Context: an optimization exercise on an open-source flow, tuned for small area. The choices shown serve that exercise and are no tape-out recipe.
At most, simulation tests tie the RTL to the original design; equivalence was not proved.
Some runs may be left out. An edit can pass the tests and still lose a function that they never use.
Only the layout flow was run in runs 2 to 6; the RTL was not checked for function there.

**Run 1: met1 routing**

The bar under the picture is 50 microns long. Supply wires on this layer in grey.
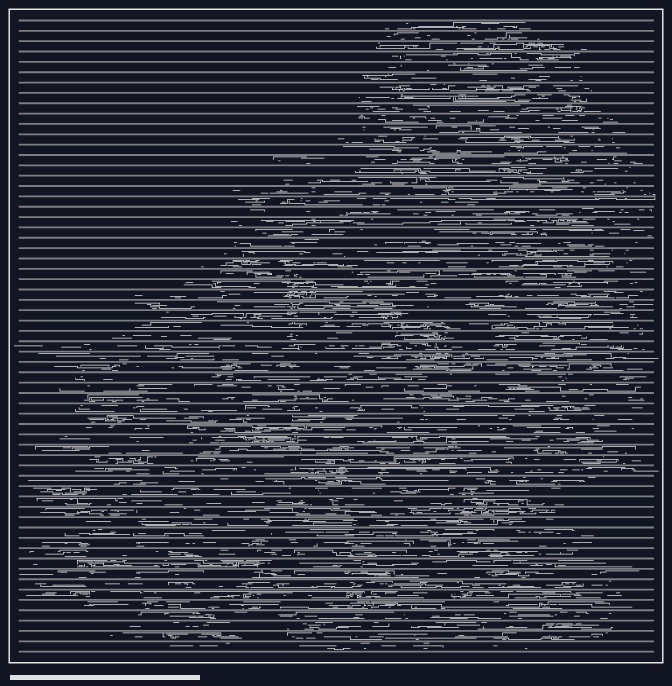
**Run 1: met2 routing**

Cells faint in the background.
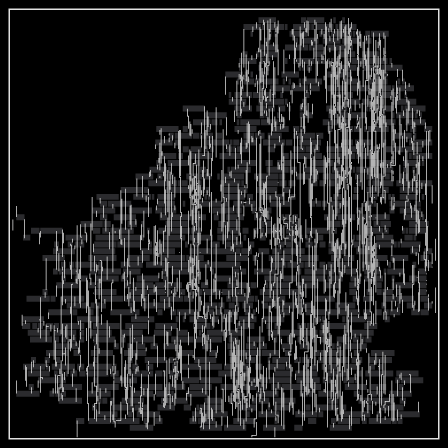
**Run 1: M4 wires**

Supply wires on this layer in grey.
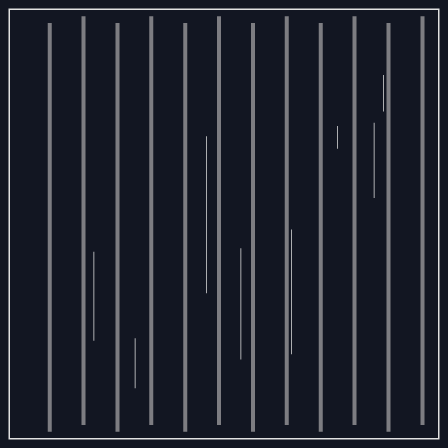
File: design/flow/run.sh
#!/bin/bash
# synth_recipe.tcl (not shown) runs the flow's synth.tcl, then flattens the netlist and writes it again
# the make line also repeats each setting of config.mk as NAME=value (left out here)
make -C /OpenROAD-flow-scripts/flow DESIGN_CONFIG=/design/flow/config.mk WORK_HOME=/design/flow/orfs CLKGATE_MAP_FILE= SYNTH_SCRIPT=/design/flow/synth_recipe.tcl finish
File: design/flow/config.mk
export PLATFORM = sky130hd
export DESIGN_NAME = top
export DESIGN_NICKNAME = top
export VERILOG_FILES = /design/flow/design.v
export SDC_FILE = /design/flow/constraint.sdc
export NUM_CORES = 4
export LEC_CHECK = 0
export CAP_MARGIN = 20
export CORE_MARGIN = 2
export CORE_UTILIZATION = 40
export SLEW_MARGIN = 20
File: design/flow/constraint.sdc
create_clock -name core_clock -period 11.0 [get_ports {clk}]
set_input_delay 2.2000 -clock core_clock [delete_from_list [all_inputs] [get_ports {clk}]]
set_output_delay 2.2000 -clock core_clock [all_outputs]
set_load 0.01 [all_outputs]
File: design/flow/design.v
module delay #(
    parameter int N = 16,
    parameter [N-1:0] TAPS = '0,
    parameter [N-1:0] R    = '0,
    parameter [N-1:0] W    = '0,
    parameter [N-1:0] MASK = '1    
)(
    input  clk,
    input  rst,
    input  btn,
    output delay_en
);
    reg [N-1:0] s;
    assign delay_en = ((s & MASK) == (W & MASK));
    wire fb = (^(s & TAPS)) ^ delay_en;
    always @(posedge clk or posedge rst) begin
        if (rst)       s <= R;
        else if (!btn) s <= R;
        else           s <= {s[N-2:0], fb};
    end
endmodule
module rca #(parameter int N = 8) (
    input  [N-1:0] a,
    input  [N-1:0] b,
    input          ci,
    output [N-1:0] s,
    output         co
);
    wire [N:0] c;
    assign c[0] = ci;
    genvar i;
    for (i = 0; i < N; i++) begin : g
        assign s[i]   = a[i] ^ b[i] ^ c[i];
        assign c[i+1] = (a[i] & b[i]) | (c[i] & (a[i] ^ b[i]));
    end
    assign co = c[N];
endmodule
module inc #(parameter int N = 8) (
    input  [N-1:0] a,
    input          ci,
    output [N-1:0] s
);
    wire [N:0] c;
    assign c[0] = ci;
    genvar i;
    for (i = 0; i < N; i++) begin : g
        assign s[i]   = a[i] ^ c[i];
        assign c[i+1] = a[i] & c[i];
    end
endmodule
module vga_controller (
    input clk,
    input rst,
    output video_on,
    output hsync,
    output vsync,
    output reg [11:0] h_count,
    output reg [10:0] v_count
);
    wire [11:0] h = h_count;
    wire [10:0] v = v_count;
    wire h_end = h[11] & h[7] & h[4] & h[2] & h[1] & h[0];           
    wire v_end = v[10] & v[6] & v[5] & v[2];                         
    wire [11:0] h_inc;
    wire [10:0] v_inc;
    inc #(12) hi (.a(h), .ci(1'b1), .s(h_inc));
    inc #(11) vi (.a(v), .ci(1'b1), .s(v_inc));
    always @(posedge clk or posedge rst) begin
        if (rst)        h_count <= 12'd0;
        else if (h_end) h_count <= 12'd0;
        else            h_count <= h_inc;
    end
    always @(posedge clk or posedge rst) begin
        if (rst)        v_count <= 11'd0;
        else if (h_end) v_count <= v_end ? 11'd0 : v_inc;
    end
    assign hsync = (h[10] & h[9] & h[8] & h[7] & h[6] & (h[5] | (h[4] & h[3]))) |
                   (h[11] & ~(h[8] | h[7] | h[6] | h[5] | h[4] | h[3] | h[2]));
    assign vsync = v[10] & ((~v[6] & v[5] & v[4] & v[3] & v[2]) |
                            (v[6] & ~(v[5] | v[4] | v[3] | v[2] | v[1] | v[0])));
    assign video_on = ~h[11] & ~(h[10] & h[9] & h[8] & h[7]) &
                      (~v[10] | (~v[6] & ~(v[5] & v[4] & v[3])));
endmodule
module rectangle (
    input clk,
    input rst,
    input btnU,
    input btnD,
    output reg [8:0] pos
);
    wire up, down;
    wire at_bot = pos[8] & pos[7] & pos[4] & pos[3] & pos[1];    
    wire at_top = (pos == 9'd0);
    wire en_d = down & ~at_bot;
    wire en_u = ~down & up & ~at_top;
    wire [8:0] nxt;
    rca #(9) add (.a(pos), .b({{6{en_u}}, en_d, en_u, en_d | en_u}), .ci(1'b0),
                  .s(nxt), .co());
    always @(posedge clk or posedge rst) begin
        if (rst) pos <= 9'd0;
        else     pos <= nxt;
    end
    delay #(.N(16), .TAPS(16'hD008), .R(16'hC01C), .W(16'h401C), .MASK(16'hFFEF))
        delay_i_u (.clk(clk), .rst(rst), .btn(btnU), .delay_en(up));
    delay #(.N(16), .TAPS(16'hD008), .R(16'hC01C), .W(16'h401C), .MASK(16'hFFEF))
        delay_i_d (.clk(clk), .rst(rst), .btn(btnD), .delay_en(down));
endmodule
module circle (
    input clk,
    input rst,
    input  [8:0] pos_l,        
    input  [8:0] pos_r,
    output reg [10:0] nhp,
    output reg [9:0]  nvp
);
    reg dir_right, dir_down;
    wire move_tick;
    wire [10:0] hp = ~nhp;
    wire [9:0]  vp = ~nvp;
    wire [8:0] pc = hp[10] ? pos_r : pos_l;
    wire in_h = (hp <= 11'd260) || (hp >= 11'd1640);
    wire [9:0] f_hi;
    wire f_co;
    rca #(9) fadd (.a(pc), .b(nvp[9:1]), .ci(1'b0), .s(f_hi[8:0]), .co(f_co));
    assign f_hi[9] = f_co;
    wire [10:0] f = {f_hi, nvp[0]};
    wire hit = in_h && (f >= 11'd713) && (f <= 11'd1083);
    delay #(.N(13), .TAPS(13'h100D), .R(13'h11F9), .W(13'h01F9), .MASK(13'h1EF7))
        delay_i_u (.clk(clk), .rst(rst), .btn(1'b1), .delay_en(move_tick));
    wire h_max = hp[10] & hp[9] & hp[8] & hp[6] & hp[1] & hp[0];
    wire h_min = ~(hp[10] | hp[9] | hp[8] | hp[7] | hp[6] | hp[1]);
    wire v_max = vp[9] & vp[8] & vp[7] & vp[6] & vp[5] & vp[4] & vp[3] & vp[1] & vp[0];
    wire v_min = ~(vp[9] | vp[8] | vp[7] | vp[6] | vp[1]);
    wire en_h = move_tick & ~(dir_right ? h_max : h_min);
    wire en_v = move_tick & ~(dir_down ? v_max : v_min);
    wire [10:0] nhp_m;
    wire [9:0]  nvp_m;
    rca #(11) hadd (.a(nhp), .b({{10{en_h & dir_right}}, en_h}), .ci(1'b0), .s(nhp_m), .co());
    rca #(10) vadd (.a(nvp), .b({{9{en_v & dir_down}}, en_v}), .ci(1'b0), .s(nvp_m), .co());
    always @(posedge clk or posedge rst) begin
        if (rst) begin
            nhp <= ~11'd479;
            dir_right <= 1'b1;
            nvp <= ~10'd270;
            dir_down <= 1'b1;
        end else if (hit) begin
            nhp <= ~11'd479;
            dir_right <= 1'b1;
            nvp <= ~10'd270;
            dir_down <= 1'b1;
        end else begin
            nhp <= nhp_m;
            nvp <= nvp_m;
            if (move_tick) begin
                if (dir_right ? h_max : h_min) dir_right <= ~dir_right;
                if (dir_down ? v_max : v_min) dir_down <= ~dir_down;
            end
        end
    end
endmodule
module circle_hit (
    input  [11:0] h,
    input  [10:0] v,
    input  [10:0] nhp,
    input  [9:0]  nvp,
    output hit
);
    wire t0 = ~(h[0] ^ nhp[0]);
    wire t1 = h[0] | nhp[0];
    wire t2 = h[1] ^ nhp[1] ^ t1;
    wire t3 = (h[1] & nhp[1]) | (t1 & (h[1] ^ nhp[1]));
    wire t4 = h[2] ^ nhp[2] ^ t3;
    wire t5 = (h[2] & nhp[2]) | (t3 & (h[2] ^ nhp[2]));
    wire t6 = h[3] ^ nhp[3] ^ t5;
    wire t7 = (h[3] & nhp[3]) | (t5 & (h[3] ^ nhp[3]));
    wire t8 = h[4] ^ nhp[4] ^ t7;
    wire t9 = (h[4] & nhp[4]) | (t7 & (h[4] ^ nhp[4]));
    wire t10 = h[5] ^ nhp[5] ^ t9;
    wire t11 = (h[5] & nhp[5]) | (t9 & (h[5] ^ nhp[5]));
    wire t12 = h[6] ^ nhp[6] ^ t11;
    wire t13 = (h[6] & nhp[6]) | (t11 & (h[6] ^ nhp[6]));
    wire t14 = h[7] ^ nhp[7] ^ t13;
    wire t15 = (h[7] & nhp[7]) | (t13 & (h[7] ^ nhp[7]));
    wire t16 = h[8] ^ nhp[8] ^ t15;
    wire t17 = (h[8] & nhp[8]) | (t15 & (h[8] ^ nhp[8]));
    wire t18 = h[9] ^ nhp[9] ^ t17;
    wire t19 = (h[9] & nhp[9]) | (t17 & (h[9] ^ nhp[9]));
    wire t20 = h[10] ^ nhp[10] ^ t19;
    wire t21 = (h[10] & nhp[10]) | (t19 & (h[10] ^ nhp[10]));
    wire t22 = ~(h[11] ^ t21);
    wire t23 = t0 ^ t22;
    wire t24 = t23 ^ t22;
    wire t25 = t23 & t22;
    wire t26 = t2 ^ t22;
    wire t27 = t26 ^ t25;
    wire t28 = t26 & t25;
    wire t29 = t4 ^ t22;
    wire t30 = t29 ^ t28;
    wire t31 = t29 & t28;
    wire t32 = t6 ^ t22;
    wire t33 = t32 ^ t31;
    wire t34 = t32 & t31;
    wire t35 = t8 ^ t22;
    wire t36 = t35 ^ t34;
    wire t37 = t35 & t34;
    wire t38 = t10 ^ t22;
    wire t39 = t38 ^ t37;
    wire t40 = t38 & t37;
    wire t41 = t12 ^ t22;
    wire t42 = t41 ^ t40;
    wire t43 = t41 & t40;
    wire t44 = t14 ^ t22;
    wire t45 = t44 ^ t43;
    wire t46 = t44 & t43;
    wire t47 = t16 ^ t22;
    wire t48 = t47 ^ t46;
    wire t49 = t47 & t46;
    wire t50 = t18 ^ t22;
    wire t51 = t50 ^ t49;
    wire t52 = t50 & t49;
    wire t53 = t20 ^ t22;
    wire t54 = t53 ^ t52;
    wire t55 = ~(v[0] ^ nvp[0]);
    wire t56 = v[0] | nvp[0];
    wire t57 = v[1] ^ nvp[1] ^ t56;
    wire t58 = (v[1] & nvp[1]) | (t56 & (v[1] ^ nvp[1]));
    wire t59 = v[2] ^ nvp[2] ^ t58;
    wire t60 = (v[2] & nvp[2]) | (t58 & (v[2] ^ nvp[2]));
    wire t61 = v[3] ^ nvp[3] ^ t60;
    wire t62 = (v[3] & nvp[3]) | (t60 & (v[3] ^ nvp[3]));
    wire t63 = v[4] ^ nvp[4] ^ t62;
    wire t64 = (v[4] & nvp[4]) | (t62 & (v[4] ^ nvp[4]));
    wire t65 = v[5] ^ nvp[5] ^ t64;
    wire t66 = (v[5] & nvp[5]) | (t64 & (v[5] ^ nvp[5]));
    wire t67 = v[6] ^ nvp[6] ^ t66;
    wire t68 = (v[6] & nvp[6]) | (t66 & (v[6] ^ nvp[6]));
    wire t69 = v[7] ^ nvp[7] ^ t68;
    wire t70 = (v[7] & nvp[7]) | (t68 & (v[7] ^ nvp[7]));
    wire t71 = v[8] ^ nvp[8] ^ t70;
    wire t72 = (v[8] & nvp[8]) | (t70 & (v[8] ^ nvp[8]));
    wire t73 = v[9] ^ nvp[9] ^ t72;
    wire t74 = (v[9] & nvp[9]) | (t72 & (v[9] ^ nvp[9]));
    wire t75 = ~(v[10] ^ t74);
    wire t76 = t55 ^ t75;
    wire t77 = t76 ^ t75;
    wire t78 = t76 & t75;
    wire t79 = t57 ^ t75;
    wire t80 = t79 ^ t78;
    wire t81 = t79 & t78;
    wire t82 = t59 ^ t75;
    wire t83 = t82 ^ t81;
    wire t84 = t82 & t81;
    wire t85 = t61 ^ t75;
    wire t86 = t85 ^ t84;
    wire t87 = t85 & t84;
    wire t88 = t63 ^ t75;
    wire t89 = t88 ^ t87;
    wire t90 = t88 & t87;
    wire t91 = t65 ^ t75;
    wire t92 = t91 ^ t90;
    wire t93 = t91 & t90;
    wire t94 = t67 ^ t75;
    wire t95 = t94 ^ t93;
    wire t96 = t94 & t93;
    wire t97 = t69 ^ t75;
    wire t98 = t97 ^ t96;
    wire t99 = t97 & t96;
    wire t100 = t71 ^ t75;
    wire t101 = t100 ^ t99;
    wire t102 = t100 & t99;
    wire t103 = t73 ^ t75;
    wire t104 = t103 ^ t102;
    wire t105 = t27 & ~t24;
    wire t106 = t27 & t24;
    wire t107 = t30 & ~t27;
    wire t108 = t30 & t27;
    wire t109 = t33 & ~t30;
    wire t110 = t33 & t30;
    wire t111 = t36 & ~t33;
    wire t112 = t36 & t33;
    wire t113 = t39 & ~t36;
    wire t114 = t39 & t36;
    wire t115 = t42 & ~t39;
    wire t116 = t42 & t39;
    wire t117 = t45 & ~t42;
    wire t118 = t45 & t42;
    wire t119 = t48 & ~t45;
    wire t120 = t48 & t45;
    wire t121 = t51 & ~t48;
    wire t122 = t51 & t48;
    wire t123 = t54 & ~t51;
    wire t124 = t24 & t30;
    wire t125 = t24 & t33;
    wire t126 = t24 & t36;
    wire t127 = t24 & t39;
    wire t128 = t24 & t42;
    wire t129 = t24 & t45;
    wire t130 = t24 & t48;
    wire t131 = t24 & t51;
    wire t132 = t24 & t54;
    wire t133 = t27 & t33;
    wire t134 = t27 & t36;
    wire t135 = t27 & t39;
    wire t136 = t27 & t42;
    wire t137 = t27 & t45;
    wire t138 = t27 & t48;
    wire t139 = t27 & t51;
    wire t140 = t27 & t54;
    wire t141 = t30 & t36;
    wire t142 = t30 & t39;
    wire t143 = t30 & t42;
    wire t144 = t30 & t45;
    wire t145 = t30 & t48;
    wire t146 = t30 & t51;
    wire t147 = t30 & t54;
    wire t148 = t33 & t39;
    wire t149 = t33 & t42;
    wire t150 = t33 & t45;
    wire t151 = t33 & t48;
    wire t152 = t33 & t51;
    wire t153 = t33 & t54;
    wire t154 = t36 & t42;
    wire t155 = t36 & t45;
    wire t156 = t36 & t48;
    wire t157 = t36 & t51;
    wire t158 = t36 & t54;
    wire t159 = t39 & t45;
    wire t160 = t39 & t48;
    wire t161 = t39 & t51;
    wire t162 = t39 & t54;
    wire t163 = t42 & t48;
    wire t164 = t42 & t51;
    wire t165 = t42 & t54;
    wire t166 = t45 & t51;
    wire t167 = t45 & t54;
    wire t168 = t48 & t54;
    wire t169 = t80 & ~t77;
    wire t170 = t80 & t77;
    wire t171 = t83 & ~t80;
    wire t172 = t83 & t80;
    wire t173 = t86 & ~t83;
    wire t174 = t86 & t83;
    wire t175 = t89 & ~t86;
    wire t176 = t89 & t86;
    wire t177 = t92 & ~t89;
    wire t178 = t92 & t89;
    wire t179 = t95 & ~t92;
    wire t180 = t95 & t92;
    wire t181 = t98 & ~t95;
    wire t182 = t98 & t95;
    wire t183 = t101 & ~t98;
    wire t184 = t101 & t98;
    wire t185 = t104 & ~t101;
    wire t186 = t104 & t101;
    wire t187 = t77 & t83;
    wire t188 = t77 & t86;
    wire t189 = t77 & t89;
    wire t190 = t77 & t92;
    wire t191 = t77 & t95;
    wire t192 = t77 & t98;
    wire t193 = t77 & t101;
    wire t194 = t77 & t104;
    wire t195 = t80 & t86;
    wire t196 = t80 & t89;
    wire t197 = t80 & t92;
    wire t198 = t80 & t95;
    wire t199 = t80 & t98;
    wire t200 = t80 & t101;
    wire t201 = t80 & t104;
    wire t202 = t83 & t89;
    wire t203 = t83 & t92;
    wire t204 = t83 & t95;
    wire t205 = t83 & t98;
    wire t206 = t83 & t101;
    wire t207 = t83 & t104;
    wire t208 = t86 & t92;
    wire t209 = t86 & t95;
    wire t210 = t86 & t98;
    wire t211 = t86 & t101;
    wire t212 = t86 & t104;
    wire t213 = t89 & t95;
    wire t214 = t89 & t98;
    wire t215 = t89 & t101;
    wire t216 = t89 & t104;
    wire t217 = t92 & t98;
    wire t218 = t92 & t101;
    wire t219 = t92 & t104;
    wire t220 = t95 & t101;
    wire t221 = t95 & t104;
    wire t222 = t98 & t104;
    wire t223 = t112 ^ t130;
    wire t224 = t112 & t130;
    wire t225 = t113 ^ t131 ^ t138;
    wire t226 = (t113 & t131) | (t138 & (t113 ^ t131));
    wire t227 = t114 ^ t132 ^ t139;
    wire t228 = (t114 & t132) | (t139 & (t114 ^ t132));
    wire t229 = t145 ^ t150;
    wire t230 = t145 & t150;
    wire t231 = t115 ^ t140 ^ t146;
    wire t232 = (t115 & t140) | (t146 & (t115 ^ t140));
    wire t233 = t116 ^ t147;
    wire t234 = t116 & t147;
    wire t235 = t110 ^ t128 ^ t135;
    wire t236 = (t110 & t128) | (t135 & (t110 ^ t128));
    wire t237 = t111 ^ t129 ^ t136;
    wire t238 = (t111 & t129) | (t136 & (t111 ^ t129));
    wire t239 = t142 ^ t175;
    wire t240 = t142 & t175;
    wire t241 = t223 ^ t137 ^ t143;
    wire t242 = (t223 & t137) | (t143 & (t223 ^ t137));
    wire t243 = t148 ^ t176 ^ t193;
    wire t244 = (t148 & t176) | (t193 & (t148 ^ t176));
    wire t245 = t199 ^ t204;
    wire t246 = t199 & t204;
    wire t247 = t225 ^ t144 ^ t149;
    wire t248 = (t225 & t144) | (t149 & (t225 ^ t144));
    wire t249 = t177 ^ t194 ^ t200;
    wire t250 = (t177 & t194) | (t200 & (t177 ^ t194));
    wire t251 = t205 ^ t209 ^ t224;
    wire t252 = (t205 & t209) | (t224 & (t205 ^ t209));
    wire t253 = t227 ^ t229 ^ t154;
    wire t254 = (t227 & t229) | (t154 & (t227 ^ t229));
    wire t255 = t178 ^ t201 ^ t206;
    wire t256 = (t178 & t201) | (t206 & (t178 ^ t201));
    wire t257 = t210 ^ t213 ^ t226;
    wire t258 = (t210 & t213) | (t226 & (t210 ^ t213));
    wire t259 = t231 ^ t151 ^ t155;
    wire t260 = (t231 & t151) | (t155 & (t231 ^ t151));
    wire t261 = t179 ^ t207 ^ t211;
    wire t262 = (t179 & t207) | (t211 & (t179 ^ t207));
    wire t263 = t214 ^ t228 ^ t230;
    wire t264 = (t214 & t228) | (t230 & (t214 ^ t228));
    wire t265 = t233 ^ t152 ^ t156;
    wire t266 = (t233 & t152) | (t156 & (t233 ^ t152));
    wire t267 = t159 ^ t180 ^ t212;
    wire t268 = (t159 & t180) | (t212 & (t159 ^ t180));
    wire t269 = t215 ^ t217 ^ t232;
    wire t270 = (t215 & t217) | (t232 & (t215 ^ t217));
    wire t271 = t117 ^ t153 ^ t157;
    wire t272 = (t117 & t153) | (t157 & (t117 ^ t153));
    wire t273 = t160 ^ t181 ^ t216;
    wire t274 = (t160 & t181) | (t216 & (t160 ^ t181));
    wire t275 = t218 ^ t234;
    wire t276 = t218 & t234;
    wire t277 = t118 ^ t158 ^ t161;
    wire t278 = (t118 & t158) | (t161 & (t118 ^ t158));
    wire t279 = t163 ^ t182 ^ t219;
    wire t280 = (t163 & t182) | (t219 & (t163 ^ t182));
    wire t281 = t119 ^ t162;
    wire t282 = t119 & t162;
    wire t283 = t108 ^ t126 ^ t133;
    wire t284 = (t108 & t126) | (t133 & (t108 ^ t126));
    wire t285 = t109 ^ t127 ^ t134;
    wire t286 = (t109 & t127) | (t134 & (t109 ^ t127));
    wire t287 = t173 ^ t190;
    wire t288 = t173 & t190;
    wire t289 = t235 ^ t141 ^ t174;
    wire t290 = (t235 & t141) | (t174 & (t235 ^ t141));
    wire t291 = t191 ^ t197 ^ t202;
    wire t292 = (t191 & t197) | (t202 & (t191 ^ t197));
    wire t293 = t237 ^ t239 ^ t192;
    wire t294 = (t237 & t239) | (t192 & (t237 ^ t239));
    wire t295 = t198 ^ t203 ^ t236;
    wire t296 = (t198 & t203) | (t236 & (t198 ^ t203));
    wire t297 = t241 ^ t243 ^ t245;
    wire t298 = (t241 & t243) | (t245 & (t241 ^ t243));
    wire t299 = t208 ^ t238 ^ t240;
    wire t300 = (t208 & t238) | (t240 & (t208 ^ t238));
    wire t301 = t247 ^ t249 ^ t251;
    wire t302 = (t247 & t249) | (t251 & (t247 ^ t249));
    wire t303 = t242 ^ t244 ^ t246;
    wire t304 = (t242 & t244) | (t246 & (t242 ^ t244));
    wire t305 = t253 ^ t255 ^ t257;
    wire t306 = (t253 & t255) | (t257 & (t253 ^ t255));
    wire t307 = t248 ^ t250 ^ t252;
    wire t308 = (t248 & t250) | (t252 & (t248 ^ t250));
    wire t309 = t259 ^ t261 ^ t263;
    wire t310 = (t259 & t261) | (t263 & (t259 ^ t261));
    wire t311 = t254 ^ t256 ^ t258;
    wire t312 = (t254 & t256) | (t258 & (t254 ^ t256));
    wire t313 = t265 ^ t267 ^ t269;
    wire t314 = (t265 & t267) | (t269 & (t265 ^ t267));
    wire t315 = t260 ^ t262 ^ t264;
    wire t316 = (t260 & t262) | (t264 & (t260 ^ t262));
    wire t317 = t271 ^ t273 ^ t275;
    wire t318 = (t271 & t273) | (t275 & (t271 ^ t273));
    wire t319 = t266 ^ t268 ^ t270;
    wire t320 = (t266 & t268) | (t270 & (t266 ^ t268));
    wire t321 = t277 ^ t279 ^ t220;
    wire t322 = (t277 & t279) | (t220 & (t277 ^ t279));
    wire t323 = t272 ^ t274 ^ t276;
    wire t324 = (t272 & t274) | (t276 & (t272 ^ t274));
    wire t325 = t281 ^ t164 ^ t183;
    wire t326 = (t281 & t164) | (t183 & (t281 ^ t164));
    wire t327 = t221 ^ t278 ^ t280;
    wire t328 = (t221 & t278) | (t280 & (t221 ^ t278));
    wire t329 = t120 ^ t165 ^ t166;
    wire t330 = (t120 & t165) | (t166 & (t120 ^ t165));
    wire t331 = t184 ^ t222 ^ t282;
    wire t332 = (t184 & t222) | (t282 & (t184 ^ t222));
    wire t333 = t121 ^ t167;
    wire t334 = t121 & t167;
    wire t335 = t106 ^ t124;
    wire t336 = t106 & t124;
    wire t337 = t107 ^ t125 ^ t171;
    wire t338 = (t107 & t125) | (t171 & (t107 ^ t125));
    wire t339 = t283 ^ t172 ^ t189;
    wire t340 = (t283 & t172) | (t189 & (t283 ^ t172));
    wire t341 = t285 ^ t287 ^ t196;
    wire t342 = (t285 & t287) | (t196 & (t285 ^ t287));
    wire t343 = t289 ^ t291 ^ t286;
    wire t344 = (t289 & t291) | (t286 & (t289 ^ t291));
    wire t345 = t293 ^ t295 ^ t290;
    wire t346 = (t293 & t295) | (t290 & (t293 ^ t295));
    wire t347 = t297 ^ t299 ^ t294;
    wire t348 = (t297 & t299) | (t294 & (t297 ^ t299));
    wire t349 = t301 ^ t303 ^ t298;
    wire t350 = (t301 & t303) | (t298 & (t301 ^ t303));
    wire t351 = t305 ^ t307 ^ t302;
    wire t352 = (t305 & t307) | (t302 & (t305 ^ t307));
    wire t353 = t309 ^ t311 ^ t306;
    wire t354 = (t309 & t311) | (t306 & (t309 ^ t311));
    wire t355 = t313 ^ t315 ^ t310;
    wire t356 = (t313 & t315) | (t310 & (t313 ^ t315));
    wire t357 = t317 ^ t319 ^ t314;
    wire t358 = (t317 & t319) | (t314 & (t317 ^ t319));
    wire t359 = t321 ^ t323 ^ t318;
    wire t360 = (t321 & t323) | (t318 & (t321 ^ t323));
    wire t361 = t325 ^ t327 ^ t322;
    wire t362 = (t325 & t327) | (t322 & (t325 ^ t327));
    wire t363 = t329 ^ t331 ^ t326;
    wire t364 = (t329 & t331) | (t326 & (t329 ^ t331));
    wire t365 = t333 ^ t185 ^ t330;
    wire t366 = (t333 & t185) | (t330 & (t333 ^ t185));
    wire t367 = t122 ^ t168 ^ t186;
    wire t368 = (t122 & t168) | (t186 & (t122 ^ t168));
    wire t369 = t335 ^ t170;
    wire t370 = t335 & t170;
    wire t371 = t337 ^ t188 ^ t336;
    wire t372 = (t337 & t188) | (t336 & (t337 ^ t188));
    wire t373 = t339 ^ t195 ^ t338;
    wire t374 = (t339 & t195) | (t338 & (t339 ^ t195));
    wire t375 = t341 ^ t284 ^ t340;
    wire t376 = (t341 & t284) | (t340 & (t341 ^ t284));
    wire t377 = t343 ^ t288 ^ t342;
    wire t378 = (t343 & t288) | (t342 & (t343 ^ t288));
    wire t379 = t345 ^ t292 ^ t344;
    wire t380 = (t345 & t292) | (t344 & (t345 ^ t292));
    wire t381 = t347 ^ t296 ^ t346;
    wire t382 = (t347 & t296) | (t346 & (t347 ^ t296));
    wire t383 = t349 ^ t300 ^ t348;
    wire t384 = (t349 & t300) | (t348 & (t349 ^ t300));
    wire t385 = t351 ^ t304 ^ t350;
    wire t386 = (t351 & t304) | (t350 & (t351 ^ t304));
    wire t387 = t353 ^ t308 ^ t352;
    wire t388 = (t353 & t308) | (t352 & (t353 ^ t308));
    wire t389 = t355 ^ t312 ^ t354;
    wire t390 = (t355 & t312) | (t354 & (t355 ^ t312));
    wire t391 = t357 ^ t316 ^ t356;
    wire t392 = (t357 & t316) | (t356 & (t357 ^ t316));
    wire t393 = t359 ^ t320 ^ t358;
    wire t394 = (t359 & t320) | (t358 & (t359 ^ t320));
    wire t395 = t361 ^ t324 ^ t360;
    wire t396 = (t361 & t324) | (t360 & (t361 ^ t324));
    wire t397 = t363 ^ t328 ^ t362;
    wire t398 = (t363 & t328) | (t362 & (t363 ^ t328));
    wire t399 = t365 ^ t332 ^ t364;
    wire t400 = (t365 & t332) | (t364 & (t365 ^ t332));
    wire t401 = t367 ^ t334 ^ t366;
    wire t402 = (t367 & t334) | (t366 & (t367 ^ t334));
    wire t403 = t123 ^ t368;
    wire t404 = t123 & t368;
    wire t405 = t24 ^ t77;
    wire t406 = t24 & t77;
    wire t407 = t105 ^ t169;
    wire t408 = t105 & t169;
    wire t409 = t369 ^ t187 ^ t408;
    wire t410 = (t369 & t187) | (t408 & (t369 ^ t187));
    wire t411 = t371 ^ t370 ^ t410;
    wire t412 = (t371 & t370) | (t410 & (t371 ^ t370));
    wire t413 = t373 ^ t372 ^ t412;
    wire t414 = (t373 & t372) | (t412 & (t373 ^ t372));
    wire t415 = t375 ^ t374 ^ t414;
    wire t416 = (t375 & t374) | (t414 & (t375 ^ t374));
    wire t417 = t377 ^ t376 ^ t416;
    wire t418 = (t377 & t376) | (t416 & (t377 ^ t376));
    wire t419 = t379 ^ t378 ^ t418;
    wire t420 = (t379 & t378) | (t418 & (t379 ^ t378));
    wire t421 = t381 ^ t380 ^ t420;
    wire t422 = (t381 & t380) | (t420 & (t381 ^ t380));
    wire t423 = t383 ^ t382 ^ t422;
    wire t424 = (t383 & t382) | (t422 & (t383 ^ t382));
    wire t425 = t385 ^ t384 ^ t424;
    wire t426 = (t385 & t384) | (t424 & (t385 ^ t384));
    wire t427 = t387 ^ t386 ^ t426;
    wire t428 = (t387 & t386) | (t426 & (t387 ^ t386));
    wire t429 = t389 ^ t388 ^ t428;
    wire t430 = (t389 & t388) | (t428 & (t389 ^ t388));
    wire t431 = t391 ^ t390 ^ t430;
    wire t432 = (t391 & t390) | (t430 & (t391 ^ t390));
    wire t433 = t393 ^ t392 ^ t432;
    wire t434 = (t393 & t392) | (t432 & (t393 ^ t392));
    wire t435 = t395 ^ t394 ^ t434;
    wire t436 = (t395 & t394) | (t434 & (t395 ^ t394));
    wire t437 = t397 ^ t396 ^ t436;
    wire t438 = (t397 & t396) | (t436 & (t397 ^ t396));
    wire t439 = t399 ^ t398 ^ t438;
    wire t440 = (t399 & t398) | (t438 & (t399 ^ t398));
    wire t441 = t401 ^ t400 ^ t440;
    wire t442 = (t401 & t400) | (t440 & (t401 ^ t400));
    wire t443 = t403 ^ t402 ^ t442;
    wire [20:0] s = {t443, t441, t439, t437, t435, t433, t431, t429, t427, t425, t423, t421, t419, t417, t415, t413, t411, t409, t407, t406, t405};
    assign hit = ~(|s[20:12]) &
                 ~(s[11] & s[10] & s[9] & ((|s[8:5]) | (s[4] & (|s[3:0]))));
endmodule
module top(
    input  clk     ,
    input  rst     ,
    input  btnU    ,
    input  btnD    ,
    input  btnL    ,
    input  btnR    ,
    output       Hsync   ,
    output       Vsync   ,
    output [3:0] vgaRed  ,
    output [3:0] vgaGreen,
    output [3:0] vgaBlue
);
    wire [11:0] h_count;
    wire [10:0] v_count;
    wire video_on;
    wire [8:0] pos_l, pos_r;
    wire [10:0] nhp;
    wire [9:0]  nvp;
    wire circ;
    reg  white;    
    vga_controller vga_ctrl (
        .clk(clk), .rst(rst), .video_on(video_on), .hsync(Hsync), .vsync(Vsync),
        .h_count(h_count), .v_count(v_count));
    rectangle rectangle_left_i  (.clk(clk), .rst(rst), .btnU(btnU), .btnD(btnR), .pos(pos_l));
    rectangle rectangle_right_i (.clk(clk), .rst(rst), .btnU(btnL), .btnD(btnD), .pos(pos_r));
    circle color_i (.clk(clk), .rst(rst), .pos_l(pos_l), .pos_r(pos_r), .nhp(nhp), .nvp(nvp));
    circle_hit circle_hit_i (.h(h_count), .v(v_count), .nhp(nhp), .nvp(nvp), .hit(circ));
    wire [11:0] h = h_count;
    wire in_l = (h >= 12'd100) && (h <= 12'd200);
    wire in_r = (h >= 12'd1700) && (h <= 12'd1800);
    wire [8:0] pr = h[10] ? pos_r : pos_l;
    wire [9:0] dq;
    wire nb;
    rca #(10) dsub (.a(v_count[10:1]), .b({1'b1, ~pr}), .ci(1'b1), .s(dq), .co(nb));
    wire rows = nb & ((dq < 10'd125) | ((dq == 10'd125) & ~v_count[0]));
    wire rect = (in_l | in_r) & rows;
    always @(posedge clk or posedge rst) begin
        if (rst) white <= 1'b0;
        else     white <= video_on & (rect | circ);
    end
    assign vgaRed   = {4{video_on}};
    assign vgaGreen = {4{video_on & white}};
    assign vgaBlue  = {4{video_on & white}};
endmodule
==> summary.txt, run 1 <==
Logic synthesis
  • Mapped cell area: 11200 sq um
  • Count of different cell masters after synthesis: 55
  • Syn Area/Cell: 11.1 sq um
  • Ys Warns: 6
  • Synth Register Bits: 142
  • Async SR Flop Fraction: 1.00
  • Synth top area cells: fa_1 29%, dfrtp_1 23%, dfstp_2 9.1%, ha_1 6.5%, inv_1 5.6%
  • Syn Inst Count: 1011
  • Ys flop type: dfrtp_1
  • Post-synth EDFFs: 0
  • Yosys top cell by area: fa_1

Setup path
  • Crit Path Category: flip-flop to flip-flop
  • Worst path required time: 11300 ps
  • Cell repeated most along the worst path: fa_2
  • Element type at the critical path end: flip-flop
  • CP max FO: 5

Status
  • Fail Reasons: negative setup slack
  • Status: finished with violations

Floorplanning
  • Die height: 171 microns
  • DIE AREA: 29400 sq um
  • Core region area: 27700 sq um
  • Row count: 61
  • Starting Density: 0.405
  • Die W: 171 microns

Clock network
  • CTS Buf Count: 17
  • CTS tree: yes
  • Worst-path clk slew: 70 ps
  • H-tree depth: 4
  • Later-pin clock latency in the skew report: 420 ps
  • Longest Clk Path Bufs: 2
  • Root buffer cell: clkbuf_16

Timing
  • Max-slew headroom: 0.404
  • Peak Freq: 0.0778 GHz
  • Worst-Margin Slew: 893 ps
  • Hold Fails Final Rpt: 0
  • Setup TNS: -1850 ps
  • Fin crit period: 12850 ps
  • Final setup viols: 1
  • Final WS setup: -1850 ps
  • RSZ-0062 raised after global routing: true
  • Slew Limit Fails: 0

Drt
  • WL/cell: 14.5 microns
  • DRT iter0 DRCs: 313
  • Remaining antenna violation count: 0
  • Drt first pass iters: 4

Flow run
  • Max Cap Viol: 0

Final layout
  • N_diodes: 0
  • Fraction of layout cells with a size suffix above 1: 0.205

Global route
  • Largest net degree at the start of global routing: 73
  • Global route overflow: 0
  • All-Layer GR Usage: 0.164
  • Initial antenna violation count: 0
  • First-pass GRT wire length: 37900 microns

Min path
  • Hold/Removal Path Class: flip-flop to flip-flop

Place
  • Placed instance count: 1447
  • Pre-CTS setup slack: -1970 ps
  • GPL Wtd Cong: 0.789
-- 'met1 routing' (at the start) --
longest straight run = 58.0 microns
main direction = horizontal
nets with wire on the layer = 1206
wire length on this layer = 10300 microns
share of all routed wire = 48%
via count: 6890
met1 Usage GRT: 0.225
routed wire length: 21400 microns

-- 'met2 routing' (at the start) --
wire length on this layer = 10500 microns
nets with wire on the layer = 1120
main direction = vertical
longest straight run = 54.1 microns
share of all routed wire = 49%
met2 Use GR: 0.275

-- 'M4 wires' (at the start) --
longest straight run = 62.6 microns
wire length on this layer = 265 microns
share of all routed wire = 1.2%

[run 1: cells in the mapped netlist (all sizes together) (5+ instances only)]
library cell / number
a21oi: 6
and2: 86
and3: 5
buf: 15
clkbuf: 28
dfrtp: 103
dfstp: 39
fa: 162
ha: 58
inv: 168
mux2: 8
mux2i: 11
nand2: 79
nand2b: 43
nand3: 10
nand4: 12
nor2: 14
nor2b: 27
nor3: 13
nor4: 14
nor4b: 7
o21ai: 16
xnor2: 35
xor2: 15
[run 1: worst max-delay path: cells and delay by family (launching register included)]
kind                       cells  cell delay, ps
adders and majority gates     35           10500
buffers and inverters         11             580
and+or+nand+nor                4             570
xor gates and xnor gates       3             560
DFF                            1             340
AOI/OAI and AO/OA              1             160
[run 1: metal layers]
layer  up-vias  GRT usage  share of wire  routed length (microns)
li1       3285          -              -                        -
met3        19     0.0265          0.018                      388
met1      3516      0.225           0.48                    10300
met5         -          0              0                        0
met4         0     0.0391          0.012                      264
met2        70      0.275           0.49                    10500
[run 1: flip-flops by register name, indices dropped and copies added, names as in the netlist, 10 cells and up]
name and flops:
rectangle_left_i.delay_i_d.s 16, vga_ctrl.v_count 11, color_i.nhp 11, rectangle_right_i.delay_i_u.s 16, rectangle_left_i.delay_i_u.s 16, vga_ctrl.h_count 12
rectangle_right_i.delay_i_d.s 16, color_i.nvp 10, color_i.delay_i_u.s 13
[run 1: final timing paths]
kind                                              endpoint  slack [ps]  cells after the start                    from
setup reg to reg                                     white       -1850                     54     vga_ctrl.h_count[0]
hold reg to reg                     color_i.delay_i_u.s[5]         360                      0  color_i.delay_i_u.s[4]
setup / recovery                                     white       -1850                     54     vga_ctrl.h_count[0]
hold / removal                      color_i.delay_i_u.s[5]         360                      0  color_i.delay_i_u.s[4]
min in group asynchronous  rectangle_left_i.delay_i_u.s[7]        2250                      2                     rst
max in group asynchronous              vga_ctrl.v_count[5]        7410                      3                     rst
[run 1: logic make-up after synthesis]
kind of cell    Yosys count  synth area share
fa+ha+maj               220             0.354
xor+xnor                 50            0.0407
buf+inv                 211            0.0747
mux                      19            0.0179
flops                   142             0.321
simple gates            326             0.167
compound gates           43            0.0244
[run 1: cell usage in the layout, fill, tap and decap left out, types with 26 or more instances in the layout]
master	Yosys	layout
inv_1	168	161
fa_1	162	134
dfrtp_1	103	103
and2_1	86	85
buf_4	11	83
nand2_1	79	79
ha_1	58	46
nand2b_1	43	42
dfstp_2	39	39
xnor2_1	35	33
fa_2	0	28
nor2b_1	27	26
[run 1: layout make-up]
type                       instances  area, sq um
clock buffer                      17          425
clock inverter                    15          171
fill                            2546        14600
inverter                         168          636
multi-input combinational        658         7030
sequential                       142         3600
tap                              378          473
timing repair buffer             102          813
[run 1: what timing repair did]
action                                 4_1_cts  5_1_grt
setup endpoints to repair                    1        1
pin swaps                                    1        0
endpoints found under the hold margin        0        0
gates cloned                                 0        0
setup buffers                                1        0
gates resized for setup                      2        0
[run 1: per-stage QoR]
step,utilization,cell area (sq um)
2_1_floorplan,-,11500
3_3_place_gp,0.452,12500
3_5_place_dp,0.452,12500
4_1_cts,0.475,13200
5_1_grt,0.475,13200
6_report,0.475,13200
**Run 1: placed standard cells**

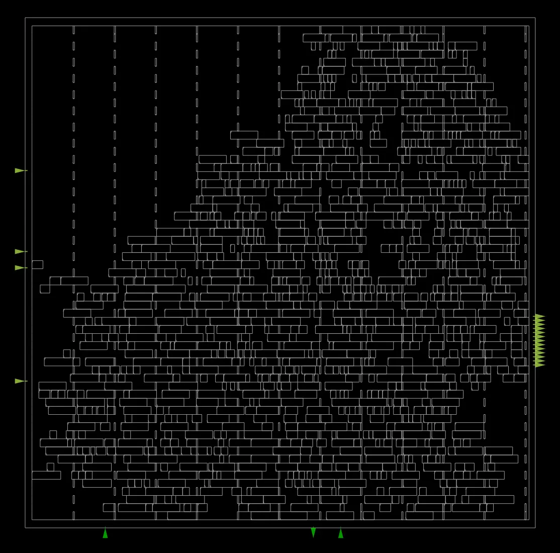

## Run 2: files that changed since run 1, shown whole
==> design/flow/design.v <==
module delay#(
    parameter VAL_DLY = 1000000  
)(
    input clk,      
    input rst,      
    input btn,      
    output reg delay_en  
);
reg [19:0] delay;  
always @(posedge clk or posedge rst) begin
    if (rst) begin
        delay <= 0;
        delay_en <= 0;
    end else begin
        if (btn) begin
            if (delay >= VAL_DLY) begin
                delay <= 0;
                delay_en <= 1;  
            end else begin
                delay <= delay + 1;
                delay_en <= 0;  
            end
        end else begin
            delay <= 0;
            delay_en <= 0;
        end
    end
end
endmodule
module vga_controller
#(
    parameter H_RES = 1920,
    parameter H_FRONT_PORCH = 88,
    parameter H_SYNC_PULSE = 44,
    parameter H_BACK_PORCH = 148,
    parameter V_RES = 1080,
    parameter V_FRONT_PORCH = 4,
    parameter V_SYNC_PULSE = 5,
    parameter V_BACK_PORCH = 36
)
(
    input clk,
    input rst,
    output video_on,
    output hsync,
    output vsync,
    output reg [11:0] h_count,
    output reg [11:0] v_count
);
    localparam H_FRAME = H_RES + H_FRONT_PORCH + H_SYNC_PULSE + H_BACK_PORCH - 1;
    localparam V_FRAME = V_RES + V_FRONT_PORCH + V_SYNC_PULSE + V_BACK_PORCH - 1;
always @(posedge clk or posedge rst) begin
if (rst)                 h_count <= 12'b0;    else
if (h_count == H_FRAME)  h_count <= 12'b0;    else
                         h_count <= h_count + 1;
    end
always @(posedge clk or posedge rst) begin
  if (rst) v_count <= 12'b0;  else 
  if (h_count == H_FRAME)     begin
  if (v_count == V_FRAME)  v_count <= 12'b0;else
                           v_count <= v_count + 1;
  end
end
    assign hsync    = ((h_count >= (H_RES + H_FRONT_PORCH)) && (h_count <  (H_RES + H_FRONT_PORCH + H_SYNC_PULSE)));
    assign vsync    = ((v_count >= (V_RES + V_FRONT_PORCH)) &&(v_count <  (V_RES + V_FRONT_PORCH + V_SYNC_PULSE)));
    assign video_on = (h_count < H_RES) && (v_count < V_RES);
endmodule
module rectangle#(
    parameter RC_H1 = 0,                
    parameter RC_H2 = 0,                
    parameter RC_V1 = 0,                
    parameter RC_V2 = 0,                
    parameter [11:0] COLOR = 12'h000    
)(
    input clk            ,                         
    input rst            ,  
    input video_on       ,  
    input btnU           ,  
    input btnD           ,  
    input [11:0] h_count ,  
    input [11:0] v_count ,  
    output reg [11:0] rgb,  
    output pe_u          ,  
    output pe_d          ,  
    output  [11:0] current_rc_h1,  
    output  [11:0] current_rc_h2,  
    output  [11:0] current_rc_v1,  
    output  [11:0] current_rc_v2   
);
localparam signed OFFSET = 10  ;  
logic signed [11:0] offset_ver1;  
logic reg_pe_r                 ;  
logic reg_pe_u                 ;  
logic delay_up                 ;  
logic delay_down               ;  
    assign pe_u = 1'b0;  
    assign pe_d = 1'b0;
    assign current_rc_h1 = RC_H1;  
    assign current_rc_h2 = RC_H2;
    assign current_rc_v1 = RC_V1 + offset_ver1;
    assign current_rc_v2 = RC_V2 + offset_ver1;
always @(posedge clk or posedge rst) begin
    if (rst)  rgb <= 12'h000;   else 
    if (((h_count >= current_rc_h1) && (h_count <=  current_rc_h2)) && ((v_count >= current_rc_v1) && (v_count <= current_rc_v2)))
        rgb <= video_on ? COLOR : 12'h000; else
        rgb <= 12'h000 ;
end
always @(posedge clk or posedge rst ) begin
    if(rst) offset_ver1 <= 12'b0;  else  
    if (delay_down) begin 
    if ((RC_V2 + offset_ver1 + OFFSET) <= 1079) offset_ver1 <= offset_ver1 + OFFSET; 
    end else
    if (delay_up) begin 
    if ((RC_V1 + offset_ver1 - OFFSET) >= 0)    offset_ver1 <= offset_ver1 - OFFSET;   
        end
    end
delay #(
.VAL_DLY(50000)              
    )delay_i_u(
        .clk      (clk      ),
        .rst      (rst      ),
        .btn      (btnU     ),
        .delay_en (delay_up )
                            );
delay #(
.VAL_DLY(50000)      
        )delay_i_d(
        .clk     (clk        ),
        .rst     (rst        ),
        .btn     (btnD       ),
        .delay_en(delay_down )
        );
endmodule
module circle#
(
    parameter P_H          = 0 ,  
    parameter P_V          = 0 ,  
    parameter radius       = 0 ,  
    parameter [11:0] COLOR = 12'hFFF        
)(
    input  clk           ,                            
    input  rst           ,                            
    input  video_on      ,  
    input [11:0] rc0_h1,  
    input [11:0] rc0_h2,  
    input [11:0] rc0_v1,  
    input [11:0] rc0_v2,  
    input [11:0] rc1_h1,  
    input [11:0] rc1_h2,  
    input [11:0] rc1_v1,  
    input [11:0] rc1_v2,  
    input [11:0] h_count,  
    input [11:0] v_count,  
    output reg [11:0] rgb                   
);
    localparam SCREEN_WIDTH  = 1920  ;  
    localparam SCREEN_LENGTH = 1080  ;
    logic [11:0] h_pos               ;  
    logic [11:0] v_pos               ;  
    logic [20:0] dh, dv              ;  
    logic [20:0] distance            ;  
    logic [20:0] p_radius            ;  
    logic        dir_right           ;  
    logic        move_tick           ;  
    logic        dir_down            ; 
    logic rec_hit_dect               ;
    logic rec_hit_dect_left;  
    logic rec_hit_dect_right;  
    logic any_rec_hit_dect;  
    assign p_radius = radius * radius;  
    assign dh = h_count - h_pos      ;  
    assign dv = v_count - v_pos      ;  
    assign distance = dh*dh + dv*dv  ;  
   assign rec_hit_dect_left  = ((h_pos + radius >= rc0_h1) && (h_pos - radius <= rc0_h2) &&
                                 (v_pos + radius >= rc0_v1) && (v_pos - radius <= rc0_v2));
    assign rec_hit_dect_right = ((h_pos + radius >= rc1_h1) && (h_pos - radius <= rc1_h2) &&
                                 (v_pos + radius >= rc1_v1) && (v_pos - radius <= rc1_v2));
    assign any_rec_hit_dect = rec_hit_dect_left || rec_hit_dect_right;
delay #(
.VAL_DLY(5000)              
        )delay_i_u(
        .clk    (clk      ),
        .rst    (rst      ),
        .btn    (1'b1     ),
       .delay_en(move_tick)
        );
    always @(posedge clk or posedge rst) begin
        if (rst) begin
            h_pos <= P_H/2;
            dir_right <= 1;
        end else if (any_rec_hit_dect) begin
            h_pos <= P_H/2;
            dir_right <= 1;
        end else if (move_tick) begin
            if (dir_right) begin
                if (h_pos + radius + 1 >= SCREEN_WIDTH) dir_right <= 0;    else      
                                                            h_pos <= h_pos + 1;
            end else begin
                if (h_pos <= radius + 1)  dir_right <= 1; else
                                              h_pos <= h_pos - 1;
            end
        end
    end
       always @(posedge clk or posedge rst) begin
        if (rst) begin
            v_pos <= P_V/2;
            dir_down <= 1;
        end else if (any_rec_hit_dect) begin
            v_pos <= P_V/2;
            dir_down <= 1;
        end else if (move_tick) begin
            if (dir_down) begin
                if (v_pos + radius + 1 >= SCREEN_LENGTH) dir_down<= 0;    else      
                                                          v_pos <= v_pos + 1;
            end else begin
                if (v_pos <= radius + 1)  dir_down <= 1; else
                                             v_pos <= v_pos - 1;
            end
        end
    end
    always@(posedge clk or posedge rst) begin
        if (rst)rgb <= 12'h000;else
        if (distance <= p_radius) rgb <= video_on ? COLOR : 12'h000;  else      
                                  rgb <= 12'h000;      
    end
endmodule
module top(
    input  clk           ,
    input  rst           ,
    input btnU           ,
    input btnD           ,
    input btnL           ,
    input btnR           ,
    output       Hsync   ,
    output       Vsync   ,
    output [3:0] vgaRed  ,
    output [3:0] vgaGreen,
    output [3:0] vgaBlue 
);
logic [19:0]delay    ;
logic [11:0]rgb      ;
logic [11:0]h_count  ;
logic [11:0]v_count  ;
logic [11:0]rgb_tr   ;
logic [11:0]rgb_rc   ;
logic [11:0]rgb_rc0  ;
logic [11:0]rgb_rc1  ;
logic [11:0]rgb_rc2  ;
logic [11:0]rgb_rc3  ;
logic [11:0]rgb_pre  ;
logic [11:0]rgb_circ ;
logic [3:0]red       ;
logic [3:0]green     ;
logic [3:0]blue      ;
logic clk_148Mhz     ;
logic video_on       ;
logic [11:0] left_rc_h1;
logic [11:0] left_rc_h2; 
logic [11:0] left_rc_v1; 
logic [11:0] left_rc_v2;
logic [11:0] right_rc_h1;
logic [11:0] right_rc_h2; 
logic [11:0] right_rc_v1; 
logic [11:0] right_rc_v2; 
assign vgaRed  = rgb[11:8]       ;
assign vgaGreen= rgb[7:4]        ;
assign vgaBlue = rgb[3:0]        ;
assign rgb_pre = (rgb_rc1 != 12'h000) ? rgb_rc1 :
                 (rgb_rc0 != 12'h000) ? rgb_rc0 :
                 (rgb_tr  != 12'h000) ? rgb_tr  :
                 (rgb_circ!= 12'h000) ? rgb_circ:
                 12'hF00; 
assign rgb = video_on ? rgb_pre : 12'h000;
assign clk_148Mhz = clk;
assign rgb_tr     = 12'h000;  
vga_controller vga_ctrl(
        .clk     (clk_148Mhz  ) ,
        .rst     (rst         ) ,
        .video_on(video_on    ) ,
        .hsync   (Hsync       ) ,
        .vsync   (Vsync       ) ,
        .h_count (h_count     ) ,
        .v_count (v_count     )
        );
circle#
(
        .P_H      (959       ) ,
        .P_V      (540       ) ,
        .radius   (60        ) ,
        .COLOR    (12'hFFF   )
) color_i  (
        .clk     (clk_148Mhz) ,
        .rst     (rst       ) ,
        .video_on(video_on  ) ,
        .h_count (h_count   ) ,
        .v_count (v_count   ) ,
        .rc0_h1       (left_rc_h1),  
        .rc0_h2     (left_rc_h2),  
        .rc0_v1     (left_rc_v1),  
        .rc0_v2     (left_rc_v2),  
        .rc1_h1     (right_rc_h1),  
        .rc1_h2     (right_rc_h2),  
        .rc1_v1     (right_rc_v1),  
        .rc1_v2     (right_rc_v2),  
        .rgb       (rgb_circ  )
);
rectangle #(
        .RC_H1 (100),  
        .RC_H2 (200),  
        .RC_V1 (0  ),  
        .RC_V2 (250),  
        .COLOR  (12'hFFF)   
) rectangle_left_i (
        .clk      (clk_148Mhz),
        .rst      (rst       ),
        .video_on (video_on  ),
        .h_count  (h_count   ),
        .v_count  (v_count   ), 
        .rgb      (rgb_rc0   ),
        .btnU     (btnU      ),
        .btnD     (btnR      ),
        .current_rc_h1 (left_rc_h1),  
        .current_rc_h2 (left_rc_h2),
        .current_rc_v1 (left_rc_v1),
        .current_rc_v2 (left_rc_v2)
);
rectangle #(
        .RC_H1  (1700   ),       
        .RC_H2  (1800   ),       
        .RC_V1  (0      ),        
        .RC_V2  (250    ),       
        .COLOR  (12'hFFF) 
) rectangle_right_i (
        .clk      (clk_148Mhz),
        .rst      (rst       ),
        .video_on (video_on  ),
        .h_count  (h_count   ),
        .v_count  (v_count   ),
        .rgb      (rgb_rc1   ),
        .btnU     (btnL      ),
        .btnD     (btnD      ),
        .current_rc_h1 (right_rc_h1),  
        .current_rc_h2 (right_rc_h2),
        .current_rc_v1 (right_rc_v1),
        .current_rc_v2 (right_rc_v2)
);
endmodule
**Run 2: placed standard cells**

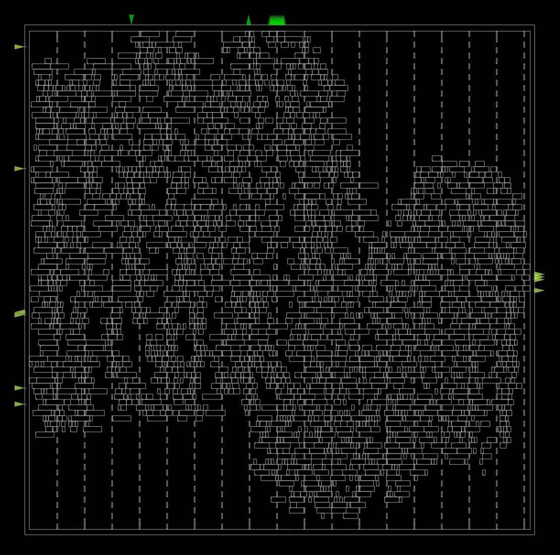
row count: 92
seq_cells: 180

==> summary.txt, run 2 <==
Logic synthesis
  • Post-synth EDFFs: 0
  • Ys Warns: 6
  • Syn Area/Cell: 9.03 sq um
  • Seq/Total Area, Yosys: 0.178
  • Async SR Flop Fraction: 1.00
  • Synth top area share: 0.229
  • Synth Register Bits: 180
  • Most frequent cell after synthesis: inv_1
  • Synth cell count leaders: 509 x inv_1, 315 x ha_1, 291 x fa_1, 272 x nor2_1, 166 x dfrtp_1
  • Synth top area cells: fa_1 23%, dfrtp_1 16%, ha_1 15%, inv_1 7.5%, xnor2_1 5.2%
  • Syn Inst Count: 2816
  • Mapped cell area: 25400 sq um
  • Count of different cell masters after synthesis: 90
  • Ys flop type: dfrtp_1
  • Yosys top cell by area: fa_1

Global route
  • Vias in the first global route: 19800
  • Largest net degree at the start of global routing: 96
  • Initial antenna violation count: 2
  • All-Layer GR Usage: 0.192
  • First-pass GRT wire length: 102000 microns
  • Global route overflow: 0

Final layout
  • Layout Nets: 3441
  • Layout area overhead: 6.78%
  • Fillers: 6194
  • Most frequent cells in the layout: 508 x inv_1, 315 x ha_1, 291 x fa_1, 272 x nor2_1, 166 x dfrtp_1
  • Commonest non-fill, non-tap cell in the layout: inv_1
  • N_diodes: 0
  • Fraction of layout cells with a size suffix above 1: 0.0366

Clock network
  • Later-pin clock latency in the skew report: 470 ps
  • CTS tree: yes
  • Worst-path clk slew: 90 ps
  • H-tree depth: 4
  • Cts hold-fix bufs: 0
  • CTS Sinks: 180
  • Longest Clk Path Bufs: 2
  • Post-CTS setup-driven buffer insertion count: 0
  • Post-CTS Resized: 0
  • Root buffer cell: clkbuf_16
  • CTS Buf Count: 17

Place
  • Final HPWL DP: 50700 microns
  • IO buf count: 19
  • Pre-CTS setup slack: 1110 ps
  • GPL Wtd Cong: 0.914

Setup path
  • Cell repeated most along the worst path: fa_1
  • Worst path arrival time: 10310 ps
  • Crit start category: flip-flop
  • Worst path required time: 11370 ps
  • Crit Path Category: flip-flop to flip-flop
  • CP max FO: 16
  • Element type at the critical path end: flip-flop
  • Largest stage delay, worst path: 850 ps
  • Crit-path slowest cell: fa_1

Min path
  • Hold/Removal Path Class: flip-flop to flip-flop

Drt
  • Vias per Instance: 5.19
  • Met2 WL: 30300 microns
  • Met3 routed WL: 2100 microns
  • Top Layer Used: met4
  • Remaining antenna violation count: 0
  • Drt first pass iters: 5
  • Residual DRC: 0
  • Routed length on met1: 27400 microns
  • WL/cell: 16.7 microns
  • DRT iter0 DRCs: 1089

Timing
  • Slew Limit Fails: 0
  • Max-slew headroom: 0.339
  • Peak Freq: 0.101 GHz
  • Final setup viols: 0
  • Worst-Margin Slew: 985 ps
  • Hold Fails Final Rpt: 0
  • Setup TNS: 0 ps
  • Fin crit period: 9940 ps
  • Tcrit/Tclk final: 0.904
  • RSZ-0062 raised after global routing: false
  • Layout Skew: 21.3 ps
  • Final WS setup: 1060 ps
  • Hold_ws: 511 ps

Flow run
  • Max Cap Viol: 0

Floorplanning
  • Core region area: 63000 sq um
  • Total I/O pin count: 20
  • DIE AREA: 65600 sq um
  • Die height: 256 microns
  • Starting Density: 0.404
  • Die W: 256 microns

Status
  • Status: complete, no violations
**Run 2: met1 routing**

The bar under the picture is 100 microns long. Supply wires on this layer in grey.
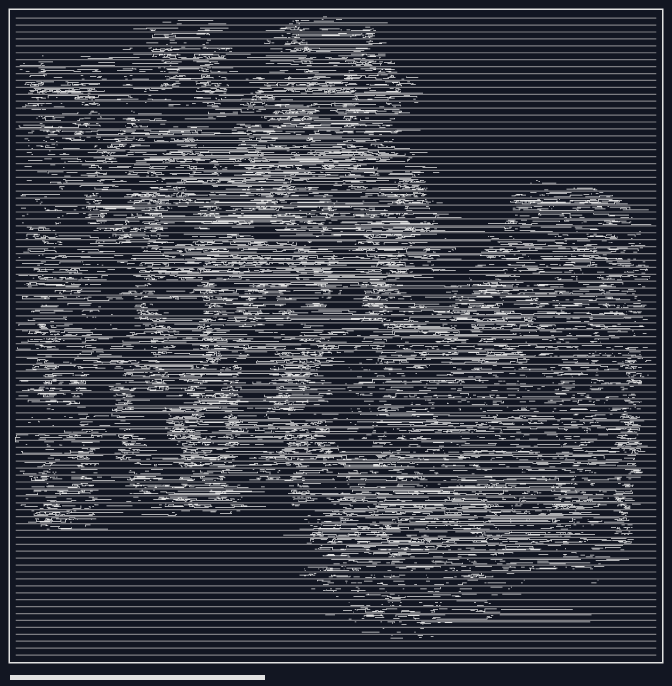
nets with wire on the layer = 3243
wire length on this layer = 27.4 mm
main direction = horizontal
longest straight run = 66.2 microns
met1 Usage GRT: 0.250
via count: 19100
routed wire length: 61500 microns

[run 2: cell count changes after synthesis, moves of 46 or more]
cell	change
inv_1	+341
nand2_1	+67
and2_1	-75
dfrtp_1	+63
o21ai_0	+48
ha_1	+257
a21o_1	+46
xor2_1	+58
xnor2_1	+116
a21oi_1	+100
fa_1	+129
nor2_1	+259
nand3_1	+71
[run 2: final cells by class]
cell class | count | area [sq um] | area share
well taps | 846 | 1060 | 0.0390
clock inverters | 12 | 120 | 0.00442
flip-flops and latches | 180 | 4520 | 0.166
inverters | 518 | 1950 | 0.0718
repair buffers | 37 | 329 | 0.0121
clock buffers | 19 | 443 | 0.0163
multi-input cells | 2075 | 18700 | 0.690
[run 2: final timing paths]
check / start / end / slack (ps) / depth (start not counted)
worst max-delay path: color_i.h_pos[2] / color_i.rgb[10] / 1060 / 32
worst min-delay path: rectangle_left_i.delay_i_u.delay[15] / rectangle_left_i.delay_i_u.delay[15] / 510 / 2
worst max register to register: color_i.h_pos[2] / color_i.rgb[10] / 1060 / 32
worst min register to register: rectangle_left_i.delay_i_u.delay[15] / rectangle_left_i.delay_i_u.delay[15] / 510 / 2
max in group asynchronous: rst / rectangle_right_i.offset_ver1[5] / 7390 / 3
min in group asynchronous: rst / rectangle_left_i.delay_i_u.delay[13] / 2290 / 2
[run 2: per-stage QoR]
| stage | instance area [sq um] | util | std cells |
|---|---|---|---|
| 5_1_grt | 27200 | 0.431 | 3687 |
| 6_report | 27200 | 0.431 | 3687 |
| 3_5_place_dp | 26600 | 0.422 | 3656 |
| 4_1_cts | 27200 | 0.431 | 3687 |
| 2_1_floorplan | 25500 | - | 2838 |
| 3_3_place_gp | 26600 | 0.422 | 3656 |
[run 2: logic make-up after synthesis]
kind of cell             after synthesis  synth area share
AND/OR/NAND/NOR                      779             0.148
buffers and inverters                583            0.0892
adder cells (fa/ha/maj)              606             0.384
multiplexers                          33            0.0131
AO/OA/AOI/OAI                        408             0.108
XOR/XNOR                             226            0.0790
flip-flops                           180             0.178
other                                  1          0.000147
[run 2: worst max-delay path, delay by kind of cell, from the launching register on]
kind	cells	cell delay [ps]
AOI/OAI and AO/OA	10	1690
DFF	1	710
xor gates and xnor gates	1	370
buffers and inverters	6	600
adders and majority gates	10	5140
and+or+nand+nor	5	1310
[run 2: per-layer routing]
layer,GRT usage,vias to the layer above
met2,0.333,327
met3,0.0219,83
met1,0.250,9504
met5,0,-
met4,0.0583,0
li1,-,9219
**Run 2: M4 wires**

Supply wires on this layer in grey.
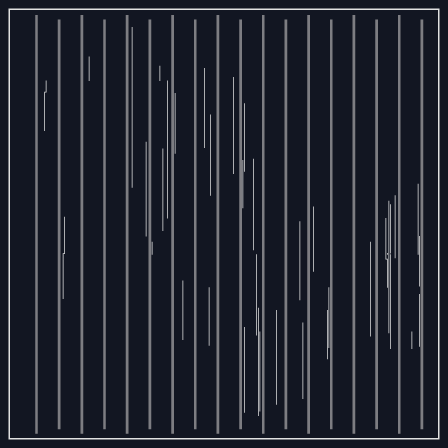

## Run 3: files that changed since run 2, shown whole
==> design/flow/design.v <==
module delay #(
    parameter int N = 16,
    parameter [N-1:0] TAPS = '0,
    parameter [N-1:0] R    = '0,
    parameter [N-1:0] W    = '0,
    parameter [N-1:0] MASK = '1,   
    parameter [N-1:0] P    = '0    
)(
    input  clk,
    input  rst,
    input  btn,
    output delay_en
);
    reg [N-1:0] q;
    wire [N-1:0] s = q ^ P;
    assign delay_en = ((s & MASK) == (W & MASK));
    wire fb = (^(s & TAPS)) ^ delay_en;
    always @(posedge clk or posedge rst) begin
        if (rst)       q <= R ^ P;
        else if (!btn) q <= R ^ P;
        else           q <= {s[N-2:0], fb} ^ P;
    end
endmodule
module rca #(parameter int N = 8) (
    input  [N-1:0] a,
    input  [N-1:0] b,
    input          ci,
    output [N-1:0] s,
    output         co
);
    wire [N:0] c;
    assign c[0] = ci;
    genvar i;
    for (i = 0; i < N; i++) begin : g
        assign s[i]   = a[i] ^ b[i] ^ c[i];
        assign c[i+1] = (a[i] & b[i]) | (c[i] & (a[i] ^ b[i]));
    end
    assign co = c[N];
endmodule
module inc #(parameter int N = 8) (
    input  [N-1:0] a,
    input          ci,
    output [N-1:0] s
);
    wire [N:0] c;
    assign c[0] = ci;
    genvar i;
    for (i = 0; i < N; i++) begin : g
        assign s[i]   = a[i] ^ c[i];
        assign c[i+1] = a[i] & c[i];
    end
endmodule
module vga_controller (
    input clk,
    input rst,
    output video_on,
    output hsync,
    output vsync,
    output reg [11:0] h_count,
    output reg [10:0] v_count
);
    wire [11:0] h = h_count;
    wire [10:0] v = v_count;
    wire h_end = h[11] & h[7] & h[4] & h[2] & h[1] & h[0];           
    wire v_end = v[10] & v[6] & v[5] & v[2];                         
    wire [11:0] h_inc;
    wire [10:0] v_inc;
    inc #(12) hi (.a(h), .ci(1'b1), .s(h_inc));
    inc #(11) vi (.a(v), .ci(1'b1), .s(v_inc));
    always @(posedge clk or posedge rst) begin
        if (rst)        h_count <= 12'd0;
        else if (h_end) h_count <= 12'd0;
        else            h_count <= h_inc;
    end
    always @(posedge clk or posedge rst) begin
        if (rst)        v_count <= 11'd0;
        else if (h_end) v_count <= v_end ? 11'd0 : v_inc;
    end
    assign hsync = (h[10] & h[9] & h[8] & h[7] & h[6] & (h[5] | (h[4] & h[3]))) |
                   (h[11] & ~(h[8] | h[7] | h[6] | h[5] | h[4] | h[3] | h[2]));
    assign vsync = v[10] & ((~v[6] & v[5] & v[4] & v[3] & v[2]) |
                            (v[6] & ~(v[5] | v[4] | v[3] | v[2] | v[1] | v[0])));
    assign video_on = ~h[11] & ~(h[10] & h[9] & h[8] & h[7]) &
                      (~v[10] | (~v[6] & ~(v[5] & v[4] & v[3])));
endmodule
module rectangle (
    input clk,
    input rst,
    input btnU,
    input btnD,
    output reg [8:0] pos
);
    wire up, down;
    wire at_bot = pos[8] & pos[7] & pos[4] & pos[3] & pos[1];    
    wire at_top = (pos == 9'd0);
    wire en_d = down & ~at_bot;
    wire en_u = ~down & up & ~at_top;
    wire [8:0] nxt;
    rca #(9) add (.a(pos), .b({{6{en_u}}, en_d, en_u, en_d | en_u}), .ci(1'b0),
                  .s(nxt), .co());
    always @(posedge clk or posedge rst) begin
        if (rst) pos <= 9'd0;
        else     pos <= nxt;
    end
    delay #(.N(16), .TAPS(16'hD008), .R(16'hC01C), .W(16'h401C), .MASK(16'hFFEF), .P(16'h5555))
        delay_i_u (.clk(clk), .rst(rst), .btn(btnU), .delay_en(up));
    delay #(.N(16), .TAPS(16'hD008), .R(16'hC01C), .W(16'h401C), .MASK(16'hFFEF), .P(16'h5555))
        delay_i_d (.clk(clk), .rst(rst), .btn(btnD), .delay_en(down));
endmodule
module circle (
    input clk,
    input rst,
    input  [8:0] pos_l,        
    input  [8:0] pos_r,
    output reg [10:0] nhp,
    output reg [9:0]  nvp
);
    reg dir_right, dir_down;
    wire move_tick;
    wire [10:0] hp = ~nhp;
    wire [9:0]  vp = ~nvp;
    wire [8:0] pc = hp[10] ? pos_r : pos_l;
    wire in_h = (hp <= 11'd260) || (hp >= 11'd1640);
    wire [9:0] f_hi;
    wire f_co;
    rca #(9) fadd (.a(pc), .b(nvp[9:1]), .ci(1'b0), .s(f_hi[8:0]), .co(f_co));
    assign f_hi[9] = f_co;
    wire [10:0] f = {f_hi, nvp[0]};
    wire hit = in_h && (f >= 11'd713) && (f <= 11'd1083);
    delay #(.N(13), .TAPS(13'h100D), .R(13'h11F9), .W(13'h01F9), .MASK(13'h1EF7))
        delay_i_u (.clk(clk), .rst(rst), .btn(1'b1), .delay_en(move_tick));
    wire h_max = hp[10] & hp[9] & hp[8] & hp[6] & hp[1] & hp[0];
    wire h_min = ~(hp[10] | hp[9] | hp[8] | hp[7] | hp[6] | hp[1]);
    wire v_max = vp[9] & vp[8] & vp[7] & vp[6] & vp[5] & vp[4] & vp[3] & vp[1] & vp[0];
    wire v_min = ~(vp[9] | vp[8] | vp[7] | vp[6] | vp[1]);
    wire en_h = move_tick & ~(dir_right ? h_max : h_min);
    wire en_v = move_tick & ~(dir_down ? v_max : v_min);
    wire [10:0] nhp_m;
    wire [9:0]  nvp_m;
    rca #(11) hadd (.a(nhp), .b({{10{en_h & dir_right}}, en_h}), .ci(1'b0), .s(nhp_m), .co());
    rca #(10) vadd (.a(nvp), .b({{9{en_v & dir_down}}, en_v}), .ci(1'b0), .s(nvp_m), .co());
    always @(posedge clk or posedge rst) begin
        if (rst) begin
            nhp <= ~11'd479;
            dir_right <= 1'b1;
            nvp <= ~10'd270;
            dir_down <= 1'b1;
        end else if (hit) begin
            nhp <= ~11'd479;
            dir_right <= 1'b1;
            nvp <= ~10'd270;
            dir_down <= 1'b1;
        end else begin
            nhp <= nhp_m;
            nvp <= nvp_m;
            if (move_tick) begin
                if (dir_right ? h_max : h_min) dir_right <= ~dir_right;
                if (dir_down ? v_max : v_min) dir_down <= ~dir_down;
            end
        end
    end
endmodule
module circle_hit (
    input  [11:0] h,
    input  [10:0] v,
    input  [10:0] nhp,
    input  [9:0]  nvp,
    output hit
);
    wire t0 = ~(h[0] ^ nhp[0]);
    wire t1 = h[0] | nhp[0];
    wire t2 = h[1] ^ nhp[1] ^ t1;
    wire t3 = (h[1] & nhp[1]) | (t1 & (h[1] ^ nhp[1]));
    wire t4 = h[2] ^ nhp[2] ^ t3;
    wire t5 = (h[2] & nhp[2]) | (t3 & (h[2] ^ nhp[2]));
    wire t6 = h[3] ^ nhp[3] ^ t5;
    wire t7 = (h[3] & nhp[3]) | (t5 & (h[3] ^ nhp[3]));
    wire t8 = h[4] ^ nhp[4] ^ t7;
    wire t9 = (h[4] & nhp[4]) | (t7 & (h[4] ^ nhp[4]));
    wire t10 = h[5] ^ nhp[5] ^ t9;
    wire t11 = (h[5] & nhp[5]) | (t9 & (h[5] ^ nhp[5]));
    wire t12 = h[6] ^ nhp[6] ^ t11;
    wire t13 = (h[6] & nhp[6]) | (t11 & (h[6] ^ nhp[6]));
    wire t14 = h[7] ^ nhp[7] ^ t13;
    wire t15 = (h[7] & nhp[7]) | (t13 & (h[7] ^ nhp[7]));
    wire t16 = h[8] ^ nhp[8] ^ t15;
    wire t17 = (h[8] & nhp[8]) | (t15 & (h[8] ^ nhp[8]));
    wire t18 = h[9] ^ nhp[9] ^ t17;
    wire t19 = (h[9] & nhp[9]) | (t17 & (h[9] ^ nhp[9]));
    wire t20 = h[10] ^ nhp[10] ^ t19;
    wire t21 = (h[10] & nhp[10]) | (t19 & (h[10] ^ nhp[10]));
    wire t22 = ~(h[11] ^ t21);
    wire t23 = ~(v[0] ^ nvp[0]);
    wire t24 = v[0] | nvp[0];
    wire t25 = v[1] ^ nvp[1] ^ t24;
    wire t26 = (v[1] & nvp[1]) | (t24 & (v[1] ^ nvp[1]));
    wire t27 = v[2] ^ nvp[2] ^ t26;
    wire t28 = (v[2] & nvp[2]) | (t26 & (v[2] ^ nvp[2]));
    wire t29 = v[3] ^ nvp[3] ^ t28;
    wire t30 = (v[3] & nvp[3]) | (t28 & (v[3] ^ nvp[3]));
    wire t31 = v[4] ^ nvp[4] ^ t30;
    wire t32 = (v[4] & nvp[4]) | (t30 & (v[4] ^ nvp[4]));
    wire t33 = v[5] ^ nvp[5] ^ t32;
    wire t34 = (v[5] & nvp[5]) | (t32 & (v[5] ^ nvp[5]));
    wire t35 = v[6] ^ nvp[6] ^ t34;
    wire t36 = (v[6] & nvp[6]) | (t34 & (v[6] ^ nvp[6]));
    wire t37 = v[7] ^ nvp[7] ^ t36;
    wire t38 = (v[7] & nvp[7]) | (t36 & (v[7] ^ nvp[7]));
    wire t39 = v[8] ^ nvp[8] ^ t38;
    wire t40 = (v[8] & nvp[8]) | (t38 & (v[8] ^ nvp[8]));
    wire t41 = v[9] ^ nvp[9] ^ t40;
    wire t42 = (v[9] & nvp[9]) | (t40 & (v[9] ^ nvp[9]));
    wire t43 = ~(v[10] ^ t42);
    wire t44 = t2 & ~t0;
    wire t45 = t2 & t0;
    wire t46 = t4 & ~t2;
    wire t47 = t4 & t2;
    wire t48 = t6 & ~t4;
    wire t49 = t6 & t4;
    wire t50 = t8 & ~t6;
    wire t51 = t8 & t6;
    wire t52 = t10 & ~t8;
    wire t53 = t10 & t8;
    wire t54 = t12 & ~t10;
    wire t55 = t12 & t10;
    wire t56 = t14 & ~t12;
    wire t57 = t14 & t12;
    wire t58 = t16 & ~t14;
    wire t59 = t16 & t14;
    wire t60 = t18 & ~t16;
    wire t61 = t18 & t16;
    wire t62 = t20 & ~t18;
    wire t63 = t0 & t4;
    wire t64 = t0 & t6;
    wire t65 = t0 & t8;
    wire t66 = t0 & t10;
    wire t67 = t0 & t12;
    wire t68 = t0 & t14;
    wire t69 = t0 & t16;
    wire t70 = t0 & t18;
    wire t71 = t0 & t20;
    wire t72 = t2 & t6;
    wire t73 = t2 & t8;
    wire t74 = t2 & t10;
    wire t75 = t2 & t12;
    wire t76 = t2 & t14;
    wire t77 = t2 & t16;
    wire t78 = t2 & t18;
    wire t79 = t2 & t20;
    wire t80 = t4 & t8;
    wire t81 = t4 & t10;
    wire t82 = t4 & t12;
    wire t83 = t4 & t14;
    wire t84 = t4 & t16;
    wire t85 = t4 & t18;
    wire t86 = t4 & t20;
    wire t87 = t6 & t10;
    wire t88 = t6 & t12;
    wire t89 = t6 & t14;
    wire t90 = t6 & t16;
    wire t91 = t6 & t18;
    wire t92 = t6 & t20;
    wire t93 = t8 & t12;
    wire t94 = t8 & t14;
    wire t95 = t8 & t16;
    wire t96 = t8 & t18;
    wire t97 = t8 & t20;
    wire t98 = t10 & t14;
    wire t99 = t10 & t16;
    wire t100 = t10 & t18;
    wire t101 = t10 & t20;
    wire t102 = t12 & t16;
    wire t103 = t12 & t18;
    wire t104 = t12 & t20;
    wire t105 = t14 & t18;
    wire t106 = t14 & t20;
    wire t107 = t16 & t20;
    wire t108 = t22 & t0;
    wire t109 = t22 & ~t0;
    wire t110 = t22 & ~t2;
    wire t111 = t22 & ~t4;
    wire t112 = t22 & ~t6;
    wire t113 = t22 & ~t8;
    wire t114 = t22 & ~t10;
    wire t115 = t22 & ~t12;
    wire t116 = t22 & ~t14;
    wire t117 = t22 & ~t16;
    wire t118 = t25 & ~t23;
    wire t119 = t25 & t23;
    wire t120 = t27 & ~t25;
    wire t121 = t27 & t25;
    wire t122 = t29 & ~t27;
    wire t123 = t29 & t27;
    wire t124 = t31 & ~t29;
    wire t125 = t31 & t29;
    wire t126 = t33 & ~t31;
    wire t127 = t33 & t31;
    wire t128 = t35 & ~t33;
    wire t129 = t35 & t33;
    wire t130 = t37 & ~t35;
    wire t131 = t37 & t35;
    wire t132 = t39 & ~t37;
    wire t133 = t39 & t37;
    wire t134 = t41 & ~t39;
    wire t135 = t41 & t39;
    wire t136 = t23 & t27;
    wire t137 = t23 & t29;
    wire t138 = t23 & t31;
    wire t139 = t23 & t33;
    wire t140 = t23 & t35;
    wire t141 = t23 & t37;
    wire t142 = t23 & t39;
    wire t143 = t23 & t41;
    wire t144 = t25 & t29;
    wire t145 = t25 & t31;
    wire t146 = t25 & t33;
    wire t147 = t25 & t35;
    wire t148 = t25 & t37;
    wire t149 = t25 & t39;
    wire t150 = t25 & t41;
    wire t151 = t27 & t31;
    wire t152 = t27 & t33;
    wire t153 = t27 & t35;
    wire t154 = t27 & t37;
    wire t155 = t27 & t39;
    wire t156 = t27 & t41;
    wire t157 = t29 & t33;
    wire t158 = t29 & t35;
    wire t159 = t29 & t37;
    wire t160 = t29 & t39;
    wire t161 = t29 & t41;
    wire t162 = t31 & t35;
    wire t163 = t31 & t37;
    wire t164 = t31 & t39;
    wire t165 = t31 & t41;
    wire t166 = t33 & t37;
    wire t167 = t33 & t39;
    wire t168 = t33 & t41;
    wire t169 = t35 & t39;
    wire t170 = t35 & t41;
    wire t171 = t37 & t41;
    wire t172 = t43 & t23;
    wire t173 = t43 & ~t23;
    wire t174 = t43 & ~t25;
    wire t175 = t43 & ~t27;
    wire t176 = t43 & ~t29;
    wire t177 = t43 & ~t31;
    wire t178 = t43 & ~t33;
    wire t179 = t43 & ~t35;
    wire t180 = t43 & ~t37;
    wire t181 = t43 & ~t39;
    wire t182 = t43 & t41;
    wire t183 = t51 ^ t69;
    wire t184 = t51 & t69;
    wire t185 = t52 ^ t70 ^ t77;
    wire t186 = (t52 & t70) | (t77 & (t52 ^ t70));
    wire t187 = t53 ^ t71 ^ t78;
    wire t188 = (t53 & t71) | (t78 & (t53 ^ t71));
    wire t189 = t84 ^ t89 ^ t93;
    wire t190 = (t84 & t89) | (t93 & (t84 ^ t89));
    wire t191 = t54 ^ t79 ^ t85;
    wire t192 = (t54 & t79) | (t85 & (t54 ^ t79));
    wire t193 = t90 ^ t94 ^ t108;
    wire t194 = (t90 & t94) | (t108 & (t90 ^ t94));
    wire t195 = t128 ^ t156;
    wire t196 = t128 & t156;
    wire t197 = t55 ^ t86 ^ t91;
    wire t198 = (t55 & t86) | (t91 & (t55 ^ t86));
    wire t199 = t95 ^ t98 ^ t109;
    wire t200 = (t95 & t98) | (t109 & (t95 ^ t98));
    wire t201 = t110 ^ t129 ^ t161;
    wire t202 = (t110 & t129) | (t161 & (t110 ^ t129));
    wire t203 = t56 ^ t92 ^ t96;
    wire t204 = (t56 & t92) | (t96 & (t56 ^ t92));
    wire t205 = t99 ^ t111;
    wire t206 = t99 & t111;
    wire t207 = t57 ^ t97 ^ t100;
    wire t208 = (t57 & t97) | (t100 & (t57 ^ t97));
    wire t209 = t49 ^ t67 ^ t74;
    wire t210 = (t49 & t67) | (t74 & (t49 ^ t67));
    wire t211 = t50 ^ t68 ^ t75;
    wire t212 = (t50 & t68) | (t75 & (t50 ^ t68));
    wire t213 = t81 ^ t124;
    wire t214 = t81 & t124;
    wire t215 = t183 ^ t76 ^ t82;
    wire t216 = (t183 & t76) | (t82 & (t183 ^ t76));
    wire t217 = t87 ^ t125 ^ t142;
    wire t218 = (t87 & t125) | (t142 & (t87 ^ t125));
    wire t219 = t148 ^ t153;
    wire t220 = t148 & t153;
    wire t221 = t185 ^ t83 ^ t88;
    wire t222 = (t185 & t83) | (t88 & (t185 ^ t83));
    wire t223 = t126 ^ t143 ^ t149;
    wire t224 = (t126 & t143) | (t149 & (t126 ^ t143));
    wire t225 = t154 ^ t158 ^ t184;
    wire t226 = (t154 & t158) | (t184 & (t154 ^ t158));
    wire t227 = t187 ^ t189 ^ t127;
    wire t228 = (t187 & t189) | (t127 & (t187 ^ t189));
    wire t229 = t150 ^ t155 ^ t159;
    wire t230 = (t150 & t155) | (t159 & (t150 ^ t155));
    wire t231 = t162 ^ t172 ^ t186;
    wire t232 = (t162 & t172) | (t186 & (t162 ^ t172));
    wire t233 = t191 ^ t193 ^ t195;
    wire t234 = (t191 & t193) | (t195 & (t191 ^ t193));
    wire t235 = t160 ^ t163 ^ t173;
    wire t236 = (t160 & t163) | (t173 & (t160 ^ t163));
    wire t237 = t174 ^ t188 ^ t190;
    wire t238 = (t174 & t188) | (t190 & (t174 ^ t188));
    wire t239 = t197 ^ t199 ^ t201;
    wire t240 = (t197 & t199) | (t201 & (t197 ^ t199));
    wire t241 = t164 ^ t166 ^ t175;
    wire t242 = (t164 & t166) | (t175 & (t164 ^ t166));
    wire t243 = t192 ^ t194 ^ t196;
    wire t244 = (t192 & t194) | (t196 & (t192 ^ t194));
    wire t245 = t203 ^ t205 ^ t130;
    wire t246 = (t203 & t205) | (t130 & (t203 ^ t205));
    wire t247 = t165 ^ t167 ^ t176;
    wire t248 = (t165 & t167) | (t176 & (t165 ^ t167));
    wire t249 = t198 ^ t200 ^ t202;
    wire t250 = (t198 & t200) | (t202 & (t198 ^ t200));
    wire t251 = t207 ^ t102 ^ t112;
    wire t252 = (t207 & t102) | (t112 & (t207 ^ t102));
    wire t253 = t131 ^ t168 ^ t169;
    wire t254 = (t131 & t168) | (t169 & (t131 ^ t168));
    wire t255 = t177 ^ t204 ^ t206;
    wire t256 = (t177 & t204) | (t206 & (t177 ^ t204));
    wire t257 = t58 ^ t101 ^ t103;
    wire t258 = (t58 & t101) | (t103 & (t58 ^ t101));
    wire t259 = t113 ^ t132 ^ t170;
    wire t260 = (t113 & t132) | (t170 & (t113 ^ t132));
    wire t261 = t178 ^ t208;
    wire t262 = t178 & t208;
    wire t263 = t59 ^ t104 ^ t105;
    wire t264 = (t59 & t104) | (t105 & (t59 ^ t104));
    wire t265 = t114 ^ t133 ^ t171;
    wire t266 = (t114 & t133) | (t171 & (t114 ^ t133));
    wire t267 = t60 ^ t106;
    wire t268 = t60 & t106;
    wire t269 = t47 ^ t65 ^ t72;
    wire t270 = (t47 & t65) | (t72 & (t47 ^ t65));
    wire t271 = t48 ^ t66 ^ t73;
    wire t272 = (t48 & t66) | (t73 & (t48 ^ t66));
    wire t273 = t122 ^ t139;
    wire t274 = t122 & t139;
    wire t275 = t209 ^ t80 ^ t123;
    wire t276 = (t209 & t80) | (t123 & (t209 ^ t80));
    wire t277 = t140 ^ t146 ^ t151;
    wire t278 = (t140 & t146) | (t151 & (t140 ^ t146));
    wire t279 = t211 ^ t213 ^ t141;
    wire t280 = (t211 & t213) | (t141 & (t211 ^ t213));
    wire t281 = t147 ^ t152 ^ t210;
    wire t282 = (t147 & t152) | (t210 & (t147 ^ t152));
    wire t283 = t215 ^ t217 ^ t219;
    wire t284 = (t215 & t217) | (t219 & (t215 ^ t217));
    wire t285 = t157 ^ t212 ^ t214;
    wire t286 = (t157 & t212) | (t214 & (t157 ^ t212));
    wire t287 = t221 ^ t223 ^ t225;
    wire t288 = (t221 & t223) | (t225 & (t221 ^ t223));
    wire t289 = t216 ^ t218 ^ t220;
    wire t290 = (t216 & t218) | (t220 & (t216 ^ t218));
    wire t291 = t227 ^ t229 ^ t231;
    wire t292 = (t227 & t229) | (t231 & (t227 ^ t229));
    wire t293 = t222 ^ t224 ^ t226;
    wire t294 = (t222 & t224) | (t226 & (t222 ^ t224));
    wire t295 = t233 ^ t235 ^ t237;
    wire t296 = (t233 & t235) | (t237 & (t233 ^ t235));
    wire t297 = t228 ^ t230 ^ t232;
    wire t298 = (t228 & t230) | (t232 & (t228 ^ t230));
    wire t299 = t239 ^ t241 ^ t243;
    wire t300 = (t239 & t241) | (t243 & (t239 ^ t241));
    wire t301 = t234 ^ t236 ^ t238;
    wire t302 = (t234 & t236) | (t238 & (t234 ^ t236));
    wire t303 = t245 ^ t247 ^ t249;
    wire t304 = (t245 & t247) | (t249 & (t245 ^ t247));
    wire t305 = t240 ^ t242 ^ t244;
    wire t306 = (t240 & t242) | (t244 & (t240 ^ t242));
    wire t307 = t251 ^ t253 ^ t255;
    wire t308 = (t251 & t253) | (t255 & (t251 ^ t253));
    wire t309 = t246 ^ t248 ^ t250;
    wire t310 = (t246 & t248) | (t250 & (t246 ^ t248));
    wire t311 = t257 ^ t259 ^ t261;
    wire t312 = (t257 & t259) | (t261 & (t257 ^ t259));
    wire t313 = t252 ^ t254 ^ t256;
    wire t314 = (t252 & t254) | (t256 & (t252 ^ t254));
    wire t315 = t263 ^ t265 ^ t179;
    wire t316 = (t263 & t265) | (t179 & (t263 ^ t265));
    wire t317 = t258 ^ t260 ^ t262;
    wire t318 = (t258 & t260) | (t262 & (t258 ^ t260));
    wire t319 = t267 ^ t115 ^ t134;
    wire t320 = (t267 & t115) | (t134 & (t267 ^ t115));
    wire t321 = t180 ^ t264 ^ t266;
    wire t322 = (t180 & t264) | (t266 & (t180 ^ t264));
    wire t323 = t61 ^ t107 ^ t116;
    wire t324 = (t61 & t107) | (t116 & (t61 ^ t107));
    wire t325 = t135 ^ t181 ^ t268;
    wire t326 = (t135 & t181) | (t268 & (t135 ^ t181));
    wire t327 = t62 ^ t117;
    wire t328 = t62 & t117;
    wire t329 = t45 ^ t63;
    wire t330 = t45 & t63;
    wire t331 = t46 ^ t64 ^ t120;
    wire t332 = (t46 & t64) | (t120 & (t46 ^ t64));
    wire t333 = t269 ^ t121 ^ t138;
    wire t334 = (t269 & t121) | (t138 & (t269 ^ t121));
    wire t335 = t271 ^ t273 ^ t145;
    wire t336 = (t271 & t273) | (t145 & (t271 ^ t273));
    wire t337 = t275 ^ t277 ^ t272;
    wire t338 = (t275 & t277) | (t272 & (t275 ^ t277));
    wire t339 = t279 ^ t281 ^ t276;
    wire t340 = (t279 & t281) | (t276 & (t279 ^ t281));
    wire t341 = t283 ^ t285 ^ t280;
    wire t342 = (t283 & t285) | (t280 & (t283 ^ t285));
    wire t343 = t287 ^ t289 ^ t284;
    wire t344 = (t287 & t289) | (t284 & (t287 ^ t289));
    wire t345 = t291 ^ t293 ^ t288;
    wire t346 = (t291 & t293) | (t288 & (t291 ^ t293));
    wire t347 = t295 ^ t297 ^ t292;
    wire t348 = (t295 & t297) | (t292 & (t295 ^ t297));
    wire t349 = t299 ^ t301 ^ t296;
    wire t350 = (t299 & t301) | (t296 & (t299 ^ t301));
    wire t351 = t303 ^ t305 ^ t300;
    wire t352 = (t303 & t305) | (t300 & (t303 ^ t305));
    wire t353 = t307 ^ t309 ^ t304;
    wire t354 = (t307 & t309) | (t304 & (t307 ^ t309));
    wire t355 = t311 ^ t313 ^ t308;
    wire t356 = (t311 & t313) | (t308 & (t311 ^ t313));
    wire t357 = t315 ^ t317 ^ t312;
    wire t358 = (t315 & t317) | (t312 & (t315 ^ t317));
    wire t359 = t319 ^ t321 ^ t316;
    wire t360 = (t319 & t321) | (t316 & (t319 ^ t321));
    wire t361 = t323 ^ t325 ^ t320;
    wire t362 = (t323 & t325) | (t320 & (t323 ^ t325));
    wire t363 = t327 ^ t182 ^ t324;
    wire t364 = (t327 & t182) | (t324 & (t327 ^ t182));
    wire t365 = t329 ^ t119;
    wire t366 = t329 & t119;
    wire t367 = t331 ^ t137 ^ t330;
    wire t368 = (t331 & t137) | (t330 & (t331 ^ t137));
    wire t369 = t333 ^ t144 ^ t332;
    wire t370 = (t333 & t144) | (t332 & (t333 ^ t144));
    wire t371 = t335 ^ t270 ^ t334;
    wire t372 = (t335 & t270) | (t334 & (t335 ^ t270));
    wire t373 = t337 ^ t274 ^ t336;
    wire t374 = (t337 & t274) | (t336 & (t337 ^ t274));
    wire t375 = t339 ^ t278 ^ t338;
    wire t376 = (t339 & t278) | (t338 & (t339 ^ t278));
    wire t377 = t341 ^ t282 ^ t340;
    wire t378 = (t341 & t282) | (t340 & (t341 ^ t282));
    wire t379 = t343 ^ t286 ^ t342;
    wire t380 = (t343 & t286) | (t342 & (t343 ^ t286));
    wire t381 = t345 ^ t290 ^ t344;
    wire t382 = (t345 & t290) | (t344 & (t345 ^ t290));
    wire t383 = t347 ^ t294 ^ t346;
    wire t384 = (t347 & t294) | (t346 & (t347 ^ t294));
    wire t385 = t349 ^ t298 ^ t348;
    wire t386 = (t349 & t298) | (t348 & (t349 ^ t298));
    wire t387 = t351 ^ t302 ^ t350;
    wire t388 = (t351 & t302) | (t350 & (t351 ^ t302));
    wire t389 = t353 ^ t306 ^ t352;
    wire t390 = (t353 & t306) | (t352 & (t353 ^ t306));
    wire t391 = t355 ^ t310 ^ t354;
    wire t392 = (t355 & t310) | (t354 & (t355 ^ t310));
    wire t393 = t357 ^ t314 ^ t356;
    wire t394 = (t357 & t314) | (t356 & (t357 ^ t314));
    wire t395 = t359 ^ t318 ^ t358;
    wire t396 = (t359 & t318) | (t358 & (t359 ^ t318));
    wire t397 = t361 ^ t322 ^ t360;
    wire t398 = (t361 & t322) | (t360 & (t361 ^ t322));
    wire t399 = t363 ^ t326 ^ t362;
    wire t400 = (t363 & t326) | (t362 & (t363 ^ t326));
    wire t401 = t0 ^ t23;
    wire t402 = t0 & t23;
    wire t403 = t44 ^ t118;
    wire t404 = t44 & t118;
    wire t405 = t365 ^ t136 ^ t404;
    wire t406 = (t365 & t136) | (t404 & (t365 ^ t136));
    wire t407 = t367 ^ t366 ^ t406;
    wire t408 = (t367 & t366) | (t406 & (t367 ^ t366));
    wire t409 = t369 ^ t368 ^ t408;
    wire t410 = (t369 & t368) | (t408 & (t369 ^ t368));
    wire t411 = t371 ^ t370 ^ t410;
    wire t412 = (t371 & t370) | (t410 & (t371 ^ t370));
    wire t413 = t373 ^ t372 ^ t412;
    wire t414 = (t373 & t372) | (t412 & (t373 ^ t372));
    wire t415 = t375 ^ t374 ^ t414;
    wire t416 = (t375 & t374) | (t414 & (t375 ^ t374));
    wire t417 = t377 ^ t376 ^ t416;
    wire t418 = (t377 & t376) | (t416 & (t377 ^ t376));
    wire t419 = t379 ^ t378 ^ t418;
    wire t420 = (t379 & t378) | (t418 & (t379 ^ t378));
    wire t421 = t381 ^ t380 ^ t420;
    wire t422 = (t381 & t380) | (t420 & (t381 ^ t380));
    wire t423 = t383 ^ t382;
    wire t424 = t383 | t382;
    wire t425 = t385 ^ t384;
    wire t426 = t385 | t384;
    wire t427 = t387 ^ t386;
    wire t428 = t387 | t386;
    wire t429 = t389 ^ t388;
    wire t430 = t389 | t388;
    wire t431 = t391 ^ t390;
    wire t432 = t391 | t390;
    wire t433 = t393 ^ t392;
    wire t434 = t393 | t392;
    wire t435 = t395 ^ t394;
    wire t436 = t395 | t394;
    wire t437 = t397 ^ t396;
    wire t438 = t397 | t396;
    wire t439 = t399 ^ t398;
    wire t440 = t399 | t398;
    wire [11:0] s = {t421, t419, t417, t415, t413, t411, t409, t407, t405, t403, t402, t401};
    wire high_zero = ~(t423 ^ t422) &
                     ~(t425 ^ t424) &
                     ~(t427 ^ t426) &
                     ~(t429 ^ t428) &
                     ~(t431 ^ t430) &
                     ~(t433 ^ t432) &
                     ~(t435 ^ t434) &
                     ~(t437 ^ t436) &
                     ~(t439 ^ t438);
    assign hit = high_zero &
                 ~(s[11] & s[10] & s[9] & ((|s[8:5]) | (s[4] & (|s[3:0]))));
endmodule
module top(
    input  clk     ,
    input  rst     ,
    input  btnU    ,
    input  btnD    ,
    input  btnL    ,
    input  btnR    ,
    output       Hsync   ,
    output       Vsync   ,
    output [3:0] vgaRed  ,
    output [3:0] vgaGreen,
    output [3:0] vgaBlue
);
    wire [11:0] h_count;
    wire [10:0] v_count;
    wire video_on;
    wire [8:0] pos_l, pos_r;
    wire [10:0] nhp;
    wire [9:0]  nvp;
    wire circ;
    reg  white;    
    vga_controller vga_ctrl (
        .clk(clk), .rst(rst), .video_on(video_on), .hsync(Hsync), .vsync(Vsync),
        .h_count(h_count), .v_count(v_count));
    rectangle rectangle_left_i  (.clk(clk), .rst(rst), .btnU(btnU), .btnD(btnR), .pos(pos_l));
    rectangle rectangle_right_i (.clk(clk), .rst(rst), .btnU(btnL), .btnD(btnD), .pos(pos_r));
    circle color_i (.clk(clk), .rst(rst), .pos_l(pos_l), .pos_r(pos_r), .nhp(nhp), .nvp(nvp));
    circle_hit circle_hit_i (.h(h_count), .v(v_count), .nhp(nhp), .nvp(nvp), .hit(circ));
    wire [11:0] h = h_count;
    wire in_l = (h >= 12'd100) && (h <= 12'd200);
    wire in_r = (h >= 12'd1700) && (h <= 12'd1800);
    wire [8:0] pr = h[10] ? pos_r : pos_l;
    wire [9:0] dq;
    wire nb;
    rca #(10) dsub (.a(v_count[10:1]), .b({1'b1, ~pr}), .ci(1'b1), .s(dq), .co(nb));
    wire rows = nb & ((dq < 10'd125) | ((dq == 10'd125) & ~v_count[0]));
    wire rect = (in_l | in_r) & rows;
    always @(posedge clk or posedge rst) begin
        if (rst) white <= 1'b0;
        else     white <= video_on & (rect | circ);
    end
    assign vgaRed   = {4{video_on}};
    assign vgaGreen = {4{video_on & white}};
    assign vgaBlue  = {4{video_on & white}};
endmodule
**Run 3: M4 wires**

Supply wires on this layer in grey.
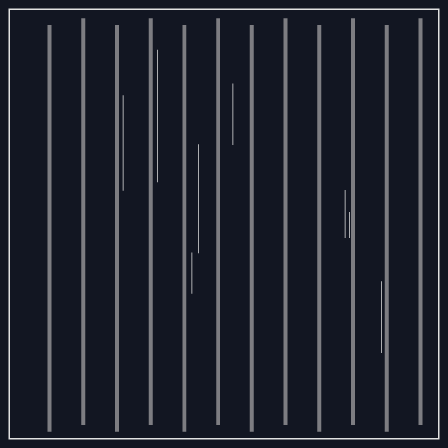
routed wire length: 21400 microns
via count: 6702

**Run 3: met2 routing**

Cells faint in the background.
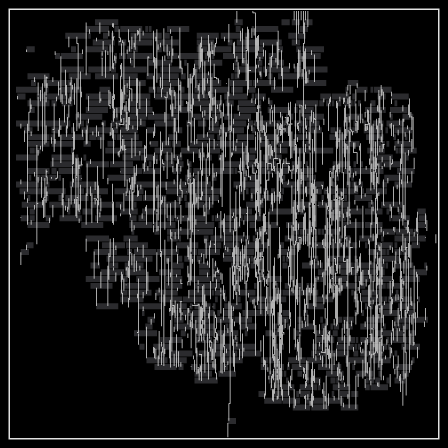
met2 Use GR: 0.262

==> summary.txt, run 3 <==
Status
  • Status: complete, no violations

Clock network
  • Post-CTS setup-driven buffer insertion count: 0
  • Worst-path clk slew: 70 ps
  • Cts hold-fix bufs: 0
  • H-tree depth: 4
  • Longest Clk Path Bufs: 2
  • Later-pin clock latency in the skew report: 420 ps

Logic synthesis
  • Most frequent cell after synthesis: inv_1
  • Async SR Flop Fraction: 1.00
  • Synth top area share: 0.301
  • Syn Area/Cell: 10.9 sq um
  • Synth cell count leaders: 182 x inv_1, 170 x fa_1, 95 x dfrtp_1, 79 x nor2b_1, 60 x nand2_1
  • Compound-cell area share of the yosys netlist: 0.0240
  • Ys flop type: dfrtp_1
  • Seq/Total Area, Yosys: 0.319
  • XOR/XNOR Fraction of Synth Area: 0.0333
  • Post-synth EDFFs: 0
  • Ys Warns: 6
  • Syn Inst Count: 1034

Floorplanning
  • Starting Density: 0.407
  • Die height: 172 microns
  • DIE AREA: 29600 sq um
  • Die W: 172 microns
  • Total I/O pin count: 20

Global route
  • All-Layer GR Usage: 0.162
  • Initial antenna violation count: 0
  • First-pass GRT wire length: 37500 microns
  • Global route overflow: 0
  • Vias in the first global route: 7316

Setup path
  • Crit path max-delay family: adder cells
  • Largest stage delay, worst path: 770 ps
  • Worst path required time: 11350 ps
  • RR Endpoint: white
  • R2R depth: 29
  • Cell repeated most along the worst path: fa_1
  • Worst path arrival time: 9670 ps

Final layout
  • Layout Nets: 1255
  • Commonest non-fill, non-tap cell in the layout: inv_1
  • Fin cells: 1421
  • Fillers: 2637

Timing
  • Setup TNS: 0 ps
  • Peak Freq: 0.107 GHz
  • Tcrit/Tclk final: 0.847
  • Hold Fails Final Rpt: 0
  • Final setup viols: 0
  • Slew Limit Fails: 0

Min path
  • Hold/Removal Path Class: flip-flop to flip-flop
  • Hold Crit Start: color_i.delay_i_u.q[4]

Drt
  • Vias per Instance: 4.72
  • DRT iter0 DRCs: 300
  • WL/cell: 15.1 microns
  • Drt first pass iters: 4
run 3: cell type report:
type / count / area, sq um / share of cell area
multi-input cells: 667 / 6820 / 0.550
flip-flops and latches: 142 / 3610 / 0.292
inverters: 182 / 688 / 0.0555
well taps: 378 / 473 / 0.0382
clock buffers: 18 / 439 / 0.0354
repair buffers: 20 / 198 / 0.0160
clock inverters: 14 / 164 / 0.0132
run 3: worst max path at each step:
stage                              startpoint    end  slack [ps]  cells past startpoint
after floorplan           vga_ctrl.h_count[0]  white        2040                     30
after global placement    vga_ctrl.h_count[0]  white        1810                     30
after CTS                 vga_ctrl.h_count[0]  white        1650                     29
after global routing      vga_ctrl.h_count[0]  white        1100                     31
after detailed placement  vga_ctrl.h_count[0]  white        1650                     29
final                     vga_ctrl.h_count[0]  white        1680                     29
run 3: metrics by stage:
stage	utilization	instance area, sq um	worst slack, ps	hold slack, ps
finish	0.446	12400	1680	362
global route	0.446	12400	1100	365
CTS	0.446	12400	1650	361
detailed placement	0.424	11800	1650	357
global placement	0.424	11800	1810	357
floorplan	-	11300	2040	347
run 3: logic make-up (layout without fill, tap and decap cells):
kind of cell,count (synthesis),count (layout)
compound gates,42,42
xor+xnor,43,43
fa+ha+maj,219,219
buf+inv,225,234
flops,142,142
mux,19,19
simple gates,344,344
run 3: per-layer routing:
metal | global-route usage | wire length, microns | share of wire | up-vias
li1 | - | - | - | 3154
met1 | 0.234 | 10500 | 0.49 | 3445
met2 | 0.262 | 10200 | 0.47 | 80
met3 | 0.0245 | 561 | 0.026 | 23
met4 | 0.0329 | 233 | 0.011 | 0
met5 | 0 | 0 | 0 | -
run 3: worst register-to-register path, delay by kind of cell (launching register included):
family | cells | cell delay [ps]
compound gates | 1 | 160
xor+xnor | 1 | 170
fa+ha+maj | 17 | 7520
buf+inv | 7 | 470
flops | 1 | 390
simple gates | 3 | 540
**Run 3: placed standard cells**

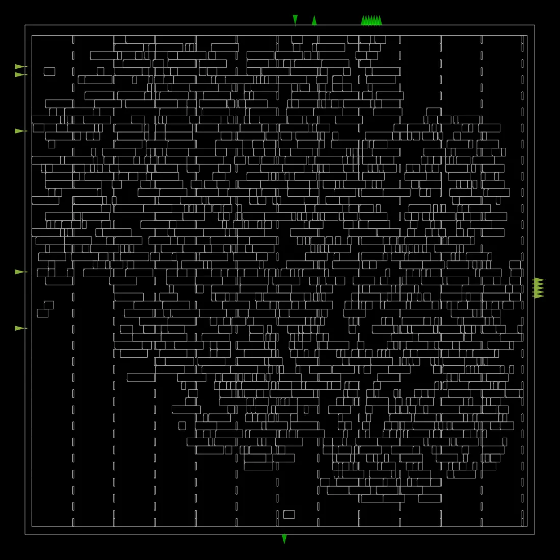

==> run 4: changes to the inputs <==
--- a/design/flow/config.mk
+++ b/design/flow/config.mk
@@ -7,5 +7,5 @@
 export LEC_CHECK = 0
 export CAP_MARGIN = 20
 export CORE_MARGIN = 2
-export CORE_UTILIZATION = 40
+export CORE_UTILIZATION = 75
 export SLEW_MARGIN = 20
**Run 4: placed standard cells**

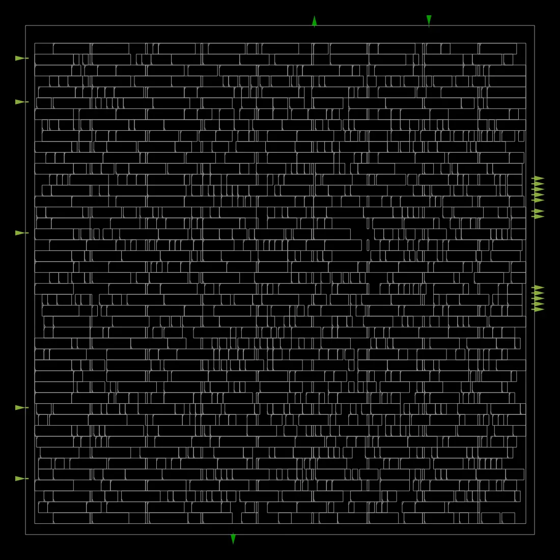
Well Taps: 184
Layout Utilization: 0.829
fin cells: 1228

==> summary.txt, run 4 <==
Floorplanning
  • Die W: 127 microns
  • DIE AREA: 16100 sq um
  • Starting Density: 0.773

Logic synthesis
  • Synth cell count leaders: 182 x inv_1, 170 x fa_1, 95 x dfrtp_1, 79 x nor2b_1, 60 x nand2_1
  • XOR/XNOR Fraction of Synth Area: 0.0333
  • Syn Area/Cell: 10.9 sq um
  • Post-synthesis adder-cell area fraction: 0.355
  • Seq/Total Area, Yosys: 0.319
  • Multiplexer share of the synthesized area: 0.0177
  • Syn Inst Count: 1034
  • Count of different cell masters after synthesis: 54
  • Ys flop type: dfrtp_1
  • Post-synth EDFFs: 0
  • Synth Register Bits: 142

Status
  • Status: complete, no violations

Final layout
  • Most frequent cells in the layout: 181 x inv_1, 170 x fa_1, 95 x dfrtp_1, 79 x nor2b_1, 60 x nand2_1
  • N_diodes: 0

Min path
  • Hold Crit Start: color_i.delay_i_u.q[5]
  • Hold Path Depth: 0
  • Hold/Removal Path Class: flip-flop to flip-flop

Drt
  • Met3 routed WL: 968 microns
  • Remaining antenna violation count: 0
  • Met2 WL: 11100 microns
  • Drt first pass iters: 5

Timing
  • Final WS setup: 1700 ps
  • Tcrit/Tclk final: 0.845
  • Layout Skew: 23.4 ps
  • Slew Limit Fails: 0

Setup path
  • R2R Setup Slk: 1700 ps
  • Crit Path Category: flip-flop to flip-flop
  • Largest stage delay, worst path: 540 ps
  • Worst path arrival time: 9650 ps
  • Element type at the critical path end: flip-flop

Clock network
  • Later-pin clock latency in the skew report: 430 ps
  • Worst-path clk slew: 70 ps
  • CTS Buf Count: 17
  • H-tree depth: 4
  • Post-CTS setup-driven buffer insertion count: 0

Global route
  • Global route overflow: 0
  • Largest net degree at the start of global routing: 77
  • Vias in the first global route: 7644

Place
  • IO buf count: 19
  • Placed instance count: 1196
**Run 4: M4 wires**

Supply wires on this layer in grey.
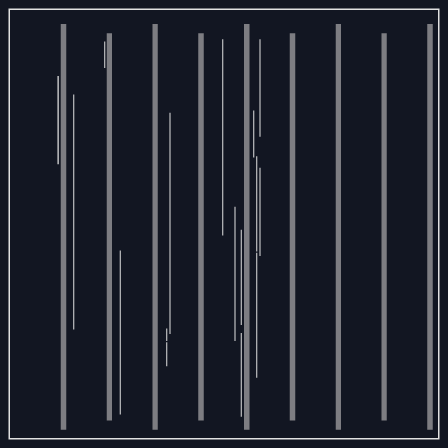
routed wire length: 22100 microns
via count: 6969

## run 4: cell counts after synthesis
Identical to the previous run, type by type.
## run 4: per-stage QoR
stage	area (sq um)	hold WS [ps]
2_1_floorplan	11300	347
3_3_place_gp	11500	353
3_5_place_dp	11500	355
4_1_cts	12100	371
5_1_grt	12100	370
6_report	12100	368
## run 4: worst max-delay path: cells and delay by family (launching register included)
kind | cells | cell delay (ps)
flip-flops | 1 | 390
adder cells (fa/ha/maj) | 17 | 6850
AND/OR/NAND/NOR | 3 | 650
buffers and inverters | 8 | 550
AO/OA/AOI/OAI | 1 | 160
XOR/XNOR | 2 | 670
## run 4: cells by family (layout without fill, tap and decap cells)
group / after synthesis / after routing
XOR/XNOR: 43 / 43
multiplexers: 19 / 19
AND/OR/NAND/NOR: 344 / 344
adder cells (fa/ha/maj): 219 / 219
flip-flops: 142 / 142
buffers and inverters: 225 / 235
AO/OA/AOI/OAI: 42 / 42
## run 4: final cells by class
| cell class | instances | area, sq um | area share |
|---|---|---|---|
| well taps | 184 | 230 | 0.0190 |
| repair buffers | 21 | 205 | 0.0169 |
| clock buffers | 18 | 439 | 0.0362 |
| flip-flops and latches | 142 | 3610 | 0.298 |
| inverters | 182 | 688 | 0.0567 |
| multi-input cells | 667 | 6810 | 0.562 |
| clock inverters | 14 | 145 | 0.0120 |
## run 4: worst max path at each step
stage	startpoint	endpoint	slack, ps	depth (start not counted)
2_1_floorplan	vga_ctrl.h_count[0]	white	2040	30
3_3_place_gp	vga_ctrl.h_count[0]	white	1840	29
3_5_place_dp	vga_ctrl.h_count[0]	white	1680	30
4_1_cts	vga_ctrl.h_count[0]	white	1670	30
5_1_grt	vga_ctrl.h_count[0]	white	1110	31
6_report	vga_ctrl.h_count[0]	white	1700	31
## run 4: per-layer routing
metal	vias up	global-route usage
met3	35	0.0578
met1	3592	0.436
met5	-	0
met4	0	0.102
met2	187	0.497
li1	3155	-
**Run 4: met1 routing**

The bar under the picture is 50 microns long. Supply wires on this layer in grey.
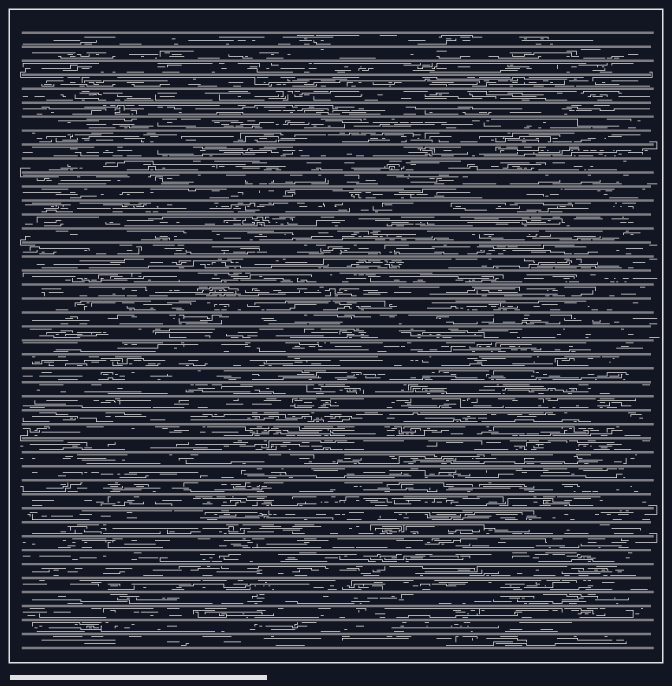

==> run 5: changes to the inputs <==
--- a/design/flow/config.mk
+++ b/design/flow/config.mk
@@ -7,5 +7,6 @@
 export LEC_CHECK = 0
 export CAP_MARGIN = 20
 export CORE_MARGIN = 2
-export CORE_UTILIZATION = 75
+export CORE_UTILIZATION = 40
+export CTS_BUF_LIST = sky130_fd_sc_hd__clkbuf_8
 export SLEW_MARGIN = 20
**Run 5: met1 routing**

The bar under the picture is 50 microns long. Supply wires on this layer in grey.
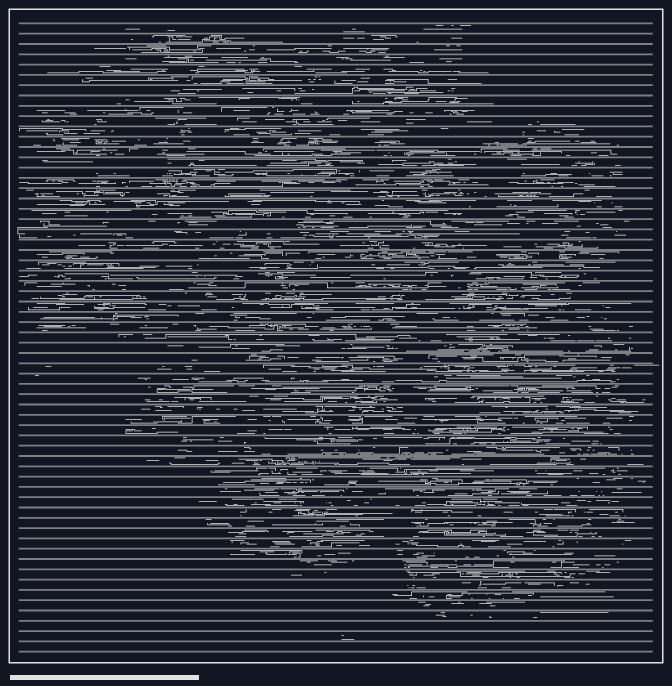
nets with wire on the layer = 1171
main direction = horizontal
wire length on this layer = 10500 microns
share of all routed wire = 49%
longest straight run = 50.1 microns
routed wire length: 21500 microns
met1 Usage GRT: 0.234

**Run 5: placed standard cells**

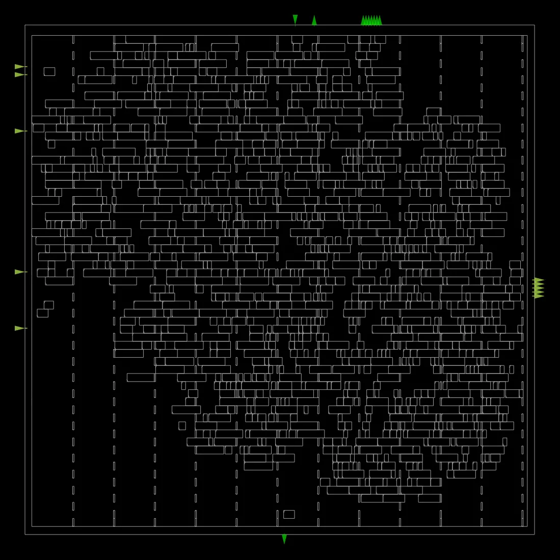
seq_cells: 142
fin cells: 1421
row count: 61

==> summary.txt, run 5 <==
Place
  • Pre-CTS setup slack: 1650 ps
  • GPL Wtd Cong: 0.801
  • Final HPWL DP: 16700 microns
  • Placed instance count: 1389
  • Area post-placement: 11800 sq um

Timing
  • Peak Freq: 0.108 GHz
  • Tcrit/Tclk final: 0.846
  • Layout Skew: 16.4 ps
  • Hold Fails Final Rpt: 0
  • Setup TNS: 0 ps
  • Hold_ws: 360 ps
  • Final setup viols: 0
  • Final WS setup: 1700 ps
  • Slew Limit Fails: 0
  • Worst-Margin Slew: 1080 ps
  • Max-slew headroom: 0.277
  • RSZ-0062 raised after global routing: false

Logic synthesis
  • Async SR Flop Fraction: 1.00
  • Synth Register Bits: 142
  • Ys Warns: 6
  • Most frequent cell after synthesis: inv_1
  • Synth top area share: 0.301
  • Synth cell count leaders: 182 x inv_1, 170 x fa_1, 95 x dfrtp_1, 79 x nor2b_1, 60 x nand2_1
  • Synth top area cells: fa_1 30%, dfrtp_1 21%, dfstp_2 11%, inv_1 6.0%, ha_1 5.4%
  • Ys flop type: dfrtp_1
  • Post-synth EDFFs: 0
  • Syn Area/Cell: 10.9 sq um
  • Seq/Total Area, Yosys: 0.319
  • Count of different cell masters after synthesis: 54
  • Mapped cell area: 11300 sq um
  • Syn Inst Count: 1034

Setup path
  • Largest stage delay, worst path: 780 ps
  • Crit path max-delay family: adder cells
  • Cell repeated most along the worst path: fa_1
  • Worst Path Buf+Inv: 7
  • Crit-path slowest cell: fa_1
  • Element type at the critical path end: flip-flop
  • Crit Path Category: flip-flop to flip-flop
  • Worst path arrival time: 9700 ps
  • Crit start category: flip-flop
  • Worst Setup SP: vga_ctrl.h_count[0]

Clock network
  • Post-CTS Resized: 0
  • Worst-path clk slew: 100 ps
  • CTS tree: yes
  • Root buffer cell: clkbuf_8
  • CTS Buf Count: 17
  • H-tree depth: 4
  • CTS Sinks: 142
  • Later-pin clock latency in the skew report: 460 ps
  • Longest Clk Path Bufs: 2
  • Post-CTS setup-driven buffer insertion count: 0
  • Cts hold-fix bufs: 0

Final layout
  • Layout Utilization: 0.439
  • Commonest non-fill, non-tap cell in the layout: inv_1
  • Layout Nets: 1255
  • Most frequent cells in the layout: 181 x inv_1, 170 x fa_1, 95 x dfrtp_1, 79 x nor2b_1, 60 x nand2_1
  • N_diodes: 0
  • Fraction of layout cells with a size suffix above 1: 0.123
  • Post-route cell area: 12200 sq um

Drt
  • Vias per Instance: 4.73
  • WL/cell: 15.1 microns
  • Remaining antenna violation count: 0
  • Drt first pass iters: 6
  • Residual DRC: 0
  • DRT iter0 DRCs: 283

Flow run
  • Max Cap Viol: 0

Global route
  • Global route overflow: 0
  • All-Layer GR Usage: 0.163
  • First-pass GRT wire length: 37500 microns
  • Vias in the first global route: 7284
  • Initial antenna violation count: 0

Min path
  • Hold/Removal Path Class: flip-flop to flip-flop
  • Hold Crit Start: color_i.delay_i_u.q[4]

Status
  • Status: complete, no violations

Floorplanning
  • Starting Density: 0.407
  • DIE AREA: 29600 sq um
  • Total I/O pin count: 20
  • Die W: 172 microns
  • Die height: 172 microns
  • Core region area: 27800 sq um
run 5: cell counts after synthesis:
Identical to the previous run, type by type.
run 5: per-layer routing:
metal,vias up,GRT usage,routed length [microns]
li1,3152,-,-
met1,3458,0.234,10500
met2,89,0.261,10200
met3,22,0.0231,535
met4,0,0.0417,280
met5,-,0,0
run 5: path summary, 6_finish.rpt:
path,to,slack (ps),cells after the start
min in group asynchronous,rectangle_left_i.delay_i_d.q[4],2250,2
min reg2reg,color_i.delay_i_u.q[5],360,0
max in group asynchronous,color_i.delay_i_u.q[2],7490,3
min,color_i.delay_i_u.q[5],360,0
max reg2reg,white,1700,29
max,white,1700,29
run 5: cell type report:
type / count / area, sq um
Fill cell: 2656 / 15600
Multi-Input combinational cell: 667 / 6820
Sequential cell: 142 / 3610
Inverter: 182 / 688
Tap cell: 378 / 473
Clock buffer: 18 / 248
Timing Repair Buffer: 20 / 198
Clock inverter: 14 / 164
run 5: logic make-up (layout without fill, tap and decap cells):
group,after synthesis,count (layout),share of synthesized area
AND/OR/NAND/NOR,344,344,0.172
AO/OA/AOI/OAI,42,42,0.0240
buffers and inverters,225,234,0.0785
flip-flops,142,142,0.319
XOR/XNOR,43,43,0.0333
multiplexers,19,19,0.0177
adder cells (fa/ha/maj),219,219,0.355
**Run 5: met2 routing**

Cells faint in the background.
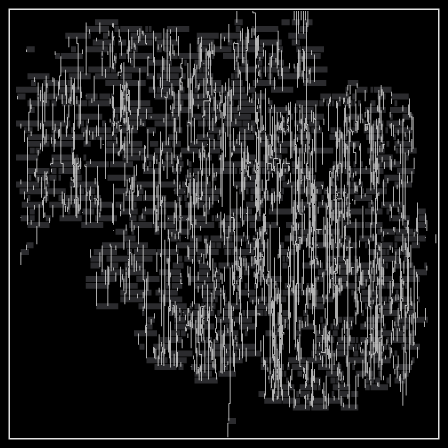

==> run 6: changes to the inputs <==
--- a/design/flow/config.mk
+++ b/design/flow/config.mk
@@ -7,6 +7,8 @@
 export LEC_CHECK = 0
 export CAP_MARGIN = 20
 export CORE_MARGIN = 2
-export CORE_UTILIZATION = 40
-export CTS_BUF_LIST = sky130_fd_sc_hd__clkbuf_8
+export CORE_UTILIZATION = 70
+export CTS_BUF_LIST = sky130_fd_sc_hd__clkbuf_4 sky130_fd_sc_hd__clkbuf_8
+export CTS_CLUSTER_DIAMETER = 500
+export CTS_CLUSTER_SIZE = 100
 export SLEW_MARGIN = 20
**Run 6: met2 routing**

Cells faint in the background.
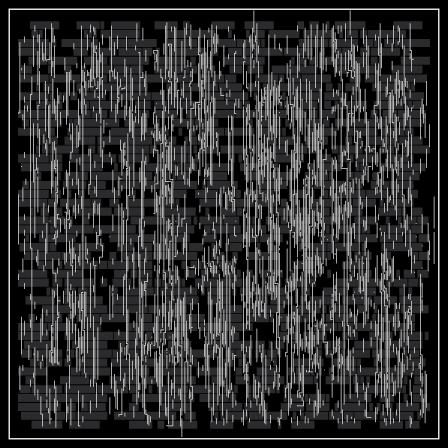
wire length on this layer = 10200 microns
share of all routed wire = 48%
via count: 6801
met2 Use GR: 0.443
routed wire length: 21100 microns

**Run 6: met1 routing**

The bar under the picture is 50 microns long. Supply wires on this layer in grey.
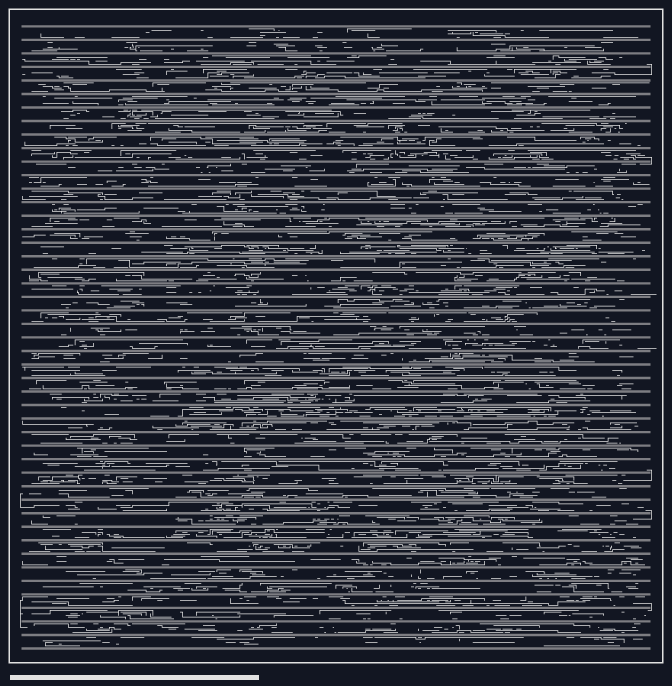
met1 Usage GRT: 0.391

==> summary.txt, run 6 <==
Setup path
  • Largest stage delay, worst path: 550 ps
  • Cell repeated most along the worst path: fa_1
  • Crit-path slowest cell: xor2_1
  • Worst path required time: 11380 ps
  • CP max FO: 10
  • R2R Setup Slk: 1650 ps
  • Worst path arrival time: 9730 ps
  • Element type at the critical path end: flip-flop
  • Crit Path Category: flip-flop to flip-flop
  • Crit start category: flip-flop

Timing
  • Peak Freq: 0.107 GHz
  • Tcrit/Tclk final: 0.850
  • Setup TNS: 0 ps
  • Max-slew headroom: 0.331
  • Worst-Margin Slew: 997 ps
  • Hold Fails Final Rpt: 0
  • Fin crit period: 9350 ps
  • Hold_ws: 370 ps
  • Layout Skew: 17.8 ps
  • Slew Limit Fails: 0
  • RSZ-0062 raised after global routing: false

Floorplanning
  • Die W: 131 microns
  • DIE AREA: 17200 sq um
  • Row count: 46
  • Starting Density: 0.715
  • Total I/O pin count: 20
  • Core region area: 15800 sq um
  • Die height: 131 microns

Logic synthesis
  • Ys flop type: dfrtp_1
  • Syn Inst Count: 1034
  • Post-synth EDFFs: 0
  • Synth top area share: 0.301
  • Synth cell count leaders: 182 x inv_1, 170 x fa_1, 95 x dfrtp_1, 79 x nor2b_1, 60 x nand2_1
  • Yosys top cell by area: fa_1
  • Most frequent cell after synthesis: inv_1
  • Mapped cell area: 11300 sq um
  • Ys Warns: 6
  • Seq/Total Area, Yosys: 0.319
  • Synth Register Bits: 142
  • Async SR Flop Fraction: 1.00
  • Count of different cell masters after synthesis: 54
  • Synth top area cells: fa_1 30%, dfrtp_1 21%, dfstp_2 11%, inv_1 6.0%, ha_1 5.4%

Clock network
  • Later-pin clock latency in the skew report: 450 ps
  • Cts hold-fix bufs: 0
  • CTS tree: yes
  • CTS Buf Count: 17
  • Root buffer cell: clkbuf_8
  • H-tree depth: 4
  • Post-CTS setup-driven buffer insertion count: 0
  • Worst-path clk slew: 90 ps
  • Post-CTS Resized: 0
  • CTS Sinks: 142

Drt
  • WL/cell: 16.8 microns
  • Remaining antenna violation count: 0
  • Drt first pass iters: 5
  • Vias per Instance: 5.40

Global route
  • All-Layer GR Usage: 0.272
  • First-pass GRT wire length: 36800 microns
  • Initial antenna violation count: 0
  • Vias in the first global route: 7340
  • Global route overflow: 0
  • Largest net degree at the start of global routing: 90

Place
  • Final HPWL DP: 16100 microns
  • IO buf count: 19
  • Pre-CTS setup slack: 1590 ps

Final layout
  • Layout Utilization: 0.759
  • Layout area overhead: 6.13%
  • Fraction of layout cells with a size suffix above 1: 0.123
  • Layout Nets: 1256
  • Fillers: 1074
  • Commonest non-fill, non-tap cell in the layout: inv_1

Status
  • Status: complete, no violations

Min path
  • Hold/Removal Path Class: flip-flop to flip-flop

Flow run
  • Max Cap Viol: 0
[run 6: changes by cell type in the layout (fill, tap and decap cells not counted), sizes merged]
cell | before | now
bufinv | 1 | 2
clkinvlp | 0 | 2
inv | 193 | 190
buf | 1 | 2
[run 6: metrics by stage]
| step | std cells | area, sq um |
|---|---|---|
| after global placement | 1228 | 11600 |
| after floorplan | 1034 | 11300 |
| after CTS | 1260 | 12000 |
| after detailed placement | 1228 | 11600 |
| after global routing | 1260 | 12000 |
| final | 1260 | 12000 |
[run 6: logic make-up after synthesis]
kind of cell,count (synthesis),share of synthesized area
XOR/XNOR,43,0.0333
AO/OA/AOI/OAI,42,0.0240
multiplexers,19,0.0177
flip-flops,142,0.319
adder cells (fa/ha/maj),219,0.355
AND/OR/NAND/NOR,344,0.172
buffers and inverters,225,0.0785
[run 6: worst max-delay path: cells and delay by family, from the launching register on]
kind | cells | cell delay [ps]
adders and majority gates | 17 | 7030
AOI/OAI and AO/OA | 1 | 160
and+or+nand+nor | 3 | 540
DFF | 1 | 400
xor gates and xnor gates | 2 | 680
buffers and inverters | 7 | 480
[run 6: cell type report]
class,count,area [sq um],area share
clock inverter,14,170,0.0142
multi-input combinational,667,6810,0.567
clock buffer,18,248,0.0206
sequential,142,3610,0.301
inverter,182,688,0.0573
timing repair buffer,21,205,0.0171
tap,216,270,0.0225
[run 6: path summary, 6_finish.rpt]
check,from,end,cells past startpoint
min in group asynchronous,rst,rectangle_left_i.delay_i_d.q[4],2
hold / removal,color_i.delay_i_u.q[6],color_i.delay_i_u.q[7],0
setup reg to reg,vga_ctrl.h_count[0],white,30
setup / recovery,vga_ctrl.h_count[0],white,30
hold reg to reg,color_i.delay_i_u.q[6],color_i.delay_i_u.q[7],0
max in group asynchronous,rst,rectangle_right_i.delay_i_u.q[4],3
[run 6: layer usage]
layer | global-route usage | vias up | wire [microns]
met5 | 0 | - | 0
met4 | 0.0773 | 0 | 363
met3 | 0.0409 | 26 | 670
met2 | 0.443 | 124 | 10200
met1 | 0.391 | 3507 | 9870
li1 | - | 3144 | -

==> notes/layouts.md <==
Pictures saved along the way, in no particular order.

M3 wires.
picture 1
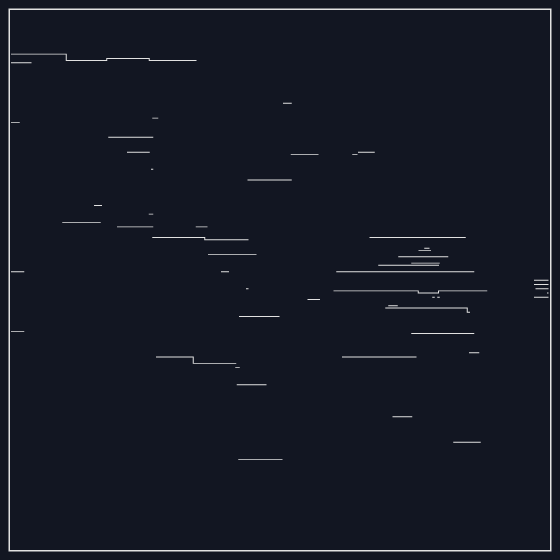
picture 2
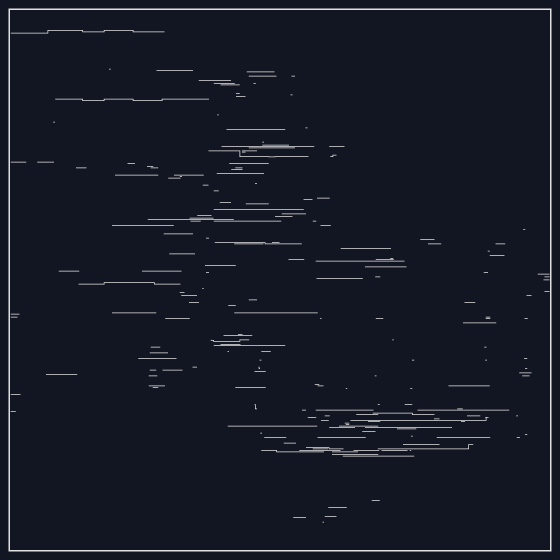
picture 3
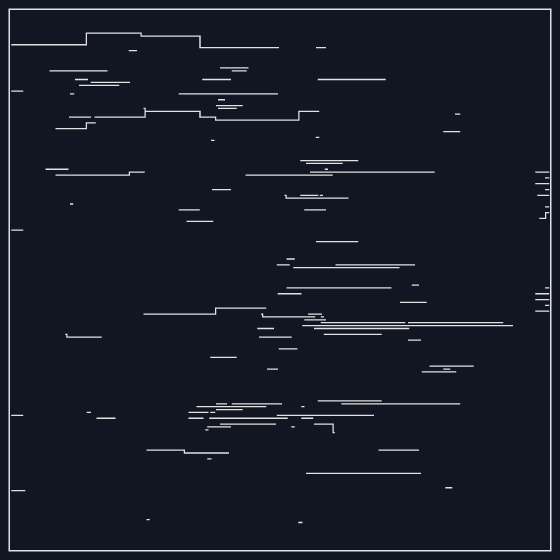
picture 4
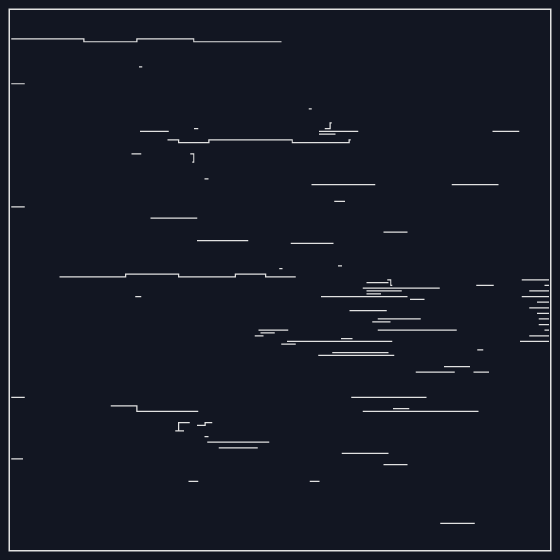
- run 6 = picture 4
- run 2 = picture 2
- run 4 = picture 3
- run 3 = picture 1

Key to picture 2:
share of all routed wire = 3.4%
main direction = horizontal

afterwards: timing with drivers on the ports:
In the flow no input, the clock included, has a driving cell. The finished layouts below were timed again as built, in two steps.
Step 1 (the two cells are an assumption about what drives the block):
set clk [get_ports {clk}]
set_driving_cell -lib_cell sky130_fd_sc_hd__clkbuf_16 $clk
set_driving_cell -lib_cell sky130_fd_sc_hd__buf_2 [delete_from_list [all_inputs] $clk]
Step 2 moves the port delays by t, midway between the first and last clock arrival at a register: inputs arrive t later, outputs are due t later. That takes back most of the time a late clock gives input paths.
a / b / c = ideal ports / drivers / drivers and shift; a / b = the first two.
| run | shift t [ns] | setup WS [ns] | worst setup path after step 2 | cell pins on the clock port's net |
|---|---|---|---|---|
| run 1 | 0.460 | -1.854 / -1.854 / -1.854 | register to register | 1 |
| run 2 | 0.510 | 1.060 / 1.060 / 1.060 | register to register | 1 |
| run 3 | 0.460 | 1.683 / 1.683 / 1.683 | register to register | 1 |
| run 4 | 0.471 | 1.700 / 1.700 / 1.700 | register to register | 1 |
| run 5 | 0.487 | 1.698 / 1.698 / 1.698 | register to register | 1 |
| run 6 | 0.480 | 1.651 / 1.651 / 1.651 | register to register | 1 |
